From an optimization exercise on the open Yosys and OpenROAD flow, aimed at small area; shortcuts taken in it are not production practice.
The RTL was checked by simulation tests, not by an equivalence proof against the original design.
The series may have gaps, and a smaller design here may also do less where the tests do not look.

==> flow/config.mk <==
export PLATFORM = sky130hd
export DESIGN_NAME = runningdog
export DESIGN_NICKNAME = runningdog
export VERILOG_FILES = /design/flow/design.v
export SDC_FILE = /design/flow/constraint.sdc
export NUM_CORES = 4
export LEC_CHECK = 0
export CAP_MARGIN = 20
export CORE_MARGIN = 2
export CORE_UTILIZATION = 40
export SLEW_MARGIN = 20
==> flow/constraint.sdc <==
create_clock -name core_clock -period 10.0 [get_ports {CLOCK_50}]
set_input_delay 2.0000 -clock core_clock [delete_from_list [all_inputs] [get_ports {CLOCK_50}]]
set_output_delay 2.0000 -clock core_clock [all_outputs]
set_load 0.01 [all_outputs]
==> flow/design.v <==
module counter(count, hex0, hex1, hex2, hex3, hex4, hex5, clk, resetn, enable);
	input clk;
	input resetn, enable;
	output [6:0] hex0, hex1, hex2, hex3, hex4, hex5;
	output [23:0] count;
	wire signal;
	wire [23:0] display;
	RateDivider rate(.pulse(signal),
					.enable(enable),
					.reset(resetn),
					.clock(clk),
					.counting(28'd49_999));
	DisplayCounter dis(.num(display), .en_able(signal), .reset_n(resetn), .clk(clk));
	hex_decoder h0(.hex_digit(display[3:0]), .segments(hex0));
	hex_decoder h1(.hex_digit(display[7:4]), .segments(hex1));
	hex_decoder h2(.hex_digit(display[11:8]), .segments(hex2));
	hex_decoder h3(.hex_digit(display[15:12]), .segments(hex3));
	hex_decoder h4(.hex_digit(display[19:16]), .segments(hex4));
	hex_decoder h5(.hex_digit(display[23:20]), .segments(hex5));
	assign count = display;
endmodule
module RateDivider(pulse, enable, reset, clock, counting);
	input enable, clock, reset;
	input [27:0] counting;
	output pulse;
	reg [27:0] out;
	always @(posedge clock)
	begin
		if (reset == 1'b0)
			out[27:0] <= counting[27:0];
		else if (enable == 1'b1)
			begin
				if (out == 28'd0)
					out <= counting[27:0];
				else
					out <= out - 1'd1;
			end
	end
	assign pulse = (out == 28'd0) ? 1 : 0;
endmodule
module DisplayCounter(num, en_able, reset_n, clk);
	input en_able, reset_n, clk;
	output reg [23:0] num;
	always @(posedge clk)
	begin
		if (reset_n == 1'b0)
			num <= 23'b0;
		else if (en_able == 1'b1)
			begin
				if (num == 24'b1111_1111_1111_1111_1111_1111) num <= num;
				else
					begin
						num <= num + 1'b1;
					end
			end
	end
endmodule
module hex_decoder(hex_digit, segments);
    input [3:0] hex_digit;
    output reg [6:0] segments;
    always @(*)
        case (hex_digit)
            4'h0: segments = 7'b100_0000;
            4'h1: segments = 7'b111_1001;
            4'h2: segments = 7'b010_0100;
            4'h3: segments = 7'b011_0000;
            4'h4: segments = 7'b001_1001;
            4'h5: segments = 7'b001_0010;
            4'h6: segments = 7'b000_0010;
            4'h7: segments = 7'b111_1000;
            4'h8: segments = 7'b000_0000;
            4'h9: segments = 7'b001_1000;
            4'hA: segments = 7'b000_1000;
            4'hB: segments = 7'b000_0011;
            4'hC: segments = 7'b100_0110;
            4'hD: segments = 7'b010_0001;
            4'hE: segments = 7'b000_0110;
            4'hF: segments = 7'b000_1110;   
            default: segments = 7'h7f;
        endcase
endmodule
module runningdog
	(
		CLOCK_50,
		resetn,
		KEY,
		plot,
		x,
		y,
		colour,
		HEX0,
		HEX1,
		HEX2,
		HEX3,
		HEX4,
		HEX5
	);
	input			CLOCK_50;
	input			resetn;
	input   [3:1]   KEY;
	output			plot;
	output	[7:0]	x;
	output	[6:0]	y;
	output	[2:0]	colour;
	output   [6:0] HEX0, HEX1, HEX2, HEX3, HEX4, HEX5;
	wire writeEn;
	wire ld_x, ld_y, draw, draw_ground;
	wire en_xy, en_delay, finish_draw, finish_erase, finish_death, right, down, up, is_jump, is_kneel, finish_tree_draw, en_erase, en_xy_tree, draw_tree, finish_delay, is_over, set_over;
	wire finish_bird, draw_bird, en_bird, draw_death, is_count;
	wire finish_ground;
	wire [23:0] count;
	assign plot = writeEn;
	counter c0(count, HEX0, HEX1, HEX2, HEX3, HEX4, HEX5, CLOCK_50, KEY[1] & resetn, is_count);
	datapath3 d3(
				 .count(count),
	             .colour(3'b000),
		         .resetn(resetn),
		         .clock(CLOCK_50),
				 .draw(draw),
                 .draw_ground(draw_ground),				 
		         .en_xy(en_xy),
		         .en_delay(en_delay),
				 .right(right),
				 .down(down),
		       .up(up),
		         .x(x),
		         .y(y),
		         .colour_out(colour),
				 .finish_ground(finish_ground),
		         .finish_draw(finish_draw),
		         .finish_erase(finish_erase),
				 .is_jump(is_jump),
				 .is_kneel(is_kneel),
				 .finish_tree_draw(finish_tree_draw),
				 .en_xy_tree(en_xy_tree),
				 .draw_tree(draw_tree),
				 .finish_delay(finish_delay),
				 .en_erase(en_erase),
				 .is_over(is_over),
				 .set_over(set_over),
				 .finish_bird(finish_bird),
				 .draw_bird(draw_bird),
				 .en_bird(en_bird),
				 .draw_death(draw_death),
				 .finish_death(finish_death),
				 .is_count(is_count)
	             );
	 FSM3 fsm3(
		       .clock(CLOCK_50),
		       .resetn(resetn),
		       .go(~KEY[1]),
			   .jump(KEY[2]),
				.kneel(KEY[3]),
			   .finish_ground(finish_ground),
		       .finish_draw(finish_draw),
		       .finish_erase(finish_erase),
			   .x(x),
			   .y(y),		
		       .en_xy(en_xy),
		       .en_delay(en_delay),
			   .right(right),
			   .down(down),
				.up(up),
			   .draw_ground(draw_ground),
		       .draw(draw),
		       .plot(writeEn),
			   .is_jump(is_jump),
				.is_kneel(is_kneel),
			   .finish_tree_draw(finish_tree_draw),
			   .en_xy_tree(en_xy_tree),
			   .draw_tree(draw_tree),
			   .finish_delay(finish_delay),
			   .en_erase(en_erase),
			   .is_over(is_over),
			   .set_over(set_over),
			   .finish_bird(finish_bird),
			   .draw_bird(draw_bird),
			   .en_bird(en_bird),
			   .draw_death(draw_death),
			   .finish_death(finish_death)
		       );
endmodule
module datapath3(count,
				colour, 
				resetn, 
				clock, 
				draw, 
				draw_ground, 
				draw_tree,
				draw_bird,
				draw_death,
				en_xy, 
				en_xy_tree,
				en_erase,
				en_delay,
				en_bird,
				set_over,
				right, 
				down,
				up,	
				x, 
				y, 
				colour_out, 
				finish_ground, 
				finish_draw, 
				finish_erase, 
				finish_tree_draw,
				finish_bird,
				finish_death,
				is_jump,
				is_kneel,
				q,
				finish_delay,
				is_over,
				is_count);
    input resetn, clock;
	input en_xy, en_delay, en_erase, draw, right, down, up, is_jump, is_kneel, draw_ground, en_xy_tree, draw_tree, set_over, draw_bird, en_bird, draw_death;
	input [2:0] colour;
	input [23:0] count;
	output reg is_count;
	output reg finish_erase;
	output reg finish_ground;
	output reg finish_draw;
	output reg finish_tree_draw;
	output reg finish_bird;
	output reg finish_death;
	output finish_delay;
	output reg is_over;
	reg [7:0] ground_x;
	reg [6:0] ground_y;
	output reg [7:0] x;
	output reg [6:0] y;
	output reg [2:0] colour_out;
	reg [7:0] tree_x;
	reg [6:0] tree_y;
	reg [7:0] x_original;
	reg [6:0] y_original;
	reg [7:0] erase_counter_x;
	reg [6:0] erase_counter_y;
	reg [7:0] bird_x;
	reg [6:0] bird_y;
	reg [4:0] bird_q; 
	reg [5:0] death_q;
	reg direction;
	output reg [5:0] q;
	reg [1:0] tree_x_counter;
	reg [6:0] tree_y_counter;
	reg [3:0]  frame;
	reg [19:0] delay;
	reg [19:0] tree_delay;
	reg [3:0] tree_frame;
	wire en_frame;
	wire en_tree_frame;
	wire [7:0] LFSR_out;
	LFSR l0(.clk(clock), .resetn(resetn), .out(LFSR_out));
	reg is_over_q;
	reg is_count_q;
	always @(posedge clock)
	begin
		is_over_q <= is_over;
		if(!resetn)
			is_count_q <= 1'b0;
		else
			is_count_q <= is_count;
	end
	always @(*)
	begin
		is_over = is_over_q;
		if(!resetn)
			is_over = 1'b0;
		if(set_over)
			is_over = 1'b0;
		else
			begin
				if(x_original + 3'd6 > tree_x && x_original + 3'd6 < tree_x + 3'd3)
					begin
						if(y_original + 3'd7 > tree_y)
							is_over = 1'd1;
					end	
				if(x_original > tree_x && x_original < tree_x + 3'd3)
				    begin
					    if(y_original + 3'd7 > tree_y)
						    is_over = 1'd1;
					end
				if(x_original < bird_x && x_original + 3'd3 > bird_x)
					begin
						if(y_original >= bird_y - 3'd7 && y_original <= bird_y + 3'd3)
							is_over = 1'd1;
					end
				if(x_original > bird_x && x_original < bird_x + 3'd1)
					begin
						if(y_original >= bird_y - 3'd7 && y_original <= bird_y + 3'd3)
							is_over = 1'd1;
					end
				if(x_original > bird_x && x_original + 3'd6 > bird_x + 3'd7)
					begin
						if(y_original >= bird_y - 3'd7 && y_original <= bird_y + 3'd3)
							is_over = 1'd1;
					end
			end
		is_count = is_count_q;
		if(draw_ground)
			is_count = 1;
		if(is_over)
			is_count = 0;
	end
	always @(posedge clock)
	begin: ground
	    if(!resetn || set_over)
		    begin
		        ground_x <= 8'd0;
				ground_y <= 7'd115;
				finish_ground <= 1'd0;
		    end
		if(finish_delay)
			begin
				ground_y <= 7'd115;
				ground_x <= 8'd0;
			end
		if(ground_y == 7'd120)
			begin
				ground_y <= 7'd115;
				finish_ground <= 1'd1;
			end	
		else
		    begin
			    if(draw_ground)
				    begin
				        if (ground_x >= 8'd159)
				            begin
					            ground_x <= 0;
						        ground_y <= ground_y + 1;
					        end
						else
							begin
								ground_x <= ground_x + 1;
								finish_ground <= 1'd0;
							end
			        end
			end
	end
	always @(posedge clock)
	begin
		if(!resetn || set_over)
			begin
				erase_counter_x <= 8'd0;
				erase_counter_y <= 7'd0;
				finish_erase <= 1'd0;
			end
		if(finish_delay)
			begin
				erase_counter_y <= 7'd0;
				erase_counter_x <= 8'd0;
			end
		if(erase_counter_y == 7'd120)
			begin
				erase_counter_y <= 7'd0;
				finish_erase <= 1'd1;
			end
		else
			begin
				if(en_erase)
					begin
						if(erase_counter_x >= 8'd159)
							begin
								erase_counter_x <= 0;
								erase_counter_y <= erase_counter_y + 1'd1;
							end
						else
							begin
								erase_counter_x <= erase_counter_x + 1;
								finish_erase <= 1'd0;
							end
					end
			end
	end
	always @(posedge clock)
	begin
		if (!resetn || set_over) begin
			colour_out <= 3'b000;
			end
		else 
			begin
			    if(draw_ground)
				    colour_out <= 3'b111;
			    if (draw && count[23:0] < 24'd5)
				    colour_out <= 3'b100;
				else if(draw &&  count[23:0] >= 24'd5 && count[23:0] < 24'd10)
					colour_out <= 3'b000;
				else if(draw && count[23:0] >= 24'd10)
					colour_out <= 3'b110;
				if (draw_tree)
					colour_out <= 3'b010;
				if(draw_bird)
					colour_out <= 3'b001;
			    if (draw_death)
				    colour_out <= 3'b101;
				if (en_erase && count[23:0] < 24'd10)
					colour_out <= 3'b011;
				else if (en_erase && count[23:0] >= 24'd10)
					colour_out <= 3'b000;
			end
	end
	always @(posedge clock)
	begin: delay_counter
		if (!resetn || set_over)
			delay <= 20'd4920;
		if (delay == 0 && count[23:0] < 24'd5)
			delay <= 20'd4920;
		else if(delay == 0 && count[23:0] >= 24'd5 && count[23:0] < 24'd10)
			delay <= 20'd4900;
		else if(delay == 0 && count[23:0] >= 24'd10)
			delay <= 20'd4890;
	    else if (en_delay)
		begin
			    delay <= delay - 1'b1;
		end
	end
	assign en_frame = (delay == 20'd0)? 1: 0;
	always @(posedge clock)
	begin: frame_counter
	    if (!resetn || set_over)
		    frame <= 4'b0000;
		if (frame == 4'd1)
			frame <= 4'd0;
		else if (en_frame == 1'b1)
		begin
			    frame <= frame + 1'b1;
		end
	end
	assign finish_delay = (frame == 4'd1) ? 1: 0;
	always @(posedge clock)
	begin: x_counter
		if (!resetn || set_over)
			x_original <= 8'd10;
	end
	always @(posedge clock)
	begin: y_counter
	    if (!resetn || set_over)
		    y_original <= 7'd110;
		else if (en_xy)
		begin
			if (is_jump)
				begin
					if (down == 1'b1)
						y_original <= y_original + 1'b1;
					else
						y_original <= y_original - 1'b1;
				end
			else if (is_kneel)
				begin
					if (up == 1'b1)
						y_original <= y_original - 1'b1;
					else
						y_original <= y_original + 1'b1;
				end
		end
	end
	always @(posedge clock)
	begin
		if(!resetn || set_over)
			bird_x <= 8'd60;
		else if(en_bird)
			bird_x <= bird_x - 1'd1;
	end
	always @(posedge clock)
	begin
		if(!resetn || set_over) begin
			bird_y <= 7'd90;
			end
		else if(en_bird)
			begin
					bird_y <= bird_y;
			end
		else if(bird_x == 8'd200)
			begin
				if (LFSR_out[1:0] == 2'b00)
					bird_y <= 7'd80;
				else if (LFSR_out[1:0] == 2'b01)
					bird_y <= 7'd107;
				else if (LFSR_out[1:0] == 2'b10)
					bird_y <= 7'd70;
				else if (LFSR_out[1:0] == 2'b11)
					bird_y <= 7'd90;
			end
	end
	always @(posedge clock)
	begin
		if(!resetn)
			begin
				bird_q <= 5'd0;
				finish_bird <= 1'd0;
			end
		if(finish_delay)
			bird_q <= 5'd0;
		if(bird_q == 5'd17)
			begin
				bird_q <= 5'd0;
				finish_bird <= 1'd1;
			end	
		else if(draw_bird)
			begin
				bird_q <= bird_q + 1'd1;
				finish_bird <= 1'd0;
			end	
	end
	always @(posedge clock)
	begin
		if(!resetn)
			begin
				death_q <= 6'd0;
				finish_death <= 1'd0;
			end
		if(finish_delay)
			death_q <= 6'd0;
		if(death_q == 6'd42)
			begin
				death_q <= 6'd0;
				finish_death <= 1'd1;
			end	
		else if(draw_death)	
			begin
				death_q <= death_q + 1'd1;
				finish_death <= 1'd0;
			end
	end
	always @(posedge clock)
	begin
		if(!resetn || set_over)
			tree_x <= 8'd130;
		else if(en_xy_tree)
		begin
			tree_x <= tree_x - 1'd1;
		end
	end
	always @(posedge clock)
	begin
		if(!resetn || set_over)
			tree_y <= 7'd100;
		else if(tree_x + 2'd3 == 8'd200)
		begin
			if (LFSR_out[1:0] == 2'b00)
			    tree_y <= 7'd112;
			else if (LFSR_out[1:0] == 2'b01)
			    tree_y <= 7'd105;
			else if (LFSR_out[1:0] == 2'b10)
			    tree_y <= 7'd95;
			else if (LFSR_out[1:0] == 2'b11)
			    tree_y <= 7'd90;
		end
	end
	always @(posedge clock)
	begin
		if(!resetn || set_over)
			begin
				tree_x_counter <= 2'd0;
				tree_y_counter <= 7'd0;
				finish_tree_draw <= 1'd0;
			end
		if(finish_delay) begin
			tree_y_counter <= 7'd0;
			tree_x_counter <= 2'd0;
		end
		else if(draw_tree)
				begin
					if(tree_x_counter == 2'd3)
						begin
							tree_x_counter <= 0;
							if(tree_y_counter + tree_y == 7'd114)
								begin
									tree_y_counter <= 7'd0;
									finish_tree_draw <= 1'd1;
								end
							else
								tree_y_counter <= tree_y_counter + 1'd1;
						end
					else
						begin
							tree_x_counter <= tree_x_counter + 1;
							finish_tree_draw <= 1'd0;
						end	
				end
	end
	always @(posedge clock)
	begin: counter
		if (!resetn || set_over) begin
			q <= 4'b0000;
			finish_draw <= 1'd0;
			end
		if(finish_delay) begin
			q <= 4'b0000;
			end
		if (q == 6'd25) begin
			q <= 0;
			finish_draw <= 1'b1;
			end
		else if (draw)
			begin
				q <= q + 1;
				finish_draw <= 1'b0;
			end
	end
	reg [7:0] x_q;
	reg [6:0] y_q;
	always @(posedge clock)
	begin
		x_q <= x;
		y_q <= y;
	end
	always @(*)
	begin
		x = x_q;
		y = y_q;
		if (!resetn || set_over) begin
			x = ground_x;
			y = ground_y;
		end
		else if (draw_ground)
		    begin
			    x = ground_x;
				y = ground_y;
			end
		else if(draw_tree)
			begin
				x = tree_x + tree_x_counter;
				y = tree_y + tree_y_counter;
			end
		else if(draw)
			begin
				if(q == 6'd0) begin
					x = x_original + 2'd3;
					y = y_original;
				end	
				else if (q == 6'd1) begin
					x = x_original + 3'd4;
					y = y_original;
				end
				else if(q == 6'd2) begin
					x = x_original + 3'd5;
					y = y_original;
				end
				else if(q == 6'd3) begin
					x = x_original + 2'd3;
					y = y_original + 1'b1;
				end	
				else if(q == 6'd4) begin
					x = x_original + 3'd5;
					y = y_original + 1'd1;
				end
				else if(q == 6'd5) begin
					x = x_original + 2'd3;
					y = y_original + 2'd2;
				end	
				else if(q == 6'd6) begin
					x = x_original + 3'd4;
					y = y_original + 2'd2;
				end	
				else if(q == 6'd7) begin
					x = x_original + 3'd5;
					y = y_original + 2'd2;
				end
				else if(q == 6'd8) begin
					x = x_original;
					y = y_original + 3'd3;
				end
				else if(q == 6'd9) begin
					x = x_original + 1'd1;
					y = y_original + 3'd3;
				end
				else if(q == 6'd10) begin
					x = x_original + 2'd2;
					y = y_original + 3'd3;
				end
				else if(q == 6'd11) begin
					x = x_original + 2'd3;
					y = y_original + 3'd3;
				end
				else if(q == 6'd12) begin
					x = x_original;
					y = y_original + 3'd4;
				end
				else if(q == 6'd13) begin
					x = x_original + 1'd1;
					y = y_original + 3'd4;
				end
				else if(q == 6'd14) begin
					x = x_original + 2'd2;
					y = y_original + 3'd4;
				end
				else if(q == 6'd15) begin
					x = x_original + 2'd3;
					y = y_original + 3'd4;
				end	
				else if(q == 6'd16) begin
					x = x_original;
					y = y_original + 3'd5;
				end
				else if(q == 6'd17) begin
					x = x_original + 1'd1;
					y = y_original + 3'd5;
				end
				else if(q == 6'd18) begin
					x = x_original + 2'd2;
					y = y_original + 3'd5;
				end
				else if(q == 6'd19) begin
					x = x_original + 3'd3;
					y = y_original + 3'd5;
				end
				else if(q == 6'd20) begin
					x = x_original;
					y = y_original + 3'd6;
				end	
				else if(q == 6'd21) begin
					x = x_original + 3'd3;
					y = y_original + 3'd6;
				end
				else if(q == 6'd22) begin
					x = x_original - 1'd1;
					y = y_original + 2'd3;
				end
				else if(q == 6'd23) begin
					x = x_original - 2'd2;
					y = y_original + 2'd3;
				end
				else if(q == 6'd24) begin
					x = x_original + 2'd3;
					y = y_original - 1'd1;
				end
				else if(q == 6'd25) begin
					x = x_original + 3'd5;
					y = y_original - 1'd1;
				end
			end
		else if(draw_bird) begin
			if(bird_q == 5'd0) begin
				x = bird_x;
				y = bird_y + 2'd2;
				end
			else if(bird_q == 5'd1) begin
				x = bird_x + 1'd1;
				y = bird_y;
				end
			else if(bird_q == 5'd2) begin
				x = bird_x + 1'd1;
				y = bird_y + 2'd1;
				end
			else if(bird_q == 5'd3) begin
				x = bird_x + 1'd1;
				y = bird_y + 2'd2;
				end
			else if(bird_q == 5'd4) begin
				x = bird_x + 2'd2;
				y = bird_y;
				end
			else if(bird_q == 5'd5) begin
				x = bird_x + 2'd2;
				y = bird_y + 2'd2;
				end	
			else if(bird_q == 5'd6) begin
				x = bird_x + 2'd3;
				y = bird_y;
				end	
			else if(bird_q == 5'd7) begin
				x = bird_x + 2'd3;
				y = bird_y + 1'd1;
				end	
			else if(bird_q == 5'd8) begin
				x = bird_x + 2'd3;
				y = bird_y + 2'd2;
				end	
			else if(bird_q == 5'd9) begin
				x = bird_x + 3'd4;
				y = bird_y - 1'd1;
				end
			else if(bird_q == 5'd10) begin
				x = bird_x + 3'd4;
				y = bird_y;
				end
			else if(bird_q == 5'd11) begin
				x = bird_x + 3'd4;
				y = bird_y + 1'd1;
				end	
			else if(bird_q == 5'd12) begin
				x = bird_x + 3'd4;
				y = bird_y + 2'd2;
				end	
			else if(bird_q == 5'd13) begin
				x = bird_x + 3'd5;
				y = bird_y;
				end
			else if(bird_q == 5'd14) begin
				x = bird_x + 3'd5;
				y = bird_y + 1'd1;
				end
			else if(bird_q == 5'd15) begin
				x = bird_x + 3'd5;
				y = bird_y + 2'd2;
				end
			else if(bird_q == 5'd16) begin
				x = bird_x + 3'd6;
				y = bird_y;
				end
			else if(bird_q == 5'd17) begin
				x = bird_x + 3'd6;
				y = bird_y + 2'd2;
				end	
			end
		else if(draw_death) begin
			if(death_q == 6'd0) begin
				x = x_original;
				y = y_original + 2'd2;
			end
			else if(death_q == 6'd1) begin
				x = x_original + 1'd1;
				y = y_original + 2'd2;
			end
			else if(death_q == 6'd2) begin
				x = x_original + 2'd2;
				y = y_original + 2'd2;
			end
			else if(death_q == 6'd3) begin
				x = x_original + 2'd2;
				y = y_original + 1'd1;
			end
			else if(death_q == 6'd4) begin
				x = x_original + 2'd2;
				y = y_original;
			end
			else if(death_q == 6'd5) begin
				x = x_original + 2'd2;
				y = y_original + 2'd3;
			end
			else if(death_q == 6'd6) begin
				x = x_original + 2'd2;
				y = y_original + 3'd4;
			end
			else if(death_q == 6'd7) begin
				x = x_original + 2'd2;
				y = y_original + 3'd5;
			end
			else if(death_q == 6'd8) begin
				x = x_original + 2'd2;
				y = y_original + 3'd6;
			end
			else if(death_q == 6'd9) begin
				x = x_original + 2'd3;
				y = y_original + 2'd2;
			end
			else if(death_q == 6'd10) begin
				x = x_original + 3'd4;
				y = y_original + 2'd2;
			end
			else if(death_q == 6'd11) begin
				x = 70;
				y = 10;
			end
			else if(death_q == 6'd12) begin
				x = 71;
				y = 10;
			end
			else if(death_q == 6'd13) begin
				x = 74;
				y = 10;
			end
			else if(death_q == 6'd14) begin
				x = 76;
				y = 10;
			end
			else if(death_q == 6'd15) begin
				x = 77;
				y = 10;
			end
			else if(death_q == 6'd16) begin
				x = 79;
				y = 10;
			end
			else if(death_q == 6'd17) begin
				x = 80;
				y = 10;
			end
			else if(death_q == 6'd18) begin
				x = 70;
				y = 11;
			end
			else if(death_q == 6'd19) begin
				x = 72;
				y = 11;
			end
			else if(death_q == 6'd20) begin
				x = 76;
				y = 11;
			end
			else if(death_q == 6'd21) begin
				x = 79;
				y = 11;
			end
			else if(death_q == 6'd22) begin
				x = 81;
				y = 11;
			end
			else if(death_q == 6'd23) begin
				x = 70;
				y = 12;
			end
			else if(death_q == 6'd24) begin
				x = 72;
				y = 12;
			end
			else if(death_q == 6'd25) begin
				x = 74;
				y = 12;
			end
			else if(death_q == 6'd26) begin
				x = 76;
				y = 12;
			end
			else if(death_q == 6'd27) begin
				x = 77;
				y = 12;
			end
			else if(death_q == 6'd28) begin
				x = 79;
				y = 12;
			end
			else if(death_q == 6'd29) begin
				x = 81;
				y = 12;
			end
			else if(death_q == 6'd30) begin
				x = 70;
				y = 13;
			end
			else if(death_q == 6'd31) begin
				x = 72;
				y = 13;
			end
			else if(death_q == 6'd32) begin
				x = 74;
				y = 13;
			end
			else if(death_q == 6'd33) begin
				x = 76;
				y = 13;
			end
			else if(death_q == 6'd34) begin
				x = 79;
				y = 13;
			end
			else if(death_q == 6'd35) begin
				x = 81;
				y = 13;
			end
			else if(death_q == 6'd36) begin
				x = 70;
				y = 14;
			end
			else if(death_q == 6'd37) begin
				x = 71;
				y = 14;
			end
			else if(death_q == 6'd38) begin
				x = 74;
				y = 14;
			end
			else if(death_q == 6'd39) begin
				x = 76;
				y = 14;
			end
			else if(death_q == 6'd40) begin
				x = 77;
				y = 14;
			end
			else if(death_q == 6'd41) begin
				x = 79;
				y = 14;
			end
			else if(death_q == 6'd42) begin
				x = 80;
				y = 14;
			end
			end
		else if(en_erase)
			begin
				x = erase_counter_x;
				y = erase_counter_y;
			end	
	end
endmodule
module FSM3(clock, 
			resetn, 
			go, 
			jump,
			kneel,
			finish_ground, 
			finish_draw, 
			finish_erase, 
			finish_tree_draw,
			finish_bird,
			finish_death,
			x, 
			y, 
			en_xy,
			en_xy_tree,
			en_delay, 
			en_bird,
			right,
			down,
			up,
			draw_ground, 
			draw_tree,
			draw_bird,
			draw, 
			draw_death,
			plot, 
			is_jump,
			is_kneel,	
			current_state,
			finish_delay,
			en_erase,
			is_over,
			set_over);
	input resetn, clock, go, finish_ground, finish_draw, finish_erase, finish_tree_draw, finish_death, jump, kneel, finish_bird, finish_delay, is_over;
	input [7:0] x;
	input [6:0] y;
	output reg en_xy, en_xy_tree, en_erase, en_delay, draw_ground, draw, draw_death, plot, down, up, right, is_jump, is_kneel, draw_tree, set_over, draw_bird, en_bird;
	output reg [3:0] current_state;
	reg [3:0] next_state;
	localparam  BEGIN = 4'd0,
	            GROUND = 4'd1,
				DRAW = 4'd2,
				DRAW_TREE = 4'd3,
				DRAW_BIRD = 4'd4,
				DRAW_DEATH = 4'd5,
				DELAY = 4'd6,
				ERASE= 4'd7,
				NEW_XY = 4'd8,
				NEW_XY_TREE = 4'd9,
				NEW_XY_BIRD = 4'd10;
	always @(posedge clock)
	begin
		if(!resetn || current_state == BEGIN)
			is_jump <= 0;
		if(!jump)
			is_jump <= 1;
		else if(down == 1 && y == 7'd115 && current_state == DRAW)
			is_jump <= 0;
	end
	always @(posedge clock)
	begin
		if(!resetn || current_state == BEGIN)
			is_kneel <= 0;
		if(!kneel)
			is_kneel <= 1;
		else if(up == 1 && y == 7'd115 && current_state == DRAW)
			is_kneel <= 0;
	end
	always @(*)
	begin: state_table
		next_state = current_state;
		case (current_state)
			BEGIN: next_state = go ? GROUND : BEGIN;
			GROUND : begin
						if(finish_ground)  
							begin
								if(is_over)
									next_state = DRAW_DEATH;
								else
									next_state = DRAW;
							end
					end
			DRAW: next_state = finish_draw ? DRAW_BIRD : DRAW;
			DRAW_BIRD : next_state = finish_bird ? DRAW_TREE: DRAW_BIRD;
			DRAW_TREE : next_state = finish_tree_draw ? DELAY : DRAW_TREE;
			DRAW_DEATH : next_state = finish_death ? DRAW_BIRD : DRAW_DEATH;
			DELAY : begin 
						if(finish_delay)
							begin
								if(is_over)
									next_state = BEGIN;
								else
									next_state = ERASE;
							end	
					end
			ERASE: begin
						if(finish_erase)
							begin
								if(is_jump || is_kneel)
									next_state = NEW_XY;
								else
									next_state = NEW_XY_TREE;
							end
					end
			NEW_XY: next_state = NEW_XY_TREE;
			NEW_XY_TREE : next_state = NEW_XY_BIRD;
			NEW_XY_BIRD : next_state = GROUND;
			default: next_state = BEGIN;
		endcase
	end
	always @(*)
	begin: signals
		en_xy = 1'b0; 
		en_delay = 1'b0;
		draw = 1'b0;
		plot = 1'b0;
		draw_ground = 1'b0;
		draw_tree = 1'b0;
		draw_bird = 1'b0;
		en_xy_tree = 1'b0;
		en_erase = 1'b0;
		set_over = 1'b0;
		en_bird = 1'b0;
		draw_death = 1'b0;
		case (current_state)
		BEGIN: begin
			set_over = 1'b1;
		end
		GROUND: begin
		    draw_ground = 1'b1;
			plot = 1'b1;
			end
		DRAW: begin
			draw = 1'b1;
			plot = 1'b1;
			end
		DRAW_BIRD: begin
		    draw_bird = 1'b1;
			plot = 1'b1;
		    end
		DRAW_TREE: begin
			draw_tree = 1'b1;
			plot = 1'b1;
			end
		DELAY: begin
			en_delay = 1'b1;
			end	
		DRAW_DEATH: begin
			draw_death = 1'b1;
			plot = 1'b1;
			end
		ERASE: begin
			en_erase = 1'b1;
			plot = 1'b1;
			end
		NEW_XY :
			begin
				en_xy = 1'b1;
			end
		NEW_XY_TREE:
			begin
				en_xy_tree = 1'b1;
			end
		NEW_XY_BIRD:
			begin
				en_bird = 1'b1;
			end
		endcase
	end
	always @(posedge clock)
	begin
		if(!resetn)begin
			right <= 1'b1;
			down <= 1'b0;
			up <= 1'b0;
		end	
		else
			begin
				if (y == 7'd115 && current_state == DRAW)
					begin
						down <= 0;
						up <= 0;
					end
				if (y == 7'd60 && current_state == DRAW)
					begin
						down <= 1;
					end
				if (y == 7'd118 && current_state == DRAW)
					begin
						up <= 1;
					end
			end	
	end
always@(posedge clock)
    begin: state_FFs
        if(!resetn)
            current_state <= BEGIN;
        else
            current_state <= next_state;
    end  
endmodule
module LFSR(clk, resetn, out);
	input clk;
	input resetn;
	output [4:0] out;
	wire xor_out;
	reg [12:0] random_reg;
	reg [3:0] current_reg;
	assign xor_out = random_reg[12] ^ random_reg[3] ^ random_reg[2] ^ random_reg[0];
	always @(posedge clk)
	begin
		if(!resetn)
			begin
				random_reg <= 8'd7;
				current_reg <= 3'd0;
			end
		else
			begin
				random_reg <= {random_reg[11:0], xor_out};
			end
	end
	assign out = random_reg[4:0];
endmodule
==> flow/run.sh <==
#!/bin/bash
# synth_recipe.tcl (not shown) runs the flow's synth.tcl, then flattens the netlist and writes it again
# the make line also repeats each setting of config.mk as NAME=value (left out here)
make -C /OpenROAD-flow-scripts/flow DESIGN_CONFIG=/design/flow/config.mk WORK_HOME=/design/flow/orfs CLKGATE_MAP_FILE= SYNTH_SCRIPT=/design/flow/synth_recipe.tcl finish
==> results.yml, run 1 <==
timing:
  worst_slack_ns: 2.57
  hold_viol: 0
  tightestPinTransition_ns: 1.34
  rsz0062_at_grt: "false"
  maxSlewViolCount: 0
  maxClockFrequency_mhz: 135
  finClkSkew_ns: 0.0243
  tns_ns: 0
  relSlewSlack: 0.103
  setup_viol_count_final: 0
  period_minus_slack_ns: 7.43
clocking:
  clockRootBuffer: "clkbuf_16"
  htree_levels: 2
  insertion_delay_ns: 0.56
  post-cts-setup-buffers: 0
  cts_num_sinks: 267
  cts_tree: "yes"
  cts_buffers: 35
  cts_buffer_depth: 3
  cts_hold_buf: 0
critical_path:
  cp-start-kind: "input pin"
  cp-endpoint: "y[4]"
  crit_slowest_cell: "clkdlybuf4s50_1"
  path_cells: "clkdlybuf4s50_1 -> buf_4 -> nor2b_2 -> nand2b_1 -> a221o_1 -> a211oi_1 -> a31oi_1 -> a21oi_1 -> clkdlybuf4s50_1"
  reg2reg_to: "c0.rate.out[5]$_SDFFE_PN0P_"
  reg2reg_depth: 16
  crit_fanout: 34
  critical_path_required_ns: 8.00
  setup.worst_path.start: "resetn"
  cpPeakStageDelay_ns: 0.60
  crit_family: "buffers and inverters"
  crit_top_cell: "clkdlybuf4s50_1"
  path_buf_inv: 3
  r2r_slack_ns: 4.59
  critPathKind: "input pin to output pin"
  critical_path_arrival_ns: 5.43
outcome:
  status: "timing/DRC/antenna clean"
place:
  gp_congestion: 1.03
  dp_hpwl_um: 65800
  dp.cells: 3612
drt:
  detail-route-antenna-nets: 0
  firstDrtPassIters: 8
  vias: 23700
  via_per_inst: 6.44
  post_drt_wl_per_cell_um: 24.1
  remaining_drc_errors: 0
min_path:
  worstHoldStart: "d3.l0.random_reg[11]$_SDFF_PN0_"
  min_path_type: "flip-flop to flip-flop"
floorplanning:
  die_area_sq_um: 56400
  num_rows: 85
  core-area_sq_um: 53900
  io_pins: 66
cells_and_area:
  num_antenna_cells: 0
  nNetsFinal: 3087
  fillers: 5437
  area_growth_pct: 10.8
  mostFrequentLayoutCells: "303 x nor2_1, 289 x nand2_1, 267 x dfxtp_1"
  seqCellArea_sq_um: 5350
  largest_reg_flops: 28
  reg_top3: "c0.rate.out (28), c0.dis.num (24), d3.delay (20)"
logic_synthesis:
  syn-cell-area_sq_um: 21800
  synth-edff-count: 0
  ys.flop_type: "dfxtp_1"
  yosysWarningCount: 7
  syn_inst: 3004
  syn_avg_cell_area_sq_um: 7.26
  async_flop_share: 0
  ys_ff_latch: 267
  syn-num-nets: 3137
  yosysSeqAreaShare: 0.245
flow_run:
  max_cap_violations: 0
grt:
  grt_max_degree: 46
  grt_usage: 0.305
run 1: cells in the mapped netlist (45+ instances only):
cell type / instances / area, sq um
ha_1: 126 / 1580
nand3_1: 117 / 586
a31oi_1: 59 / 369
inv_1: 113 / 424
clkbuf_1: 177 / 664
nor2_1: 303 / 1140
nand2b_1: 45 / 282
xnor2_1: 77 / 674
nor3_1: 89 / 445
dfxtp_1: 267 / 5350
a21oi_1: 214 / 1070
xor2_1: 51 / 447
o22ai_1: 51 / 319
nand2_1: 289 / 1080
o21ai_0: 226 / 1130
run 1: stage by stage:
step	utilization	instance area, sq um	hold WS (ns)
6_report	0.448	24200	0.430
5_1_grt	0.448	24200	0.450
3_5_place_dp	0.427	23000	0.419
4_1_cts	0.448	24200	0.434
3_3_place_gp	0.426	23000	0.417
2_1_floorplan	-	21800	0.412
run 1: worst min path at each step:
stage | end | slack (ns) | cells past startpoint
detailed placement | d3.l0.random_reg[5]$_SDFF_PN0_ | 0.42 | 1
floorplan | d3.l0.random_reg[10]$_SDFF_PN0_ | 0.41 | 1
global placement | d3.l0.random_reg[12]$_SDFF_PN0_ | 0.42 | 1
CTS | d3.l0.random_reg[8]$_SDFF_PN0_ | 0.43 | 1
global route | d3.l0.random_reg[8]$_SDFF_PN0_ | 0.45 | 1
finish | d3.l0.random_reg[12]$_SDFF_PN0_ | 0.43 | 1
run 1: kinds of logic after synthesis:
| kind of cell | Yosys count | synth area share |
|---|---|---|
| xor gates and xnor gates | 128 | 0.0514 |
| buffers and inverters | 327 | 0.0573 |
| AOI/OAI and AO/OA | 904 | 0.268 |
| and+or+nand+nor | 1193 | 0.277 |
| DFF | 267 | 0.245 |
| muxes | 57 | 0.0269 |
| adders and majority gates | 128 | 0.0741 |
run 1: layout make-up:
type,instances,area share
Tap cell,696,0.0360
Clock inverter,11,0.00569
Inverter,115,0.0179
Multi-Input combinational cell,2410,0.632
Timing Repair Buffer,125,0.0455
Clock buffer,51,0.0420
Sequential cell,267,0.221
run 1: routing by layer:
layer	wire (um)	share of wire	global-route usage	vias to the layer above
li1	-	-	-	10900
met1	37000	0.42	0.401	11300
met2	39100	0.44	0.482	1202
met3	8140	0.092	0.0648	247
met4	4500	0.051	0.131	4
met5	34	0.00038	0	-
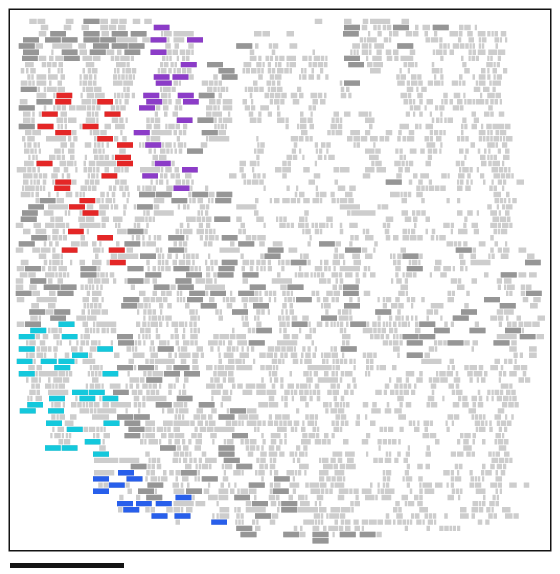
run_1/registers.png
Bar = 50 um. Other sequential cells in the stronger grey, the rest of the logic in the fainter grey.
purple -> d3.delay  # flops 20, where upper left
red -> c0.dis.num  # flops 24
cyan -> c0.rate.out  # flops 28
blue -> d3.l0.random_reg  # flops 13, where lower left
not coloured = 182

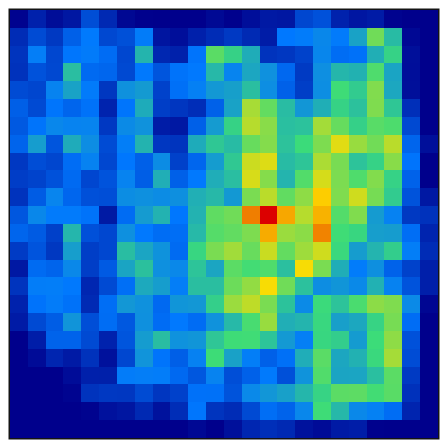
run_1/wire_density.png
24 x 24 tiles, from dark blue (low) to red (high), scaled to the fullest tile. Values are wire area over tile area, all layers added.
fullest tile = 0.95
mean over tiles = 0.27
tiles over half the peak = 17%
densest ninth of the die = centre

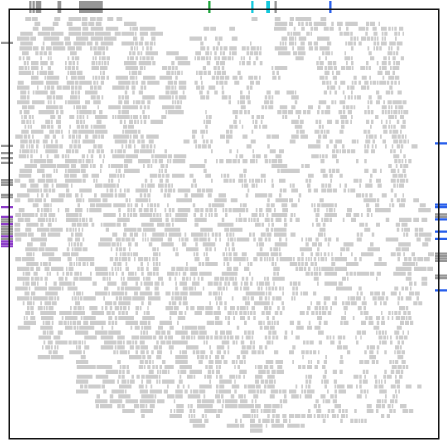
run_1/pins.png
Pins as bars across the die edge, other pins in grey.
purple -> HEX0  # pins 7, direction output, edge left
green -> plot  # pins 1, direction output, edge top
cyan -> colour  # pins 3, direction output, edge top
blue -> x  # pins 8, direction output, edge 7 right, 1 top
all pins by edge = 27 top, 24 left, 15 right
die height: 238 um
Die X: 238 um
number of port buffers: 65

run_1/density.png
Bar = 50 um. 24 x 24 tiles, from dark blue (low) to red (high), 0 to 100% covered.
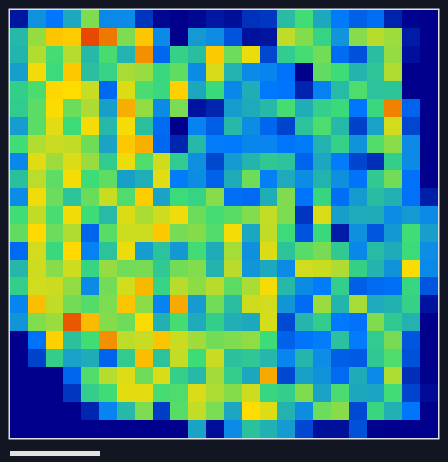

==> run 2: a larger rewrite; changed files in full <==
==> flow/design.v <==
module counter(count, hex0, hex1, hex2, hex3, hex4, hex5, clk, resetn, enable);
	input clk;
	input resetn, enable;
	output [6:0] hex0, hex1, hex2, hex3, hex4, hex5;
	output [23:0] count;
	reg [15:0] rd;
	reg [23:0] num;
	wire pulse = (rd == 16'h487D);
	wire fb = rd[15] ^ rd[13] ^ rd[12] ^ rd[10];
	always @(posedge clk)
	begin
		if (!resetn || (enable && pulse))
			rd <= 16'hFFFF;
		else if (enable)
			rd <= {rd[14:0], fb};
	end
	wire [24:0] inc = {1'b0, num} + 25'd1;
	always @(posedge clk)
	begin
		if (!resetn)
			num <= 24'd0;
		else if (pulse && !inc[24])
			num <= inc[23:0];
	end
	hex_decoder h0(.hex_digit(num[3:0]), .segments(hex0));
	hex_decoder h1(.hex_digit(num[7:4]), .segments(hex1));
	hex_decoder h2(.hex_digit(num[11:8]), .segments(hex2));
	hex_decoder h3(.hex_digit(num[15:12]), .segments(hex3));
	hex_decoder h4(.hex_digit(num[19:16]), .segments(hex4));
	hex_decoder h5(.hex_digit(num[23:20]), .segments(hex5));
	assign count = num;
endmodule
module hex_decoder(hex_digit, segments);
	input [3:0] hex_digit;
	output [6:0] segments;
	localparam [111:0] SEG = {7'b000_1110, 7'b000_0110, 7'b010_0001, 7'b100_0110,
	                          7'b000_0011, 7'b000_1000, 7'b001_1000, 7'b000_0000,
	                          7'b111_1000, 7'b000_0010, 7'b001_0010, 7'b001_1001,
	                          7'b011_0000, 7'b010_0100, 7'b111_1001, 7'b100_0000};
	assign segments = SEG[hex_digit*7 +: 7];
endmodule
module runningdog
	(
		CLOCK_50,
		resetn,
		KEY,
		plot,
		x,
		y,
		colour,
		HEX0,
		HEX1,
		HEX2,
		HEX3,
		HEX4,
		HEX5
	);
	input			CLOCK_50;
	input			resetn;
	input   [3:1]   KEY;
	output			plot;
	output	reg [7:0]	x;
	output	reg [6:0]	y;
	output	reg [2:0]	colour;
	output   [6:0] HEX0, HEX1, HEX2, HEX3, HEX4, HEX5;
	localparam  BEGIN = 4'd0,
	            GROUND = 4'd1,
	            DRAW = 4'd2,
	            DRAW_TREE = 4'd3,
	            DRAW_BIRD = 4'd4,
	            DRAW_DEATH = 4'd5,
	            DELAY = 4'd6,
	            ERASE = 4'd7,
	            NEW_XY = 4'd8,
	            NEW_XY_TREE = 4'd9,
	            NEW_XY_BIRD = 4'd10;
	reg [3:0] state, next_state;
	wire s_begin  = (state == BEGIN);
	wire s_ground = (state == GROUND);
	wire s_draw   = (state == DRAW);
	wire s_tree   = (state == DRAW_TREE);
	wire s_bird   = (state == DRAW_BIRD);
	wire s_death  = (state == DRAW_DEATH);
	wire s_delay  = (state == DELAY);
	wire s_erase  = (state == ERASE);
	wire s_nxy    = (state == NEW_XY);
	wire s_nxtree = (state == NEW_XY_TREE);
	wire s_nxbird = (state == NEW_XY_BIRD);
	assign plot = s_ground | s_draw | s_tree | s_bird | s_death | s_erase;
	wire [23:0] count;
	wire is_count;
	counter c0(count, HEX0, HEX1, HEX2, HEX3, HEX4, HEX5, CLOCK_50, KEY[1] & resetn, is_count);
	wire c_lt5  = (count < 24'd5);
	wire c_lt10 = (count < 24'd10);
	reg [12:0] lfsr;
	always @(posedge CLOCK_50)
	begin
		if (!resetn)
			lfsr <= 13'd7;
		else
			lfsr <= {lfsr[11:0], lfsr[12] ^ lfsr[3] ^ lfsr[2] ^ lfsr[0]};
	end
	reg [6:0] y_o;         
	reg [7:0] tree_x;
	reg [2:0] tcode;       
	reg [1:0] bcode;       
	reg is_jump, is_kneel, down, up;
	wire [6:0] tree_y = tcode[2] ? 7'd100 :
	                    tcode[1] ? (tcode[0] ? 7'd90 : 7'd95) : (tcode[0] ? 7'd105 : 7'd112);
	always @(posedge CLOCK_50)
	begin
		if (!resetn || s_begin)
			y_o <= 7'd110;
		else if (s_nxy)
		begin
			if (is_jump)
				y_o <= down ? y_o + 7'd1 : y_o - 7'd1;
			else if (is_kneel)
				y_o <= up ? y_o - 7'd1 : y_o + 7'd1;
		end
	end
	always @(posedge CLOCK_50)
	begin
		if (!resetn || s_begin)
			tree_x <= 8'd130;
		else if (s_nxtree)
			tree_x <= tree_x - 8'd1;
	end
	always @(posedge CLOCK_50)
	begin
		if (!resetn || s_begin)
			tcode <= 3'b100;
		else if (tree_x == 8'd197)
			tcode <= {1'b0, lfsr[1:0]};
	end
	always @(posedge CLOCK_50)
	begin
		if (!resetn || s_begin)
			bcode <= 2'b11;
		else if (!s_nxbird && tree_x == 8'd14)
			bcode <= lfsr[1:0];
	end
	wire [6:0] bird_base = bcode[1] ? (bcode[0] ? 7'd90 : 7'd70) : (bcode[0] ? 7'd107 : 7'd80);
	wire [6:0] tree_lo = tree_y - 7'd6;
	wire [6:0] bird_lo = bird_base - 7'd7;
	wire tree_xhit = (tree_x == 8'd8) | (tree_x == 8'd9) | (tree_x == 8'd14) | (tree_x == 8'd15);
	wire bird_xhit = s_nxbird ?
		((tree_x >= 8'd69 && tree_x <= 8'd77) || tree_x == 8'd80 || tree_x == 8'd81) :
		((tree_x >= 8'd70 && tree_x <= 8'd78) || tree_x == 8'd81 || tree_x == 8'd82);
	wire coll = (tree_xhit && y_o >= tree_lo && y_o <= 7'd120) ||
	            (bird_xhit && y_o >= bird_lo && y_o <= bird_lo + 7'd10);
	reg is_over_q;
	wire is_over = !s_begin && (coll || (resetn && is_over_q));
	always @(posedge CLOCK_50)
		is_over_q <= is_over;
	assign is_count = !s_begin && !is_over;
	reg [7:0] X;
	reg [6:0] Y;
	reg F;
	reg [1:0] dc;         
	wire [5:0] q = X[5:0];
	wire [7:0] x0 = dc[1] ? (dc[0] ? 8'd71 : 8'd61) : (dc[0] ? 8'd41 : 8'd40);
	wire raster = s_ground | s_erase | s_delay;
	wire sp_term = (s_draw && q == 6'd25) || (s_death && q == 6'd42) || (s_bird && q == 6'd17);
	always @(posedge CLOCK_50)
	begin
		if (!resetn || s_begin)
		begin
			X <= 8'd0;
			Y <= 7'd115;
			F <= 1'b0;
		end
		else if (F)
		begin
			F <= 1'b0;
			X <= s_tree ? x0 : 8'd0;
			Y <= s_tree ? 7'd89 : (s_erase ? 7'd115 : 7'd0);
		end
		else if (raster)
		begin
			if (Y == 7'd120)
			begin
				F <= 1'b1;
				Y <= s_ground ? 7'd115 : 7'd0;
			end
			else if (X == 8'd159)
			begin
				X <= 8'd0;
				Y <= Y + 7'd1;
			end
			else
				X <= X + 8'd1;
		end
		else if (s_draw | s_death | s_bird)
		begin
			if (sp_term)
			begin
				X <= 8'd0;
				F <= 1'b1;
			end
			else
				X <= X + 8'd1;
		end
		else if (s_tree)
		begin
			if (X[1:0] == 2'd3)
			begin
				X <= 8'd0;
				if (y == 7'd114)
				begin
					Y <= 7'd0;
					F <= 1'b1;
				end
				else
					Y <= Y + 7'd1;
			end
			else
				X <= X + 8'd1;
		end
	end
	always @(posedge CLOCK_50)
	begin
		if (!resetn || s_begin)
			dc <= 2'd0;
		else if (s_delay && !F && Y == 7'd120)
			dc <= c_lt5 ? 2'd1 : (c_lt10 ? 2'd2 : 2'd3);
	end
	always @(posedge CLOCK_50)
	begin
		if (!resetn || s_begin)
			colour <= 3'b000;
		else if (s_ground)
			colour <= 3'b111;
		else if (s_draw)
			colour <= c_lt5 ? 3'b100 : (c_lt10 ? 3'b000 : 3'b110);
		else if (s_tree)
			colour <= 3'b010;
		else if (s_bird)
			colour <= 3'b001;
		else if (s_death)
			colour <= 3'b101;
		else if (s_erase)
			colour <= c_lt10 ? 3'b011 : 3'b000;
	end
	localparam [255:0] DOG_X = {8'd15, 8'd15, 8'd15, 8'd15, 8'd15, 8'd15, 8'd15, 8'd13, 8'd8, 8'd9, 8'd13, 8'd10, 8'd13, 8'd12, 8'd11, 8'd10, 8'd13, 8'd12, 8'd11, 8'd10, 8'd13, 8'd12, 8'd11, 8'd10, 8'd15, 8'd14, 8'd13, 8'd15, 8'd13, 8'd15, 8'd14, 8'd13};
	localparam [223:0] DOG_DY = {7'd127, 7'd127, 7'd127, 7'd127, 7'd127, 7'd127, 7'd127, 7'd127, 7'd3, 7'd3, 7'd6, 7'd6, 7'd5, 7'd5, 7'd5, 7'd5, 7'd4, 7'd4, 7'd4, 7'd4, 7'd3, 7'd3, 7'd3, 7'd3, 7'd2, 7'd2, 7'd2, 7'd1, 7'd1, 7'd0, 7'd0, 7'd0};
	localparam [511:0] DEATH_X = {8'd80, 8'd80, 8'd80, 8'd80, 8'd80, 8'd80, 8'd80, 8'd80, 8'd80, 8'd80, 8'd80, 8'd80, 8'd80, 8'd80, 8'd80, 8'd80, 8'd80, 8'd80, 8'd80, 8'd80, 8'd80, 8'd80, 8'd79, 8'd77, 8'd76, 8'd74, 8'd71, 8'd70, 8'd81, 8'd79, 8'd76, 8'd74, 8'd72, 8'd70, 8'd81, 8'd79, 8'd77, 8'd76, 8'd74, 8'd72, 8'd70, 8'd81, 8'd79, 8'd76, 8'd72, 8'd70, 8'd80, 8'd79, 8'd77, 8'd76, 8'd74, 8'd71, 8'd70, 8'd14, 8'd13, 8'd12, 8'd12, 8'd12, 8'd12, 8'd12, 8'd12, 8'd12, 8'd11, 8'd10};
	localparam [447:0] DEATH_Y = {7'd14, 7'd14, 7'd14, 7'd14, 7'd14, 7'd14, 7'd14, 7'd14, 7'd14, 7'd14, 7'd14, 7'd14, 7'd14, 7'd14, 7'd14, 7'd14, 7'd14, 7'd14, 7'd14, 7'd14, 7'd14, 7'd14, 7'd14, 7'd14, 7'd14, 7'd14, 7'd14, 7'd14, 7'd13, 7'd13, 7'd13, 7'd13, 7'd13, 7'd13, 7'd12, 7'd12, 7'd12, 7'd12, 7'd12, 7'd12, 7'd12, 7'd11, 7'd11, 7'd11, 7'd11, 7'd11, 7'd10, 7'd10, 7'd10, 7'd10, 7'd10, 7'd10, 7'd10, 7'd2, 7'd2, 7'd6, 7'd5, 7'd4, 7'd3, 7'd0, 7'd1, 7'd2, 7'd2, 7'd2};
	localparam [95:0] BIRD_DX = {3'd6, 3'd6, 3'd6, 3'd6, 3'd6, 3'd6, 3'd6, 3'd6, 3'd6, 3'd6, 3'd6, 3'd6, 3'd6, 3'd6, 3'd6, 3'd6, 3'd5, 3'd5, 3'd5, 3'd4, 3'd4, 3'd4, 3'd4, 3'd3, 3'd3, 3'd3, 3'd2, 3'd2, 3'd1, 3'd1, 3'd1, 3'd0};
	localparam [223:0] BIRD_DY = {7'd2, 7'd2, 7'd2, 7'd2, 7'd2, 7'd2, 7'd2, 7'd2, 7'd2, 7'd2, 7'd2, 7'd2, 7'd2, 7'd2, 7'd2, 7'd0, 7'd2, 7'd1, 7'd0, 7'd2, 7'd1, 7'd0, 7'd127, 7'd2, 7'd1, 7'd0, 7'd2, 7'd0, 7'd2, 7'd1, 7'd0, 7'd2};
	wire [7:0] dog_x = DOG_X[q[4:0]*8 +: 8];
	wire [6:0] dog_dy = DOG_DY[q[4:0]*7 +: 7];
	wire [7:0] death_x = DEATH_X[q*8 +: 8];
	wire [6:0] death_y = DEATH_Y[q*7 +: 7];
	wire death_abs = (q > 6'd10);
	wire [6:0] dy = s_death ? death_y : dog_dy;
	wire [2:0] bdx = BIRD_DX[q[4:0]*3 +: 3];
	wire [6:0] bird_y = bird_base + BIRD_DY[q[4:0]*7 +: 7];
	wire [7:0] xsum = tree_x + (s_tree ? {6'd0, X[1:0]} : 8'd186 + {5'd0, bdx});
	wire [6:0] ysum = (s_tree ? tree_y : y_o) + (s_tree ? Y : dy);
	always @(*)
	begin
		x = X;
		y = Y;
		if (s_draw)
		begin
			x = dog_x;
			y = ysum;
		end
		else if (s_death)
		begin
			x = death_x;
			y = death_abs ? death_y : ysum;
		end
		else if (s_bird)
		begin
			x = xsum;
			y = bird_y;
		end
		else if (s_tree)
		begin
			x = xsum;
			y = ysum;
		end
	end
	always @(posedge CLOCK_50)
	begin
		if (!resetn || s_begin)
			is_jump <= 1'b0;
		if (!KEY[2])
			is_jump <= 1'b1;
		else if (down && y == 7'd115 && s_draw)
			is_jump <= 1'b0;
	end
	always @(posedge CLOCK_50)
	begin
		if (!resetn || s_begin)
			is_kneel <= 1'b0;
		if (!KEY[3])
			is_kneel <= 1'b1;
		else if (up && y == 7'd115 && s_draw)
			is_kneel <= 1'b0;
	end
	always @(posedge CLOCK_50)
	begin
		if (!resetn)
		begin
			down <= 1'b0;
			up <= 1'b0;
		end
		else if (s_draw)
		begin
			if (y == 7'd115)
			begin
				down <= 1'b0;
				up <= 1'b0;
			end
			if (y == 7'd60)
				down <= 1'b1;
			if (y == 7'd118)
				up <= 1'b1;
		end
	end
	always @(*)
	begin
		next_state = BEGIN;
		case (state)
			BEGIN: next_state = !KEY[1] ? GROUND : BEGIN;
			GROUND: next_state = F ? (is_over ? DRAW_DEATH : DRAW) : GROUND;
			DRAW: next_state = F ? DRAW_BIRD : DRAW;
			DRAW_BIRD: next_state = F ? DRAW_TREE : DRAW_BIRD;
			DRAW_TREE: next_state = F ? DELAY : DRAW_TREE;
			DRAW_DEATH: next_state = F ? DRAW_BIRD : DRAW_DEATH;
			DELAY: next_state = F ? (is_over ? BEGIN : ERASE) : DELAY;
			ERASE: next_state = F ? ((is_jump || is_kneel) ? NEW_XY : NEW_XY_TREE) : ERASE;
			NEW_XY: next_state = NEW_XY_TREE;
			NEW_XY_TREE: next_state = NEW_XY_BIRD;
			NEW_XY_BIRD: next_state = GROUND;
			default: next_state = BEGIN;
		endcase
	end
	always @(posedge CLOCK_50)
	begin
		if (!resetn)
			state <= BEGIN;
		else
			state <= next_state;
	end
endmodule
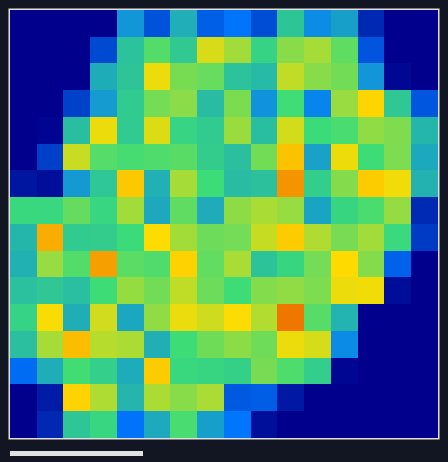
run_2/density.png
Bar = 50 um. 16 x 16 tiles, from dark blue (low) to red (high), 0 to 100% covered.
fullest tile = 86%
densest ninth of the die = centre
mean over tiles = 41%
tiles over 75% full = 5.5%
total core area: 24200 sq um
Initial Util: 0.405
Final Core Density: 0.451

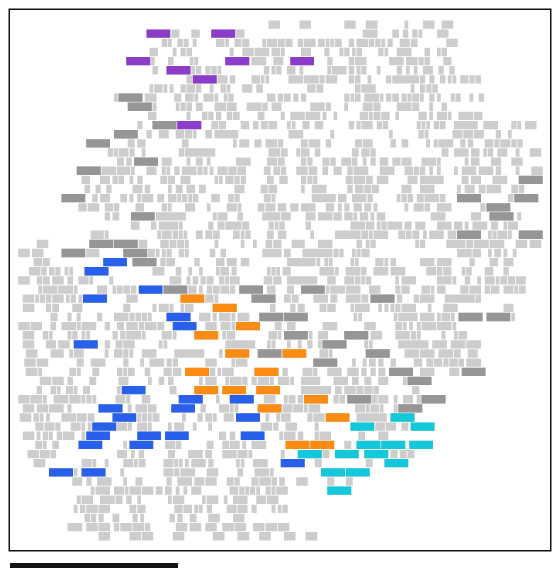
run_2/registers.png
Bar = 50 um. Other sequential cells in the stronger grey, the rest of the logic in the fainter grey.
cyan -> lfsr  # flops 13
purple -> X  # flops 8
orange -> c0.rd  # flops 16
blue -> c0.num  # flops 24
not coloured = 42

==> results.yml, run 2 <==
critical_path:
  crit_fanout: 24
  setup.worst_path.start: "state[0]$_SDFF_PN0_"
  critical_path_required_ns: 8.00
  reg2reg_to: "Y[6]$_SDFFE_PP1P_"
  reg2reg_depth: 16
  cp-start-kind: "flip-flop"
  critical_path_arrival_ns: 5.02
timing:
  whs_ns: 0.434
  tightestPinTransition_ns: 1.02
  setup_viol_count_final: 0
  maxSlewViolCount: 0
  worst_slack_ns: 2.98
  finClkSkew_ns: 0.0175
  hold_viol: 0
  rsz0062_at_grt: "false"
  period_minus_slack_ns: 7.02
  maxClockFrequency_mhz: 142
clocking:
  cts_resized: 0
  clockRootBuffer: "clkbuf_16"
  insertion_delay_ns: 0.37
  cts_buffers: 9
  cts_buffer_depth: 2
  post-cts-setup-buffers: 0
  cts_tree: "yes"
  cts_hold_buf: 0
logic_synthesis:
  syn_inst: 1322
  synth_top_cell_by_area: "dfxtp_1"
  syn-num-nets: 1430
  synthTopCellsByCount: "157 x nor2_1, 109 x nand2_1, 103 x dfxtp_1"
  async_flop_share: 0
  syn_avg_cell_area_sq_um: 7.43
  yosysWarningCount: 2
  syn-cell-area_sq_um: 9830
  synth-edff-count: 0
  ys.flop_type: "dfxtp_1"
  ys_ff_latch: 103
  synth.most_common_cell: "nor2_1"
flow_run:
  max_cap_violations: 0
place:
  dp_hpwl_um: 20900
  gp_congestion: 0.885
  place_area_sq_um: 10600
  dp.cells: 1644
  port_buffers: 65
drt:
  vias: 9669
  post_drt_wl_per_cell_um: 17.0
  remaining_drc_errors: 0
  via_per_inst: 5.82
min_path:
  worstHoldStart: "lfsr[5]$_SDFF_PN0_"
  min_to: "lfsr[6]$_SDFF_PN0_"
  worstHoldPathCells: 1
  min_path_type: "flip-flop to flip-flop"
floorplanning:
  num_rows: 57
  io_pins: 66
  die_area_sq_um: 25800
  die_x_um: 161
outcome:
  status: "timing/DRC/antenna clean"
cells_and_area:
  area_growth_pct: 11.3
  reg_top3: "c0.num (24), c0.rd (16), lfsr (13)"
  largest_reg_flops: 24
  mostFrequentLayoutCells: "156 x nor2_1, 109 x nand2_1, 103 x dfxtp_1"
  final_cell_area_sq_um: 10900
  fillers: 2526
  nNetsFinal: 1439
grt:
  grt_max_degree: 54
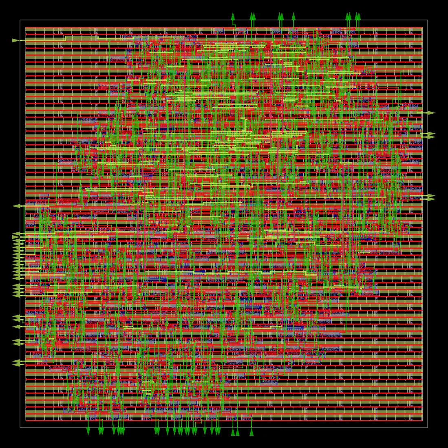
run_2/final_routing.png
WL met2: 12400 um
WL final: 28200 um

[run 2: cell types whose count changed in the layout (fill, tap and decap cells not counted), moves of 45 or more]
cell,previous run,this run
a21oi_1,214,87
a31oi_1,59,14
buf_4,59,11
dfxtp_1,267,103
inv_1,113,59
nand2_1,289,109
nand3_1,117,57
nor2_1,303,156
nor3_1,88,27
o21ai_0,226,102
[run 2: critical path, stage by stage (launching register included)]
cell             delay, ns
dfxtp_1               0.88
nand4bb_1             0.94
o22ai_1               0.49
a21oi_1               0.09
ha_1                  0.22
fa_1                  0.43
a211oi_1              0.30
o21ai_0               0.16
and3_1                0.19
mux2i_1               0.18
and2_1                0.23
clkdlybuf4s50_1       0.55
[run 2: final cells by class]
| class | instances | area share |
|---|---|---|
| clock inverter | 7 | 0.00824 |
| timing repair buffer | 76 | 0.0670 |
| multi-input combinational | 1078 | 0.657 |
| sequential | 103 | 0.189 |
| inverter | 63 | 0.0216 |
| clock buffer | 9 | 0.0206 |
| tap | 324 | 0.0371 |
[run 2: layer usage]
metal / GRT usage / up-vias / share of wire
li1: - / 4761 / -
met1: 0.316 / 4563 / 0.47
met2: 0.337 / 319 / 0.44
met3: 0.0349 / 26 / 0.071
met4: 0.0479 / 0 / 0.014
met5: 0 / - / 0
[run 2: worst max-delay path by stage]
stage,endpoint,slack (ns),depth (start not counted)
2_1_floorplan,y[6],4.71,15
3_3_place_gp,y[6],3.60,14
4_1_cts,y[4],3.11,14
3_5_place_dp,y[6],3.53,11
5_1_grt,y[6],2.72,11
6_report,y[6],2.98,11
[run 2: kinds of logic (layout without fill, tap and decap cells)]
group | count (synthesis) | in the layout | synth area share
AND/OR/NAND/NOR | 526 | 526 | 0.273
AO/OA/AOI/OAI | 351 | 351 | 0.228
buffers and inverters | 141 | 155 | 0.0614
adder cells (fa/ha/maj) | 103 | 103 | 0.133
flip-flops | 103 | 103 | 0.210
XOR/XNOR | 51 | 51 | 0.0455
multiplexers | 47 | 47 | 0.0492
run_2/pins.png
Pins as bars across the die edge, other pins in grey.
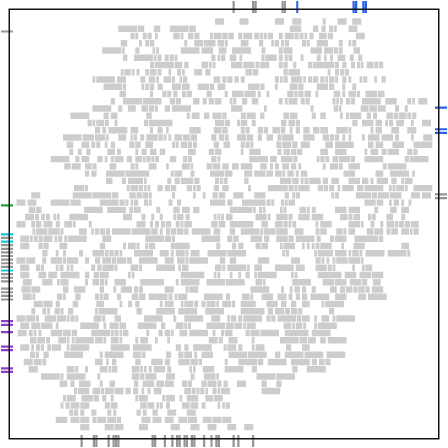

==> run 3: a larger rewrite; changed files in full <==
==> flow/design.v <==
module counter(count, hex0, hex1, hex2, hex3, hex4, hex5, clk, resetn, enable);
	input clk;
	input resetn, enable;
	output [6:0] hex0, hex1, hex2, hex3, hex4, hex5;
	output [23:0] count;
	reg [15:0] rd;
	reg [23:0] num;
	wire pulse = (rd == 16'h487D);
	wire fb = rd[15] ^ rd[13] ^ rd[12] ^ rd[10];
	always @(posedge clk)
	begin
		if (!resetn || (enable && pulse))
			rd <= 16'hFFFF;
		else if (enable)
			rd <= {rd[14:0], fb};
	end
	wire step = pulse && !(&num);
	always @(posedge clk)
	begin
		if (!resetn)
			num <= 24'd0;
		else
			num <= num + {23'd0, step};
	end
	hex_decoder h0(.hex_digit(num[3:0]), .segments(hex0));
	hex_decoder h1(.hex_digit(num[7:4]), .segments(hex1));
	hex_decoder h2(.hex_digit(num[11:8]), .segments(hex2));
	hex_decoder h3(.hex_digit(num[15:12]), .segments(hex3));
	hex_decoder h4(.hex_digit(num[19:16]), .segments(hex4));
	hex_decoder h5(.hex_digit(num[23:20]), .segments(hex5));
	assign count = num;
endmodule
module hex_decoder(hex_digit, segments);
	input [3:0] hex_digit;
	output [6:0] segments;
	localparam [111:0] SEG = {7'b000_1110, 7'b000_0110, 7'b010_0001, 7'b100_0110,
	                          7'b000_0011, 7'b000_1000, 7'b001_1000, 7'b000_0000,
	                          7'b111_1000, 7'b000_0010, 7'b001_0010, 7'b001_1001,
	                          7'b011_0000, 7'b010_0100, 7'b111_1001, 7'b100_0000};
	assign segments = SEG[hex_digit*7 +: 7];
endmodule
module runningdog
	(
		CLOCK_50,
		resetn,
		KEY,
		plot,
		x,
		y,
		colour,
		HEX0,
		HEX1,
		HEX2,
		HEX3,
		HEX4,
		HEX5
	);
	input			CLOCK_50;
	input			resetn;
	input   [3:1]   KEY;
	output			plot;
	output	reg [7:0]	x;
	output	reg [6:0]	y;
	output	reg [2:0]	colour;
	output   [6:0] HEX0, HEX1, HEX2, HEX3, HEX4, HEX5;
	localparam  BEGIN = 4'd0,
	            GROUND = 4'd1,
	            DRAW = 4'd2,
	            DRAW_TREE = 4'd3,
	            DRAW_BIRD = 4'd4,
	            DRAW_DEATH = 4'd5,
	            DELAY = 4'd6,
	            ERASE = 4'd7,
	            NEW_XY = 4'd8,
	            NEW_XY_TREE = 4'd9,
	            NEW_XY_BIRD = 4'd10;
	reg [3:0] state, next_state;
	wire s_begin  = (state == BEGIN);
	wire s_ground = (state == GROUND);
	wire s_draw   = (state == DRAW);
	wire s_tree   = (state == DRAW_TREE);
	wire s_bird   = (state == DRAW_BIRD);
	wire s_death  = (state == DRAW_DEATH);
	wire s_delay  = (state == DELAY);
	wire s_erase  = (state == ERASE);
	wire s_nxy    = (state == NEW_XY);
	wire s_nxtree = (state == NEW_XY_TREE);
	wire s_nxbird = (state == NEW_XY_BIRD);
	assign plot = s_ground | s_draw | s_tree | s_bird | s_death | s_erase;
	wire [23:0] count;
	wire is_count;
	counter c0(count, HEX0, HEX1, HEX2, HEX3, HEX4, HEX5, CLOCK_50, KEY[1] & resetn, is_count);
	wire c_lt5  = (count < 24'd5);
	wire c_lt10 = (count < 24'd10);
	reg [12:0] lfsr;
	always @(posedge CLOCK_50)
	begin
		if (!resetn)
			lfsr <= 13'd7;
		else
			lfsr <= {lfsr[11:0], lfsr[12] ^ lfsr[3] ^ lfsr[2] ^ lfsr[0]};
	end
	reg [6:0] y_o;         
	reg [7:0] tree_x;
	reg [2:0] tcode;       
	reg [1:0] bcode;       
	reg is_jump, is_kneel, down, up;
	wire [6:0] tree_y = tcode[2] ? 7'd100 :
	                    tcode[1] ? (tcode[0] ? 7'd90 : 7'd95) : (tcode[0] ? 7'd105 : 7'd112);
	wire y_dec = is_jump ? !down : up;
	wire [6:0] y_z = y_o ^ {7{y_dec}};
	wire [6:0] y_t = {&y_z[5:0], &y_z[4:0], &y_z[3:0], &y_z[2:0], &y_z[1:0], y_z[0], 1'b1};
	always @(posedge CLOCK_50)
	begin
		if (s_begin)
			y_o <= 7'd110;
		else if (s_nxy && (is_jump || is_kneel))
			y_o <= y_o ^ y_t;
	end
	always @(posedge CLOCK_50)
	begin
		if (s_begin)
			tree_x <= 8'd130;
		else
			tree_x <= tree_x - {7'd0, s_nxtree};
	end
	always @(posedge CLOCK_50)
	begin
		if (s_begin)
			tcode <= 3'b100;
		else if (tree_x == 8'd197)
			tcode <= {1'b0, lfsr[1:0]};
	end
	always @(posedge CLOCK_50)
	begin
		if (s_begin)
			bcode <= 2'b11;
		else if (!s_nxbird && tree_x == 8'd14)
			bcode <= lfsr[1:0];
	end
	wire tree_xhit = (tree_x == 8'd8) | (tree_x == 8'd9) | (tree_x == 8'd14) | (tree_x == 8'd15);
	wire bird_xhit = s_nxbird ?
		((tree_x >= 8'd69 && tree_x <= 8'd77) || tree_x == 8'd80 || tree_x == 8'd81) :
		((tree_x >= 8'd70 && tree_x <= 8'd78) || tree_x == 8'd81 || tree_x == 8'd82);
	wire tree_yhit = (y_o <= 7'd120) &&
		(tcode[2] ? (y_o >= 7'd94) :
		 tcode[1] ? (tcode[0] ? (y_o >= 7'd84) : (y_o >= 7'd89)) :
		            (tcode[0] ? (y_o >= 7'd99) : (y_o >= 7'd106)));
	wire bird_yhit =
		bcode[1] ? (bcode[0] ? (y_o >= 7'd83 && y_o <= 7'd93) : (y_o >= 7'd63 && y_o <= 7'd73)) :
		           (bcode[0] ? (y_o >= 7'd100 && y_o <= 7'd110) : (y_o >= 7'd73 && y_o <= 7'd83));
	wire coll = (tree_xhit && tree_yhit) || (bird_xhit && bird_yhit);
	reg is_over_q;
	wire is_over = !s_begin && (coll || (resetn && is_over_q));
	always @(posedge CLOCK_50)
		is_over_q <= is_over;
	assign is_count = !s_begin && !is_over;
	reg [7:0] X;
	reg [6:0] Y;
	reg F;
	reg [1:0] dc;         
	wire [5:0] q = X[5:0];
	wire [7:0] x0 = dc[1] ? (dc[0] ? 8'd71 : 8'd61) : (dc[0] ? 8'd41 : 8'd40);
	wire raster = s_ground | s_erase | s_delay;
	wire sprite = s_draw | s_death | s_bird;
	wire x159 = X[7] & X[4] & X[3] & X[2] & X[1] & X[0];
	wire y120 = Y[6] & Y[5] & Y[4] & Y[3];
	wire sp_term = (s_draw & q[4] & q[3] & q[0]) |       
	               (s_death & q[5] & q[3] & q[1]) |      
	               (s_bird & q[4] & q[0]);               
	wire t3 = X[1] & X[0];
	wire y114 = (y == 7'd114);
	wire x_inc = !F && (raster ? !y120 : (sprite | s_tree));
	wire x_clr = s_begin || (!F && ((raster && x159) || sp_term || (s_tree && t3)));
	wire x_ld = F && s_tree;
	wire y_inc = !F && ((raster && x159) || (s_tree && t3 && !y114));
	wire y_115 = s_begin || (F && s_erase) || (!F && s_ground && y120);
	wire y_89 = F && s_tree;
	wire y_0 = (F && !s_tree && !s_erase) || (!F && raster && y120 && !s_ground) ||
	           (!F && s_tree && t3 && y114);
	always @(posedge CLOCK_50)
	begin
		if (x_clr)
			X <= 8'd0;
		else if (x_ld)
			X <= x0;
		else
			X <= X + {7'd0, x_inc};
		if (y_115)
			Y <= 7'd115;
		else if (y_89)
			Y <= 7'd89;
		else if (y_0)
			Y <= 7'd0;
		else
			Y <= Y + {6'd0, y_inc};
		F <= !F && ((raster && y120) || sp_term || (s_tree && t3 && y114));
	end
	always @(posedge CLOCK_50)
	begin
		if (s_begin)
			dc <= 2'd0;
		else if (s_delay && !F && y120)
			dc <= c_lt5 ? 2'd1 : (c_lt10 ? 2'd2 : 2'd3);
	end
	always @(posedge CLOCK_50)
	begin
		if (s_begin)
			colour <= 3'b000;
		else if (s_ground)
			colour <= 3'b111;
		else if (s_draw)
			colour <= c_lt5 ? 3'b100 : (c_lt10 ? 3'b000 : 3'b110);
		else if (s_tree)
			colour <= 3'b010;
		else if (s_bird)
			colour <= 3'b001;
		else if (s_death)
			colour <= 3'b101;
		else if (s_erase)
			colour <= c_lt10 ? 3'b011 : 3'b000;
	end
	localparam [255:0] DOG_X = {8'd15, 8'd15, 8'd15, 8'd15, 8'd15, 8'd15, 8'd15, 8'd13, 8'd8, 8'd9, 8'd13, 8'd10, 8'd13, 8'd12, 8'd11, 8'd10, 8'd13, 8'd12, 8'd11, 8'd10, 8'd13, 8'd12, 8'd11, 8'd10, 8'd15, 8'd14, 8'd13, 8'd15, 8'd13, 8'd15, 8'd14, 8'd13};
	localparam [223:0] DOG_DY = {7'd127, 7'd127, 7'd127, 7'd127, 7'd127, 7'd127, 7'd127, 7'd127, 7'd3, 7'd3, 7'd6, 7'd6, 7'd5, 7'd5, 7'd5, 7'd5, 7'd4, 7'd4, 7'd4, 7'd4, 7'd3, 7'd3, 7'd3, 7'd3, 7'd2, 7'd2, 7'd2, 7'd1, 7'd1, 7'd0, 7'd0, 7'd0};
	localparam [511:0] DEATH_X = {8'd80, 8'd80, 8'd80, 8'd80, 8'd80, 8'd80, 8'd80, 8'd80, 8'd80, 8'd80, 8'd80, 8'd80, 8'd80, 8'd80, 8'd80, 8'd80, 8'd80, 8'd80, 8'd80, 8'd80, 8'd80, 8'd80, 8'd79, 8'd77, 8'd76, 8'd74, 8'd71, 8'd70, 8'd81, 8'd79, 8'd76, 8'd74, 8'd72, 8'd70, 8'd81, 8'd79, 8'd77, 8'd76, 8'd74, 8'd72, 8'd70, 8'd81, 8'd79, 8'd76, 8'd72, 8'd70, 8'd80, 8'd79, 8'd77, 8'd76, 8'd74, 8'd71, 8'd70, 8'd14, 8'd13, 8'd12, 8'd12, 8'd12, 8'd12, 8'd12, 8'd12, 8'd12, 8'd11, 8'd10};
	localparam [447:0] DEATH_Y = {7'd14, 7'd14, 7'd14, 7'd14, 7'd14, 7'd14, 7'd14, 7'd14, 7'd14, 7'd14, 7'd14, 7'd14, 7'd14, 7'd14, 7'd14, 7'd14, 7'd14, 7'd14, 7'd14, 7'd14, 7'd14, 7'd14, 7'd14, 7'd14, 7'd14, 7'd14, 7'd14, 7'd14, 7'd13, 7'd13, 7'd13, 7'd13, 7'd13, 7'd13, 7'd12, 7'd12, 7'd12, 7'd12, 7'd12, 7'd12, 7'd12, 7'd11, 7'd11, 7'd11, 7'd11, 7'd11, 7'd10, 7'd10, 7'd10, 7'd10, 7'd10, 7'd10, 7'd10, 7'd2, 7'd2, 7'd6, 7'd5, 7'd4, 7'd3, 7'd0, 7'd1, 7'd2, 7'd2, 7'd2};
	localparam [255:0] BIRD_XOFF = {8'd192, 8'd192, 8'd192, 8'd192, 8'd192, 8'd192, 8'd192, 8'd192, 8'd192, 8'd192, 8'd192, 8'd192, 8'd192, 8'd192, 8'd192, 8'd192, 8'd191, 8'd191, 8'd191, 8'd190, 8'd190, 8'd190, 8'd190, 8'd189, 8'd189, 8'd189, 8'd188, 8'd188, 8'd187, 8'd187, 8'd187, 8'd186};
	localparam [895:0] BIRD_Y = {7'd92, 7'd92, 7'd92, 7'd92, 7'd92, 7'd92, 7'd92, 7'd92, 7'd92, 7'd92, 7'd92, 7'd92, 7'd92, 7'd92, 7'd92, 7'd90, 7'd92, 7'd91, 7'd90, 7'd92, 7'd91, 7'd90, 7'd89, 7'd92, 7'd91, 7'd90, 7'd92, 7'd90, 7'd92, 7'd91, 7'd90, 7'd92, 7'd72, 7'd72, 7'd72, 7'd72, 7'd72, 7'd72, 7'd72, 7'd72, 7'd72, 7'd72, 7'd72, 7'd72, 7'd72, 7'd72, 7'd72, 7'd70, 7'd72, 7'd71, 7'd70, 7'd72, 7'd71, 7'd70, 7'd69, 7'd72, 7'd71, 7'd70, 7'd72, 7'd70, 7'd72, 7'd71, 7'd70, 7'd72, 7'd109, 7'd109, 7'd109, 7'd109, 7'd109, 7'd109, 7'd109, 7'd109, 7'd109, 7'd109, 7'd109, 7'd109, 7'd109, 7'd109, 7'd109, 7'd107, 7'd109, 7'd108, 7'd107, 7'd109, 7'd108, 7'd107, 7'd106, 7'd109, 7'd108, 7'd107, 7'd109, 7'd107, 7'd109, 7'd108, 7'd107, 7'd109, 7'd82, 7'd82, 7'd82, 7'd82, 7'd82, 7'd82, 7'd82, 7'd82, 7'd82, 7'd82, 7'd82, 7'd82, 7'd82, 7'd82, 7'd82, 7'd80, 7'd82, 7'd81, 7'd80, 7'd82, 7'd81, 7'd80, 7'd79, 7'd82, 7'd81, 7'd80, 7'd82, 7'd80, 7'd82, 7'd81, 7'd80, 7'd82};
	wire [7:0] dog_x = DOG_X[q[4:0]*8 +: 8];
	wire [6:0] dog_dy = DOG_DY[q[4:0]*7 +: 7];
	wire [7:0] death_x = DEATH_X[q*8 +: 8];
	wire [6:0] death_y = DEATH_Y[q*7 +: 7];
	wire death_abs = (q > 6'd10);
	wire [6:0] dy = s_death ? death_y : dog_dy;
	wire [7:0] bird_xoff = BIRD_XOFF[q[4:0]*8 +: 8];
	wire [6:0] bird_y = BIRD_Y[{bcode, q[4:0]}*7 +: 7];
	wire [7:0] xsum = tree_x + (s_tree ? {6'd0, X[1:0]} : bird_xoff);
	wire [6:0] ysum = (s_tree ? tree_y : y_o) + (s_tree ? Y : dy);
	always @(*)
	begin
		x = X;
		y = Y;
		if (s_draw)
		begin
			x = dog_x;
			y = ysum;
		end
		else if (s_death)
		begin
			x = death_x;
			y = death_abs ? death_y : ysum;
		end
		else if (s_bird)
		begin
			x = xsum;
			y = bird_y;
		end
		else if (s_tree)
		begin
			x = xsum;
			y = ysum;
		end
	end
	wire y115 = (y == 7'd115);
	always @(posedge CLOCK_50)
	begin
		if (!KEY[2])
			is_jump <= 1'b1;
		else if (!resetn || s_begin || (down && y115 && s_draw))
			is_jump <= 1'b0;
	end
	always @(posedge CLOCK_50)
	begin
		if (!KEY[3])
			is_kneel <= 1'b1;
		else if (!resetn || s_begin || (up && y115 && s_draw))
			is_kneel <= 1'b0;
	end
	always @(posedge CLOCK_50)
	begin
		if (!resetn)
		begin
			down <= 1'b0;
			up <= 1'b0;
		end
		else if (s_draw)
		begin
			if (y115)
			begin
				down <= 1'b0;
				up <= 1'b0;
			end
			if (y == 7'd60)
				down <= 1'b1;
			if (y == 7'd118)
				up <= 1'b1;
		end
	end
	always @(*)
	begin
		next_state = BEGIN;
		case (state)
			BEGIN: next_state = !KEY[1] ? GROUND : BEGIN;
			GROUND: next_state = F ? (is_over ? DRAW_DEATH : DRAW) : GROUND;
			DRAW: next_state = F ? DRAW_BIRD : DRAW;
			DRAW_BIRD: next_state = F ? DRAW_TREE : DRAW_BIRD;
			DRAW_TREE: next_state = F ? DELAY : DRAW_TREE;
			DRAW_DEATH: next_state = F ? DRAW_BIRD : DRAW_DEATH;
			DELAY: next_state = F ? (is_over ? BEGIN : ERASE) : DELAY;
			ERASE: next_state = F ? ((is_jump || is_kneel) ? NEW_XY : NEW_XY_TREE) : ERASE;
			NEW_XY: next_state = NEW_XY_TREE;
			NEW_XY_TREE: next_state = NEW_XY_BIRD;
			NEW_XY_BIRD: next_state = GROUND;
			default: next_state = BEGIN;
		endcase
	end
	always @(posedge CLOCK_50)
	begin
		if (!resetn)
			state <= BEGIN;
		else
			state <= next_state;
	end
endmodule
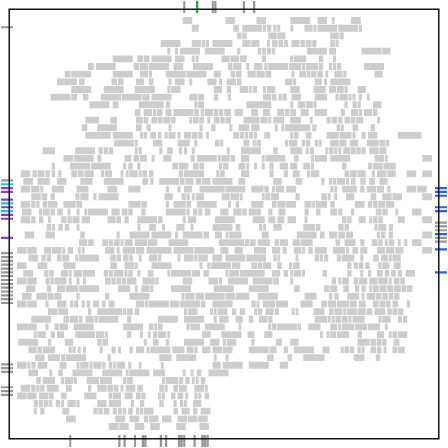
run_3/pins.png
Pins as bars across the die edge, other pins in grey.
cyan -> colour  # pins 3, direction output, edge left
purple -> HEX0  # pins 7, direction output, edge left
blue -> x  # pins 8, direction output, edge right
green -> plot  # pins 1, direction output, edge top
all pins by edge = 32 left, 15 bottom, 13 right, 6 top
die height: 152 um
Die X: 152 um

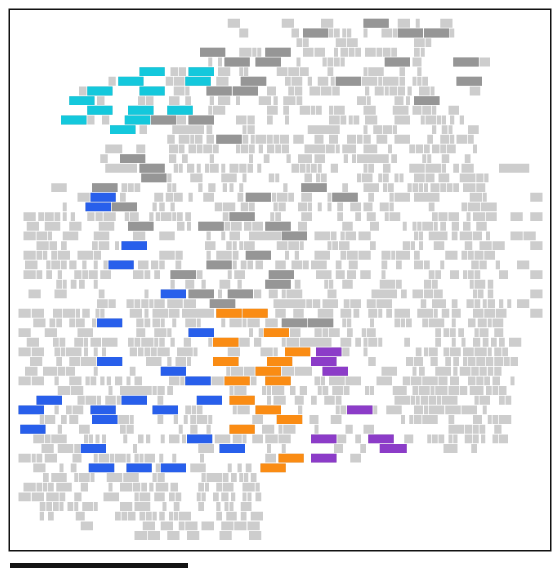
run_3/registers.png
Bar = 50 um. Other sequential cells in the stronger grey, the rest of the logic in the fainter grey.
blue -> c0.num  # flops 24
orange -> c0.rd  # flops 16
purple -> X  # flops 8, where bottom centre
cyan -> lfsr  # flops 13, where upper left
not coloured = 42

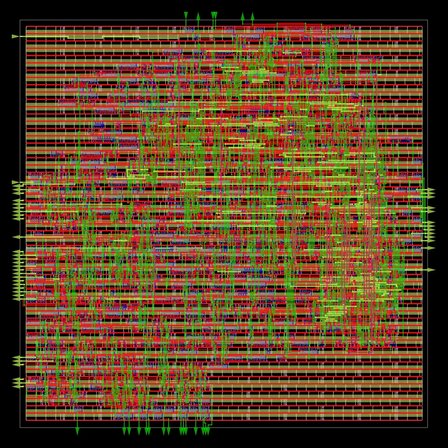
run_3/final_routing.png
drt wl/cell: 17.4 um
WL met2: 11100 um

==> results.yml, run 3 <==
clocking:
  cts_buffer_depth: 2
  cts_hold_buf: 0
  post-cts-setup-buffers: 0
  htree_levels: 3
  cts_resized: 0
  insertion_delay_ns: 0.35
  cts_buffers: 9
  cts_num_sinks: 103
  cts_tree: "yes"
  clockRootBuffer: "clkbuf_16"
critical_path:
  cp-start-kind: "flip-flop"
  critical_path_required_ns: 8.00
  critical_path_arrival_ns: 4.67
  critPathKind: "flip-flop to output pin"
  r2r_slack_ns: 4.70
  reg2reg_depth: 22
  reg2reg_to: "Y[6]$_SDFF_PP1_"
  crit_fanout: 15
floorplanning:
  io_pins: 66
  die_area_sq_um: 23100
  num_rows: 54
  initial_core_util: 0.404
  core-area_sq_um: 21700
place:
  dp_hpwl_um: 19000
  place_area_sq_um: 9550
  port_buffers: 65
  dp.cells: 1475
  gp_congestion: 0.953
drt:
  via_per_inst: 5.77
  remaining_drc_errors: 0
  vias: 8600
  detail-route-antenna-nets: 0
  wl_um: 25900
  firstDrtPassIters: 5
logic_synthesis:
  synth_top_cell_by_area: "dfxtp_1"
  syn-cell-area_sq_um: 8760
  yosys-top-cells-area: "dfxtp_1 24%, ha_1 9.1%, nand2_1 6.1%, a21oi_1 5.4%, nor2_1 5.3%"
  synthTopCellsByCount: "142 x nand2_1, 123 x nor2_1, 103 x dfxtp_1"
  synth_top_area_share: 0.235
  ys.flop_type: "dfxtp_1"
  syn-num-nets: 1268
  ys_ff_latch: 103
  synth.most_common_cell: "nand2_1"
  syn_avg_cell_area_sq_um: 7.32
  syn_inst: 1197
  async_flop_share: 0
  yosysWarningCount: 2
  synth-edff-count: 0
  yosysSeqAreaShare: 0.235
cells_and_area:
  num_antenna_cells: 0
  fin_cells: 1491
  area_growth_pct: 12.4
  reg_top3: "c0.num (24), c0.rd (16), lfsr (13)"
  nNetsFinal: 1277
  largest_reg_flops: 24
  final_cell_area_sq_um: 9850
  fin_util: 0.454
  mostFrequentLayoutCells: "142 x nand2_1, 123 x nor2_1, 102 x dfxtp_1"
timing:
  maxSlewViolCount: 0
  period_minus_slack_ns: 6.67
  finClkSkew_ns: 0.00838
  relSlewSlack: 0.408
  whs_ns: 0.433
  setup_viol_count_final: 0
  worst_slack_ns: 3.33
  tightestPinTransition_ns: 0.883
  tns_ns: 0
  maxClockFrequency_mhz: 150
  hold_viol: 0
  rsz0062_at_grt: "false"
min_path:
  min_path_type: "flip-flop to flip-flop"
  min_to: "lfsr[7]$_SDFF_PN0_"
  worstHoldStart: "lfsr[6]$_SDFF_PN0_"
  worstHoldPathCells: 1
grt:
  grt_max_degree: 60
  grt_usage: 0.217
flow_run:
  max_cap_violations: 0
outcome:
  status: "timing/DRC/antenna clean"
[run 3: worst max-delay path by stage]
| stage | from | to | slack [ns] | cells past startpoint |
|---|---|---|---|---|
| 3_5_place_dp | X[1]$_SDFF_PP0_ | x[6] | 3.83 | 16 |
| 2_1_floorplan | X[3]$_SDFF_PP0_ | x[6] | 4.42 | 16 |
| 6_report | X[1]$_SDFF_PP0_ | x[6] | 3.33 | 16 |
| 3_3_place_gp | X[1]$_SDFF_PP0_ | x[6] | 3.91 | 16 |
| 4_1_cts | X[1]$_SDFF_PP0_ | x[6] | 3.43 | 16 |
| 5_1_grt | X[1]$_SDFF_PP0_ | x[6] | 3.00 | 16 |
[run 3: critical path: stages (launching register included)]
cell and delay (ns):
dfxtp_1 0.64, inv_1 0.30, ha_1 0.28, nand2b_1 0.20, o211ai_1 0.14, o2111ai_1 0.14
o21ai_0 0.12, ha_1 0.23, fa_1 0.41, a21oi_1 0.18, o21bai_1 0.11, a21o_1 0.19
a21oi_1 0.17, xnor2_1 0.14, mux2i_1 0.09, a211oi_1 0.36, clkdlybuf4s50_1 0.62
[run 3: logic make-up after synthesis]
logic type	synth area share
AND/OR/NAND/NOR	0.264
AO/OA/AOI/OAI	0.236
buffers and inverters	0.0581
flip-flops	0.235
adder cells (fa/ha/maj)	0.0960
XOR/XNOR	0.0610
multiplexers	0.0497
[run 3: metal layers]
metal,share of wire,up-vias,global-route usage
met4,0.028,0,0.0788
met2,0.43,340,0.323
li1,-,4266,-
met5,0,-,0
met1,0.48,3938,0.313
met3,0.065,56,0.0371
[run 3: final cells by class]
type,count,area [sq um]
clock buffer,12,256
sequential,103,2060
inverter,53,199
tap,280,350
fill,2196,11800
multi-input combinational,962,6200
clock inverter,4,36.3
timing repair buffer,77,741
run_3/wire_density.png
30 x 30 tiles, from dark blue (low) to red (high), scaled to the fullest tile. Values are wire area over tile area, all layers added.
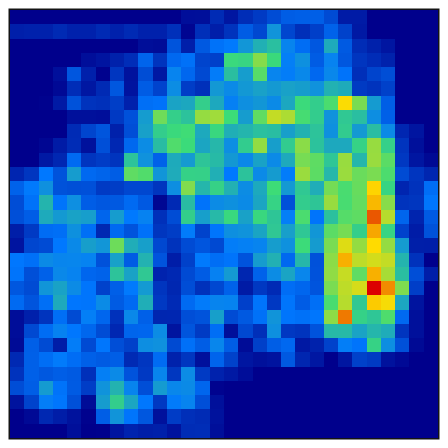

--- run 4 (diff from run 3) ---
--- a/flow/config.mk
+++ b/flow/config.mk
@@ -6,4 +6,5 @@
 export NUM_CORES = 4
 export LEC_CHECK = 0
+export ABC_AREA = 1
 export CAP_MARGIN = 20
 export CORE_MARGIN = 2
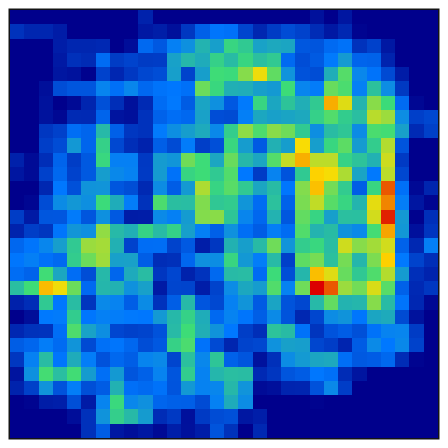
run_4/wire_density.png
30 x 30 tiles, from dark blue (low) to red (high), scaled to the fullest tile. Values are wire area over tile area, all layers added.
emptiest ninth of the die = upper left
densest ninth of the die = middle right
tiles over half the peak = 11%
nearly empty tiles = 17%
fullest tile = 0.76
mean over tiles = 0.19

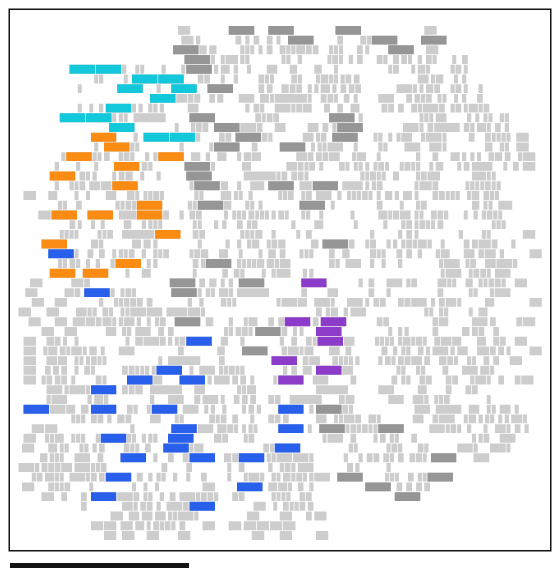
run_4/registers.png
Bar = 50 um. Other sequential cells in the stronger grey, the rest of the logic in the fainter grey.
purple -> X  # flops 8, where centre
blue -> c0.num  # flops 24
cyan -> lfsr  # flops 13, where upper left
orange -> c0.rd  # flops 16
not coloured = 42
fraction of area in registers: 0.212
register area: 2060 sq um

==> results.yml, run 4 <==
logic_synthesis:
  yosys-top-cells-area: "dfxtp_1 24%, nand2_1 14%, ha_1 9.2%, inv_1 8.6%, o21ai_0 6.6%"
  syn-cell-area_sq_um: 8670
  synthTopCellsByCount: "322 x nand2_1, 198 x inv_1, 133 x nor2_1"
  yosysSeqAreaShare: 0.238
  ys_ff_latch: 103
  synth_top_cell_by_area: "dfxtp_1"
  syn-num-nets: 1468
  syn_inst: 1397
floorplanning:
  die_area_sq_um: 22900
  num_rows: 53
  die_x_um: 151
  core-area_sq_um: 21200
cells_and_area:
  num_antenna_cells: 0
  area_growth_pct: 12.4
  final_cell_area_sq_um: 9750
  nNetsFinal: 1499
flow_run:
  max_cap_violations: 0
clocking:
  cts_buffer_depth: 2
  htree_levels: 3
  cts_hold_buf: 0
  cts_resized: 0
  post-cts-setup-buffers: 0
min_path:
  min_path_type: "flip-flop to flip-flop"
place:
  dp_hpwl_um: 20100
  place_area_sq_um: 9450
critical_path:
  critical_path_required_ns: 8.00
  crit_top_cell: "nand2_1"
  cpPeakStageDelay_ns: 0.86
  critical_path_arrival_ns: 5.11
  crit_fanout: 25
  crit_slowest_cell: "dfxtp_1"
  path_cells: "clkinv_1 -> nand2_1 -> nand3_1 -> nand3_1 -> nand2_1 -> nand2_1 -> nand2_1 -> a221oi_1 -> ha_1 -> inv_1 -> fa_1 -> inv_1 -> nand2_1 -> nand3_1 -> inv_1 -> nand2_1 -> nand3_1 -> nand2_1 -> nand3_2 -> nand2_2 -> clkdlybuf4s50_1"
timing:
  finClkSkew_ns: 0.0119
  tightestPinTransition_ns: 0.906
  period_minus_slack_ns: 7.11
  hold_viol: 0
  setup_viol_count_final: 0
  relSlewSlack: 0.395
  maxClockFrequency_mhz: 141
  rsz0062_at_grt: "false"
  worst_slack_ns: 2.89
grt:
  grt_usage: 0.235
outcome:
  status: "timing/DRC/antenna clean"
drt:
  remaining_drc_errors: 0
  firstDrtPassIters: 5
  wl_um: 26400
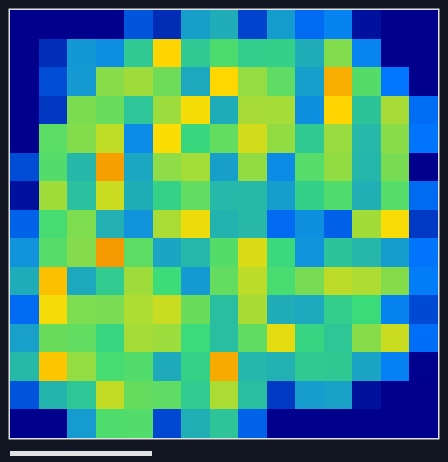
run_4/density.png
Bar = 50 um. 15 x 15 tiles, from dark blue (low) to red (high), 0 to 100% covered.
fullest tile = 83%
tiles over 75% full = 4.0%
nearly empty tiles = 11%
mean over tiles = 41%

[run 4: final cells by class]
type	instances	area, sq um
clock buffers	10	239
flip-flops and latches	103	2060
clock inverters	6	62.6
multi-input cells	1035	5580
inverters	212	797
repair buffers	67	666
fillers	2229	11400
well taps	275	344
[run 4: final timing paths]
check | endpoint | cells past startpoint | startpoint | slack (ns)
setup reg to reg | Y[6]$_SDFF_PP1_ | 31 | X[2]$_SDFF_PP0_ | 4.29
hold reg to reg | lfsr[9]$_SDFF_PN0_ | 2 | lfsr[8]$_SDFF_PN0_ | 0.41
hold / removal | lfsr[9]$_SDFF_PN0_ | 2 | lfsr[8]$_SDFF_PN0_ | 0.41
setup / recovery | y[6] | 21 | X[2]$_SDFF_PP0_ | 2.89
[run 4: per-stage QoR]
stage,std cells,hold WS [ns]
after floorplan,1397,0.390
after global placement,1692,0.392
after detailed placement,1692,0.399
after CTS,1708,0.417
after global routing,1708,0.427
final,1708,0.413
[run 4: worst reg2reg max path, delay by kind of cell, from the launching register on]
| kind | cells | cell delay (ns) |
|---|---|---|
| buffers and inverters | 5 | 1.04 |
| flip-flops | 1 | 0.86 |
| adder cells (fa/ha/maj) | 4 | 1.06 |
| XOR/XNOR | 2 | 0.29 |
| AO/OA/AOI/OAI | 2 | 0.44 |
| AND/OR/NAND/NOR | 18 | 1.90 |
[run 4: routing by layer]
layer	vias to the layer above	routed length (um)	global-route usage
met2	300	11600	0.377
met5	-	0	0
met3	28	1670	0.0383
met4	0	425	0.0533
li1	4684	-	-
met1	4102	12800	0.332
[run 4: cell families (layout without fill, tap and decap cells)]
| family | count (synthesis) | count (layout) | synth area share |
|---|---|---|---|
| AND/OR/NAND/NOR | 639 | 639 | 0.314 |
| AO/OA/AOI/OAI | 306 | 306 | 0.208 |
| buffers and inverters | 259 | 295 | 0.119 |
| flip-flops | 103 | 103 | 0.238 |
| adder cells (fa/ha/maj) | 66 | 66 | 0.0970 |
| XOR/XNOR | 23 | 23 | 0.0232 |
| multiplexers | 1 | 1 | 0.00115 |
run_4/pins.png
Pins as bars across the die edge, other pins in grey.
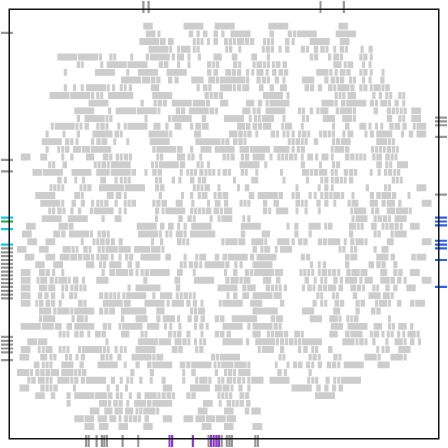

--- run 5 (diff from run 4) ---
==> flow/flow/run.sh (new file) <==
#!/bin/bash
# Layout flow: the standard synthesis with a stronger ABC script for the
# combinational logic (flow/my_synth.tcl, flow/abc_deep.script), then the standard flow's
# standard layout (standard.sh) of that netlist. Each tool's output goes to a
# log in this folder: synth.log, layout.log.
set -euo pipefail
W=$(pwd)
export MY_ABC_SCRIPT=$W/flow/abc_deep.script
make -C $FLOW_HOME DESIGN_CONFIG=$W/config.mk WORK_HOME=$W/syn CLKGATE_MAP_FILE= \
  SYNTH_SCRIPT=$W/flow/my_synth.tcl synth > $W/synth.log 2>&1
cp $W/syn/results/$FLOW_PLATFORM/runningdog/base/1_2_yosys.v $W/my_netlist.v
grep -A3 "Chip area" $W/syn/reports/$FLOW_PLATFORM/runningdog/base/synth_stat.txt >> $W/synth.log || true
echo "export SYNTH_NETLIST_FILES = $W/my_netlist.v" >> $W/config.mk
bash standard.sh > $W/layout.log 2>&1
==> flow/flow/abc_deep.script (new file) <==
strash
ifraig
&get -n
&st
&deepsyn -T 120
&put
dch -f
amap
topo
==> flow/flow/my_synth.tcl (new file) <==
# synth_recipe.tcl with two changes to ORFS's synth.tcl: no adder extraction
# (extract_fa), and ABC_SCRIPT (deep synthesis and area mapping) in place of
# ORFS's ABC script. Registers are mapped exactly as in the standard synthesis.
proc synth {args} { yosys synth -nofsm -noshare {*}$args }
set f [open $::env(SCRIPTS_DIR)/synth.tcl]
set txt [read $f]
close $f
set n0 [string length $txt]
set txt [string map [list \
  "extract_fa {*}\[dont_use_extract_fa_args\]" "" \
  "log_cmd abc {*}\$abc_args" "log_cmd abc {*}\[lreplace \$abc_args 1 1 $::env(MY_ABC_SCRIPT)\]"] $txt]
if { [string length $txt] == $n0 } { error "synth.tcl patch did not apply" }
eval $txt
# left out here: clear keep_hierarchy, flatten, clean up, hide names made inside functions, write 1_2_yosys.v
==> flow/standard.sh (new file) <==
#!/bin/bash
# synth_recipe.tcl (not shown) runs the flow's synth.tcl, then flattens the netlist and writes it again
# the make line also repeats each setting of config.mk as NAME=value (left out here)
make -C /OpenROAD-flow-scripts/flow DESIGN_CONFIG=/design/flow/config.mk WORK_HOME=/design/flow/orfs CLKGATE_MAP_FILE= SYNTH_SCRIPT=/design/flow/synth_recipe.tcl "${@:-finish}"
--- a/flow/config.mk
+++ b/flow/config.mk
@@ -6,7 +6,7 @@
 export NUM_CORES = 4
 export LEC_CHECK = 0
-export ABC_AREA = 1
 export CAP_MARGIN = 20
 export CORE_MARGIN = 2
 export CORE_UTILIZATION = 40
 export SLEW_MARGIN = 20
+export SYNTH_NETLIST_FILES = /design/flow/my_netlist.v
removed: flow/run.sh
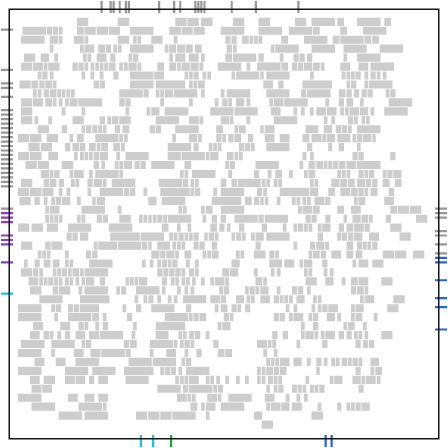
run_5/pins.png
Pins as bars across the die edge, other pins in grey.
cyan -> colour  # pins 3, direction output, edge 2 bottom, 1 left
green -> plot  # pins 1, direction output, edge bottom
purple -> HEX0  # pins 7, direction output, edge left
blue -> x  # pins 8, direction output, edge 6 right, 2 bottom
all pins by edge = 32 left, 16 top, 13 right, 5 bottom

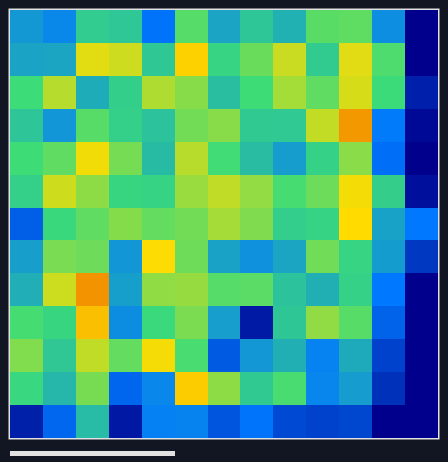
run_5/density.png
Bar = 50 um. 13 x 13 tiles, from dark blue (low) to red (high), 0 to 100% covered.
nearly empty tiles = 5.9%
mean over tiles = 43%
tiles over 75% full = 3.6%
emptiest ninth of the die = lower right
Final Core Density: 0.484
total core area: 15700 sq um
Initial Util: 0.405

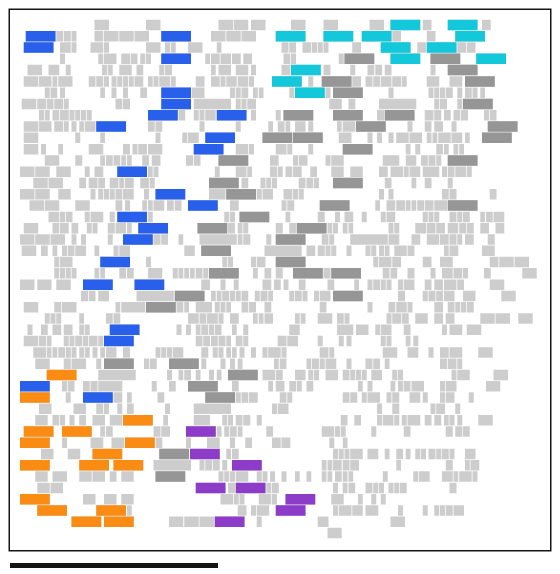
run_5/registers.png
Bar = 50 um. Other sequential cells in the stronger grey, the rest of the logic in the fainter grey.
orange -> c0.rd  # flops 16, where lower left
cyan -> lfsr  # flops 13
purple -> X  # flops 8, where bottom centre
blue -> c0.num  # flops 24
fraction of area in registers: 0.271

==> results.yml, run 5 <==
cells_and_area:
  seqCellArea_sq_um: 2060
  multiInputGateArea_sq_um: 3830
  mostFrequentLayoutCells: "179 x nor2_1, 125 x clkinv_1, 117 x nand2_1"
  num_antenna_cells: 0
  largest_reg_flops: 24
  reg_top3: "c0.num (24), c0.rd (16), lfsr (13)"
  area_growth_pct: 19.5
  fin_cells: 1252
timing:
  period_minus_slack_ns: 7.70
  relSlewSlack: 0.521
  whs_ns: 0.437
  tns_ns: 0
  finClkSkew_ns: 0.0147
  maxSlewViolCount: 0
  maxClockFrequency_mhz: 130
  hold_viol: 0
  worst_slack_ns: 2.30
  setup_viol_count_final: 0
  rsz0062_at_grt: "false"
floorplanning:
  die_x_um: 130
  chipHeight_um: 130
  die_area_sq_um: 16900
  io_pins: 66
  num_rows: 46
clocking:
  cts_buffers: 9
  clockRootBuffer: "clkbuf_16"
  cts_buffer_depth: 2
  cts_num_sinks: 103
  cts_resized: 0
  post-cts-setup-buffers: 0
critical_path:
  crit_fanout: 8
  crit_top_cell: "nor2_1"
  cp-start-kind: "flip-flop"
  critical_path_required_ns: 8.00
  critPathKind: "flip-flop to output pin"
  path_buf_inv: 4
  crit_family: "compound AO/OA/AOI/OAI gates"
  path_cells: "clkinv_1 -> nor2_1 -> clkinv_1 -> nor2_1 -> nand2_1 -> clkinv_1 -> o21ai_0 -> a21oi_1 -> o22a_1 -> nor2_1 -> o21ai_0 -> o22ai_1 -> nor2_1 -> a21oi_1 -> a2111oi_0 -> o21ai_0 -> or2_0 -> o21a_1 -> o221ai_1 -> clkdlybuf4s50_1"
  cpPeakStageDelay_ns: 0.60
drt:
  wl_um: 20600
  post_drt_wl_per_cell_um: 16.5
  firstDrtPassIters: 7
  detail-route-antenna-nets: 0
  remaining_drc_errors: 0
  vias: 7135
  via_per_inst: 5.70
grt:
  grt_max_degree: 21
  grt_util_met1: 0.338
  grt_usage: 0.247
logic_synthesis:
  yosysWarningCount: 0
  syn_inst: 953
  syn-num-nets: 958
  syn_avg_cell_area_sq_um: 6.67
  syn-cell-area_sq_um: 6360
place:
  dp_hpwl_um: 16200
  gp_congestion: 0.945
  place_area_sq_um: 7290
  port_buffers: 65
outcome:
  status: "timing/DRC/antenna clean"
flow_run:
  max_cap_violations: 0
min_path:
  min_path_type: "flip-flop to flip-flop"
==> run 5: cell count changes in the layout (fill, tap and decap cells not counted), moves of 29 or more <==
cell | before | now
clkinv_1 | 4 | 125
ha_1 | 64 | 0
o21ai_0 | 114 | 85
nor2_1 | 133 | 179
nand3_1 | 112 | 18
nand2_1 | 322 | 117
inv_1 | 198 | 0
a21oi_1 | 88 | 58
==> run 5: final timing paths <==
path | start | endpoint | slack [ns] | cells after the start
hold reg to reg | lfsr[3]$_SDFF_PN0_ | lfsr[4]$_SDFF_PN0_ | 0.44 | 2
hold / removal | lfsr[3]$_SDFF_PN0_ | lfsr[4]$_SDFF_PN0_ | 0.44 | 2
setup reg to reg | state[0]$_SDFF_PN0_ | Y[4]$_SDFF_PP1_ | 3.68 | 25
setup / recovery | state[0]$_SDFF_PN0_ | y[4] | 2.30 | 20
==> run 5: routing by layer <==
metal,wire length [um],share of wire,up-vias
li1,-,-,3615
met1,9490,0.46,3198
met2,9020,0.44,273
met3,1470,0.071,49
met4,622,0.030,0
met5,0,0,-
==> run 5: worst register-to-register path, stage by stage, from the launching register on <==
cell	delay, ns
dfxtp_1	0.52
clkinv_1	0.31
nor2_1	0.29
clkinv_1	0.14
nor2_1	0.19
nand2_1	0.27
clkinv_1	0.22
o21ai_0	0.17
a21oi_1	0.24
o22a_1	0.20
nor2_1	0.07
o21ai_0	0.32
o22ai_1	0.19
nor2_1	0.12
a21oi_1	0.04
a2111oi_0	0.47
o21ai_0	0.25
or2_0	0.32
o21a_1	0.13
o221ai_1	0.27
nand3_1	0.13
or3b_1	0.45
nor4_1	0.39
a31oi_1	0.17
nand2_1	0.19
o21ai_0	0.10
==> run 5: layout make-up <==
| type | instances | share of cell area |
|---|---|---|
| Tap cell | 216 | 0.0356 |
| Timing Repair Buffer | 67 | 0.0876 |
| Sequential cell | 103 | 0.271 |
| Multi-Input combinational cell | 725 | 0.504 |
| Clock buffer | 9 | 0.0296 |
| Clock inverter | 7 | 0.0102 |
| Inverter | 125 | 0.0618 |
run_5/wire_density.png
26 x 26 tiles, from dark blue (low) to red (high), scaled to the fullest tile. Values are wire area over tile area, all layers added.
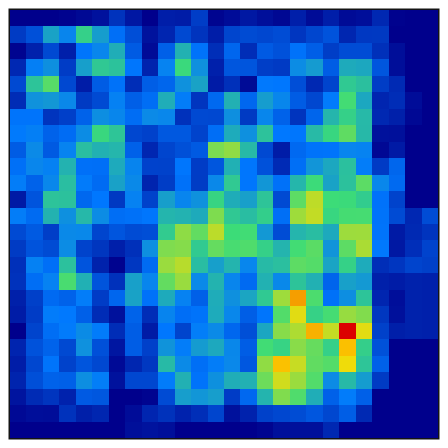

--- run 6 (diff from run 5) ---
--- a/flow/flow/run.sh
+++ b/flow/flow/run.sh
@@ -12,3 +12,6 @@
 grep -A3 "Chip area" $W/syn/reports/$FLOW_PLATFORM/runningdog/base/synth_stat.txt >> $W/synth.log || true
 echo "export SYNTH_NETLIST_FILES = $W/my_netlist.v" >> $W/config.mk
+# smallest buffer on each port; small clock buffers, no dummy clock loads
+echo "export BUFFER_PORTS_ARGS = -buffer_cell sky130_fd_sc_hd__buf_1" >> $W/config.mk
+echo "export CTS_ARGS = -sink_clustering_enable -repair_clock_nets -dont_use_dummy_load -buf_list sky130_fd_sc_hd__clkbuf_8" >> $W/config.mk
 bash standard.sh > $W/layout.log 2>&1
--- a/flow/config.mk
+++ b/flow/config.mk
@@ -11,2 +11,4 @@
 export SLEW_MARGIN = 20
 export SYNTH_NETLIST_FILES = /design/flow/my_netlist.v
+export BUFFER_PORTS_ARGS = -buffer_cell sky130_fd_sc_hd__buf_1
+export CTS_ARGS = -sink_clustering_enable -repair_clock_nets -dont_use_dummy_load -buf_list sky130_fd_sc_hd__clkbuf_8
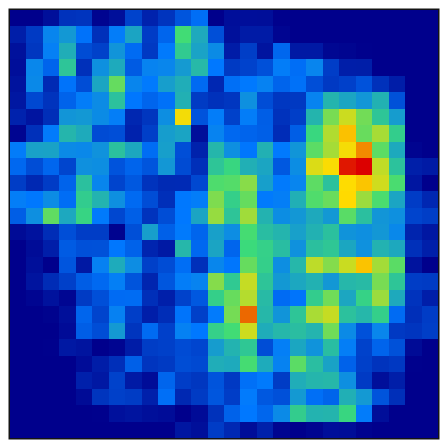
run_6/wire_density.png
26 x 26 tiles, from dark blue (low) to red (high), scaled to the fullest tile. Values are wire area over tile area, all layers added.
tiles over half the peak = 9.3%
emptiest ninth of the die = lower left
fullest tile = 0.89
nearly empty tiles = 17%
densest ninth of the die = middle right
mean over tiles = 0.20
gr usage total: 0.243
WL final: 20600 um

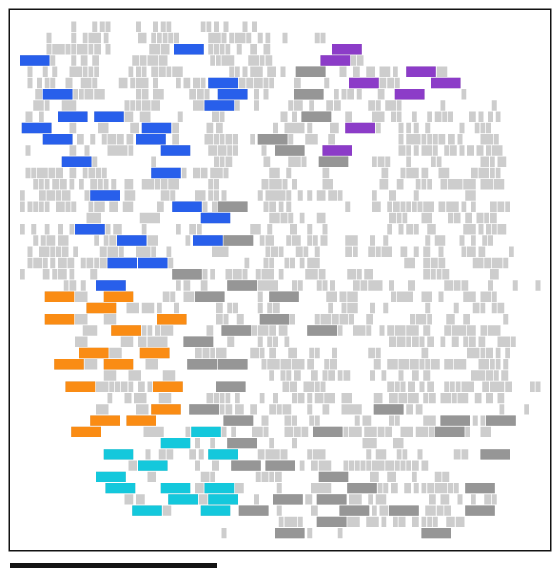
run_6/registers.png
Bar = 50 um. Other sequential cells in the stronger grey, the rest of the logic in the fainter grey.
orange -> c0.rd  # flops 16
cyan -> lfsr  # flops 13
blue -> c0.num  # flops 24
purple -> X  # flops 8
not coloured = 42
Final Core Density: 0.448
fraction of area in registers: 0.292

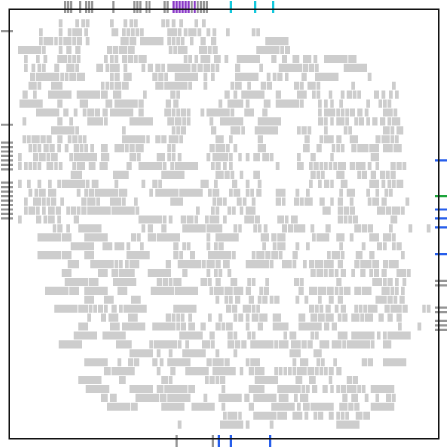
run_6/pins.png
Pins as bars across the die edge, other pins in grey.
cyan -> colour  # pins 3, direction output, edge top
purple -> HEX0  # pins 7, direction output, edge top
green -> plot  # pins 1, direction output, edge right
blue -> x  # pins 8, direction output, edge 5 right, 3 bottom
all pins by edge = 30 top, 18 left, 13 right, 5 bottom
die height: 131 um
Die X: 131 um

==> results.yml, run 6 <==
drt:
  detail-route-antenna-nets: 0
  remaining_drc_errors: 0
  via_per_inst: 5.84
  vias: 7300
  wl_met2_um: 9200
  drt-met1-wl_um: 9370
  post_drt_wl_per_cell_um: 16.5
  met3_wirelength_um: 1500
  firstDrtPassIters: 6
critical_path:
  reg2reg_to: "Y[0]$_SDFF_PP1_"
  path_cells: "clkinv_1 -> nor2_1 -> nand3_1 -> clkinv_1 -> nor2_1 -> clkinv_1 -> nor2_1 -> nor3_1 -> nor2_1 -> clkinv_1 -> o22ai_1 -> or3_1 -> o21ai_0 -> nand2_1 -> o21ai_0 -> nor2_1 -> o32ai_1 -> nor2_1 -> o22ai_1 -> nor2_1 -> a21oi_1 -> a22oi_1 -> o21ai_0 -> buf_1"
  critical_path_required_ns: 8.00
  cp-start-kind: "flip-flop"
  cpPeakStageDelay_ns: 0.62
  critical_path_arrival_ns: 5.86
  critPathKind: "flip-flop to output pin"
  reg2reg_depth: 29
  crit_slowest_cell: "o32ai_1"
  crit_family: "simple AND/OR/NAND/NOR gates"
  path_buf_inv: 5
  crit_fanout: 17
  r2r_slack_ns: 3.70
  crit_top_cell: "nor2_1"
  timing.rr.start: "state[0]$_SDFF_PN0_"
floorplanning:
  initial_core_util: 0.406
  die_area_sq_um: 17000
  io_pins: 66
timing:
  relSlewSlack: 0.462
  maxSlewViolCount: 0
  setup_viol_count_final: 0
  maxClockFrequency_mhz: 127
  tightestPinTransition_ns: 0.787
  hold_viol: 0
  rsz0062_at_grt: "false"
  tns_ns: 0
  period_minus_slack_ns: 7.86
clocking:
  htree_levels: 3
  cts_tree: "yes"
  cts_buffer_depth: 2
  insertion_delay_ns: 0.39
  cts_resized: 0
  cts_hold_buf: 0
min_path:
  worstHoldStart: "lfsr[11]$_SDFF_PN0_"
  min_path_type: "flip-flop to flip-flop"
  min_to: "lfsr[12]$_SDFF_PN0_"
  worstHoldPathCells: 1
place:
  port_buffers: 65
  gp_congestion: 0.944
  dp_hpwl_um: 15900
cells_and_area:
  num_antenna_cells: 0
  reg_top3: "c0.num (24), c0.rd (16), lfsr (13)"
  fillers: 1710
  mostFrequentLayoutCells: "193 x nor2_1, 129 x clkinv_1, 103 x dfxtp_1"
  area_growth_pct: 10.3
grt:
  grt_max_degree: 19
logic_synthesis:
  syn_avg_cell_area_sq_um: 6.70
  syn-num-nets: 961
  syn-cell-area_sq_um: 6400
  yosysWarningCount: 0
outcome:
  status: "timing/DRC/antenna clean"
flow_run:
  max_cap_violations: 0
[run 6: cell types whose count changed in the layout (fill, tap and decap cells not counted), moves of 9 or more]
cell and delta:
clkbuf_8 +9, nor2_1 +14, a21oi_1 -11, clkdlybuf4s50_1 -65
nand3_1 +11, nand2_1 -30, clkbuf_16 -9, buf_1 +65
[run 6: metal layers]
metal  up-vias  global-route usage
met2       309               0.388
met1      3313               0.334
met5         -                   0
met3        55              0.0391
li1       3623                   -
met4         0              0.0832
[run 6: worst max-delay path by stage]
stage                              from  endpoint  slack [ns]  cells past startpoint
floorplan           state[0]$_SDFF_PN0_      x[6]        3.93                     23
global placement    state[0]$_SDFF_PN0_      x[7]        3.00                     25
detailed placement  state[0]$_SDFF_PN0_      x[7]        2.75                     24
CTS                 state[0]$_SDFF_PN0_      x[7]        2.32                     24
global route        state[0]$_SDFF_PN0_      x[7]        1.71                     25
finish              state[0]$_SDFF_PN0_      x[7]        2.14                     24
[run 6: layout make-up]
type	count	area, sq um	area share
well taps	216	270	0.0383
repair buffers	68	267	0.0377
multi-input cells	724	3860	0.546
flip-flops and latches	103	2060	0.292
clock buffers	9	124	0.0175
inverters	129	484	0.0685
[run 6: metrics by stage]
stage                     setup WS (ns)  instances  cell area (sq um)
after floorplan                    3.93        956               6400
after global placement             3.00       1240               6940
after detailed placement           2.75       1240               6940
after CTS                          2.32       1249               7070
after global routing               1.71       1249               7070
final                              2.14       1249               7070
[run 6: worst reg2reg max path, delay by kind of cell (launching register included)]
family | cells | cell delay, ns
AND/OR/NAND/NOR | 16 | 3.44
AO/OA/AOI/OAI | 11 | 1.74
flip-flops | 1 | 0.51
buffers and inverters | 2 | 0.46
run_6/final_routing.png
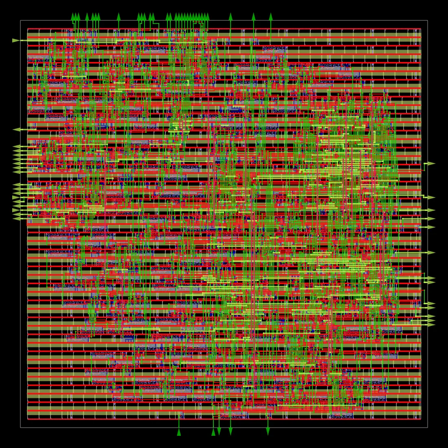

==> run 7: too many edits to list; what changed since run 6 <==
flow/design.v: 324 -> 325 lines; modules unchanged: 2
  runningdog: edited, 283 -> 284 lines
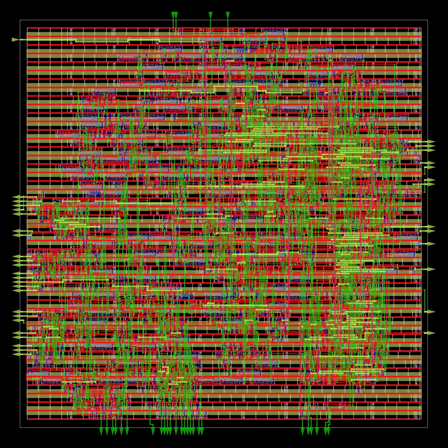
run_7/final_routing.png
WL final: 19300 um
WL met2: 8690 um
top layer reached by signal wires: met4
gr usage total: 0.231

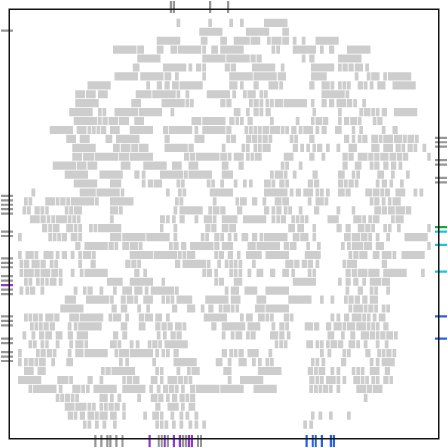
run_7/pins.png
Pins as bars across the die edge, other pins in grey.
green -> plot  # pins 1, direction output, edge right
blue -> x  # pins 8, direction output, edge 6 bottom, 2 right
purple -> HEX0  # pins 7, direction output, edge 6 bottom, 1 left
cyan -> colour  # pins 3, direction output, edge right
all pins by edge = 25 bottom, 24 left, 13 right, 4 top
Die X: 130 um
die height: 130 um

==> results.yml, run 7 <==
clocking:
  cts_tree: "yes"
  clockRootBuffer: "clkbuf_8"
  cts_num_sinks: 103
  post-cts-setup-buffers: 0
  cts_resized: 0
  insertion_delay_ns: 0.39
  htree_levels: 3
  cts_buffers: 9
critical_path:
  critical_path_required_ns: 8.00
  critical_path_arrival_ns: 5.30
  crit_slowest_cell: "nor2_1"
  cp-start-kind: "flip-flop"
  crit_fanout: 9
  crit_top_cell: "o21ai_0"
  path_cells: "clkinv_1 -> nand2_1 -> nor2_1 -> clkinv_1 -> nor2_1 -> clkinv_1 -> a21oi_1 -> o21ai_0 -> o221ai_1 -> o21ai_0 -> and2_0 -> o22ai_1 -> o22ai_1 -> o21ai_0 -> nand3b_1 -> o21ai_0 -> nor2_1 -> nor2b_1 -> nor2_1 -> o21ai_0 -> o31ai_1 -> o221ai_1 -> buf_1"
  critPathKind: "flip-flop to output pin"
drt:
  detail-route-antenna-nets: 0
  remaining_drc_errors: 0
  via_per_inst: 5.70
  post_drt_wl_per_cell_um: 15.4
  vias: 7144
  drt_iter0_drc: 676
cells_and_area:
  reg_top3: "c0.num (24), c0.rd (16), lfsr (13)"
  nNetsFinal: 1044
  largest_reg_flops: 24
  final_cell_area_sq_um: 7040
  seqCellArea_sq_um: 2060
  fin_cells: 1253
  multiInputGateArea_sq_um: 3820
  area_growth_pct: 10.2
  fillers: 1685
  num_antenna_cells: 0
timing:
  worst_slack_ns: 2.70
  maxSlewViolCount: 0
  rsz0062_at_grt: "false"
  tightestPinTransition_ns: 0.837
  whs_ns: 0.425
  relSlewSlack: 0.436
  finClkSkew_ns: 0.0323
  tns_ns: 0
  period_minus_slack_ns: 7.30
  setup_viol_count_final: 0
floorplanning:
  initial_core_util: 0.405
  die_area_sq_um: 17000
  io_pins: 66
  num_rows: 46
logic_synthesis:
  syn-num-nets: 966
  syn-cell-area_sq_um: 6390
  syn_inst: 961
  yosysWarningCount: 0
place:
  dp.cells: 1244
  port_buffers: 65
  gp_congestion: 0.973
  dp_hpwl_um: 15100
  dp_slack_ns: 3.28
grt:
  grt_max_degree: 20
outcome:
  status: "timing/DRC/antenna clean"
flow_run:
  max_cap_violations: 0
min_path:
  min_path_type: "flip-flop to flip-flop"
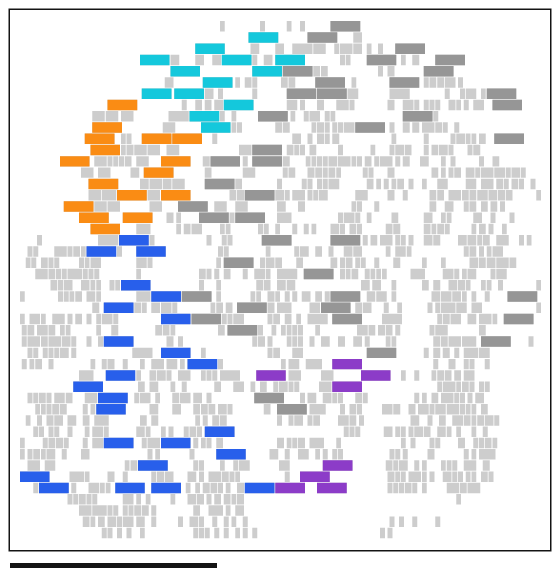
run_7/registers.png
Bar = 50 um. Other sequential cells in the stronger grey, the rest of the logic in the fainter grey.
purple -> X  # flops 8, where bottom centre
cyan -> lfsr  # flops 13
orange -> c0.rd  # flops 16
blue -> c0.num  # flops 24
Final Core Density: 0.447
fraction of area in registers: 0.293

-- run 7: final timing paths --
kind,from,end,slack [ns],cells after the start
worst min register to register,lfsr[3]$_SDFF_PN0_,lfsr[4]$_SDFF_PN0_,0.43,2
worst max register to register,state[3]$_SDFF_PN0_,Y[6]$_SDFF_PP1_,4.15,27
worst max-delay path,state[3]$_SDFF_PN0_,y[6],2.70,23
worst min-delay path,lfsr[3]$_SDFF_PN0_,lfsr[4]$_SDFF_PN0_,0.43,2
-- run 7: layout make-up --
cell class | instances | share of cell area
Inverter | 134 | 0.0714
Clock buffer | 9 | 0.0176
Timing Repair Buffer | 67 | 0.0368
Multi-Input combinational cell | 724 | 0.543
Tap cell | 216 | 0.0384
Sequential cell | 103 | 0.293
-- run 7: worst max-delay path, delay by kind of cell (launching register included) --
kind	cells	cell delay, ns
AO/OA/AOI/OAI	11	1.91
buffers and inverters	4	0.99
AND/OR/NAND/NOR	8	1.67
flip-flops	1	0.36
-- run 7: layer usage --
layer  up-vias  track usage  part of all wire  routed length, um
met5         -            0                 0                  0
met3        40       0.0493             0.069               1320
met4         0       0.0845             0.028                537
met1      3226        0.306              0.45               8780
li1       3601            -                 -                  -
met2       277        0.373              0.45               8690

==> notes/layouts.md <==
Pictures saved along the way, in no particular order.

Cell area per tile.
(a)
Bar = 50 um. 15 x 15 tiles, from dark blue (low) to red (high), 0 to 100% covered.
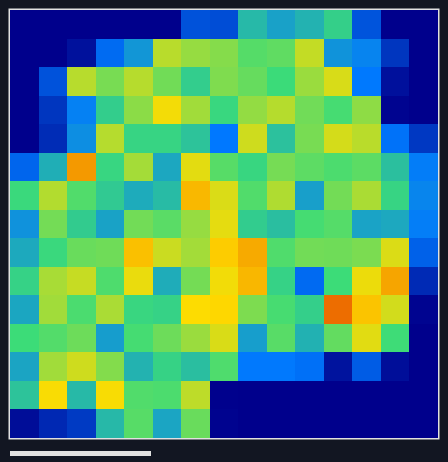
(b)
Bar = 50 um. 13 x 13 tiles, from dark blue (low) to red (high), 0 to 100% covered.
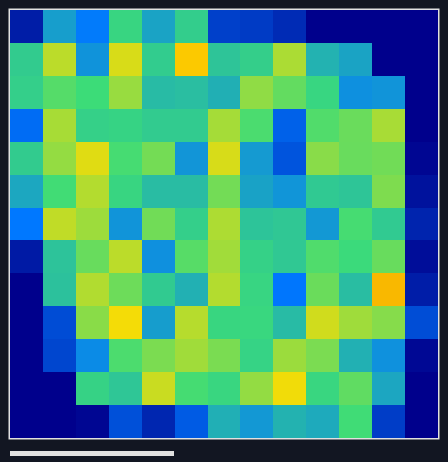
Run 3 is (a).
Run 6 is (b).


==> screenshots <==
Wires after detailed routing.
Plate I
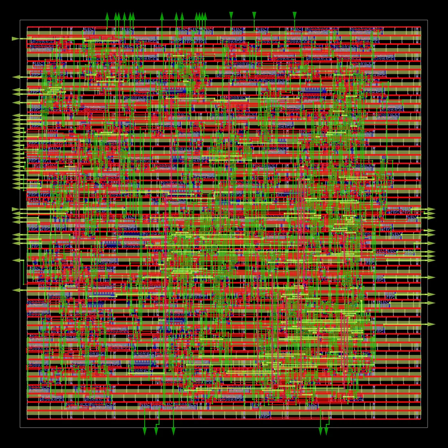
Plate II
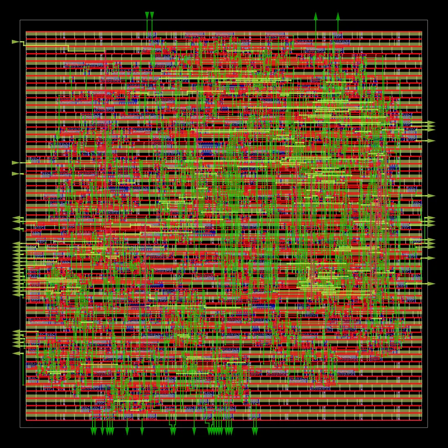
Plate III
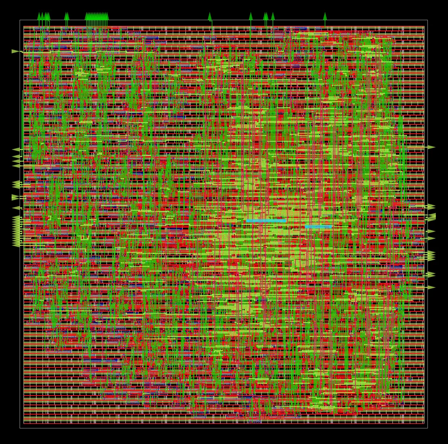
| picture | from |
|---|---|
| Plate I | run 5 |
| Plate III | run 1 |
| Plate II | run 4 |

[port drivers added, routing unchanged]
The flow's constraints put no driver on any port. The routed layouts listed below were extracted and timed again, unchanged, in two steps. Step 1 sets driving cells, clkbuf_16 on the clock port and buf_2 on the other inputs (assumed; they add their load-dependent delay and slew). Step 2 moves the port delays by t, midway between the first and last clock arrival at a register: inputs arrive t later, outputs are due t later. That takes back most of the time a late clock gives input paths. Three values: ideal, step 1, step 2; two values: the first two.
run | t (ns) | slack for setup (ns) | worst setup path at the end | worst register clock-pin slew, ns
run 1 | 0.613 | 2.574 / 2.547 / 2.547 | input to output | 0.07 / 0.07
run 2 | 0.413 | 2.977 / 2.928 / 3.341 | register to output | 0.09 / 0.09
run 3 | 0.391 | 3.330 / 3.288 / 3.678 | register to output | 0.07 / 0.07
run 4 | 0.402 | 2.886 / 2.840 / 3.242 | register to output | 0.08 / 0.08
run 5 | 0.399 | 2.301 / 2.257 / 2.657 | register to output | 0.08 / 0.08
run 6 | 0.413 | 2.145 / 2.106 / 2.520 | register to output | 0.11 / 0.11
run 7 | 0.414 | 2.698 / 2.660 / 3.074 | register to output | 0.10 / 0.10
After both steps setup and hold are still met in every run listed. The setup slack of run 1, which loses most, moves by -0.027 ns with the drivers and by -0.027 ns with both steps.
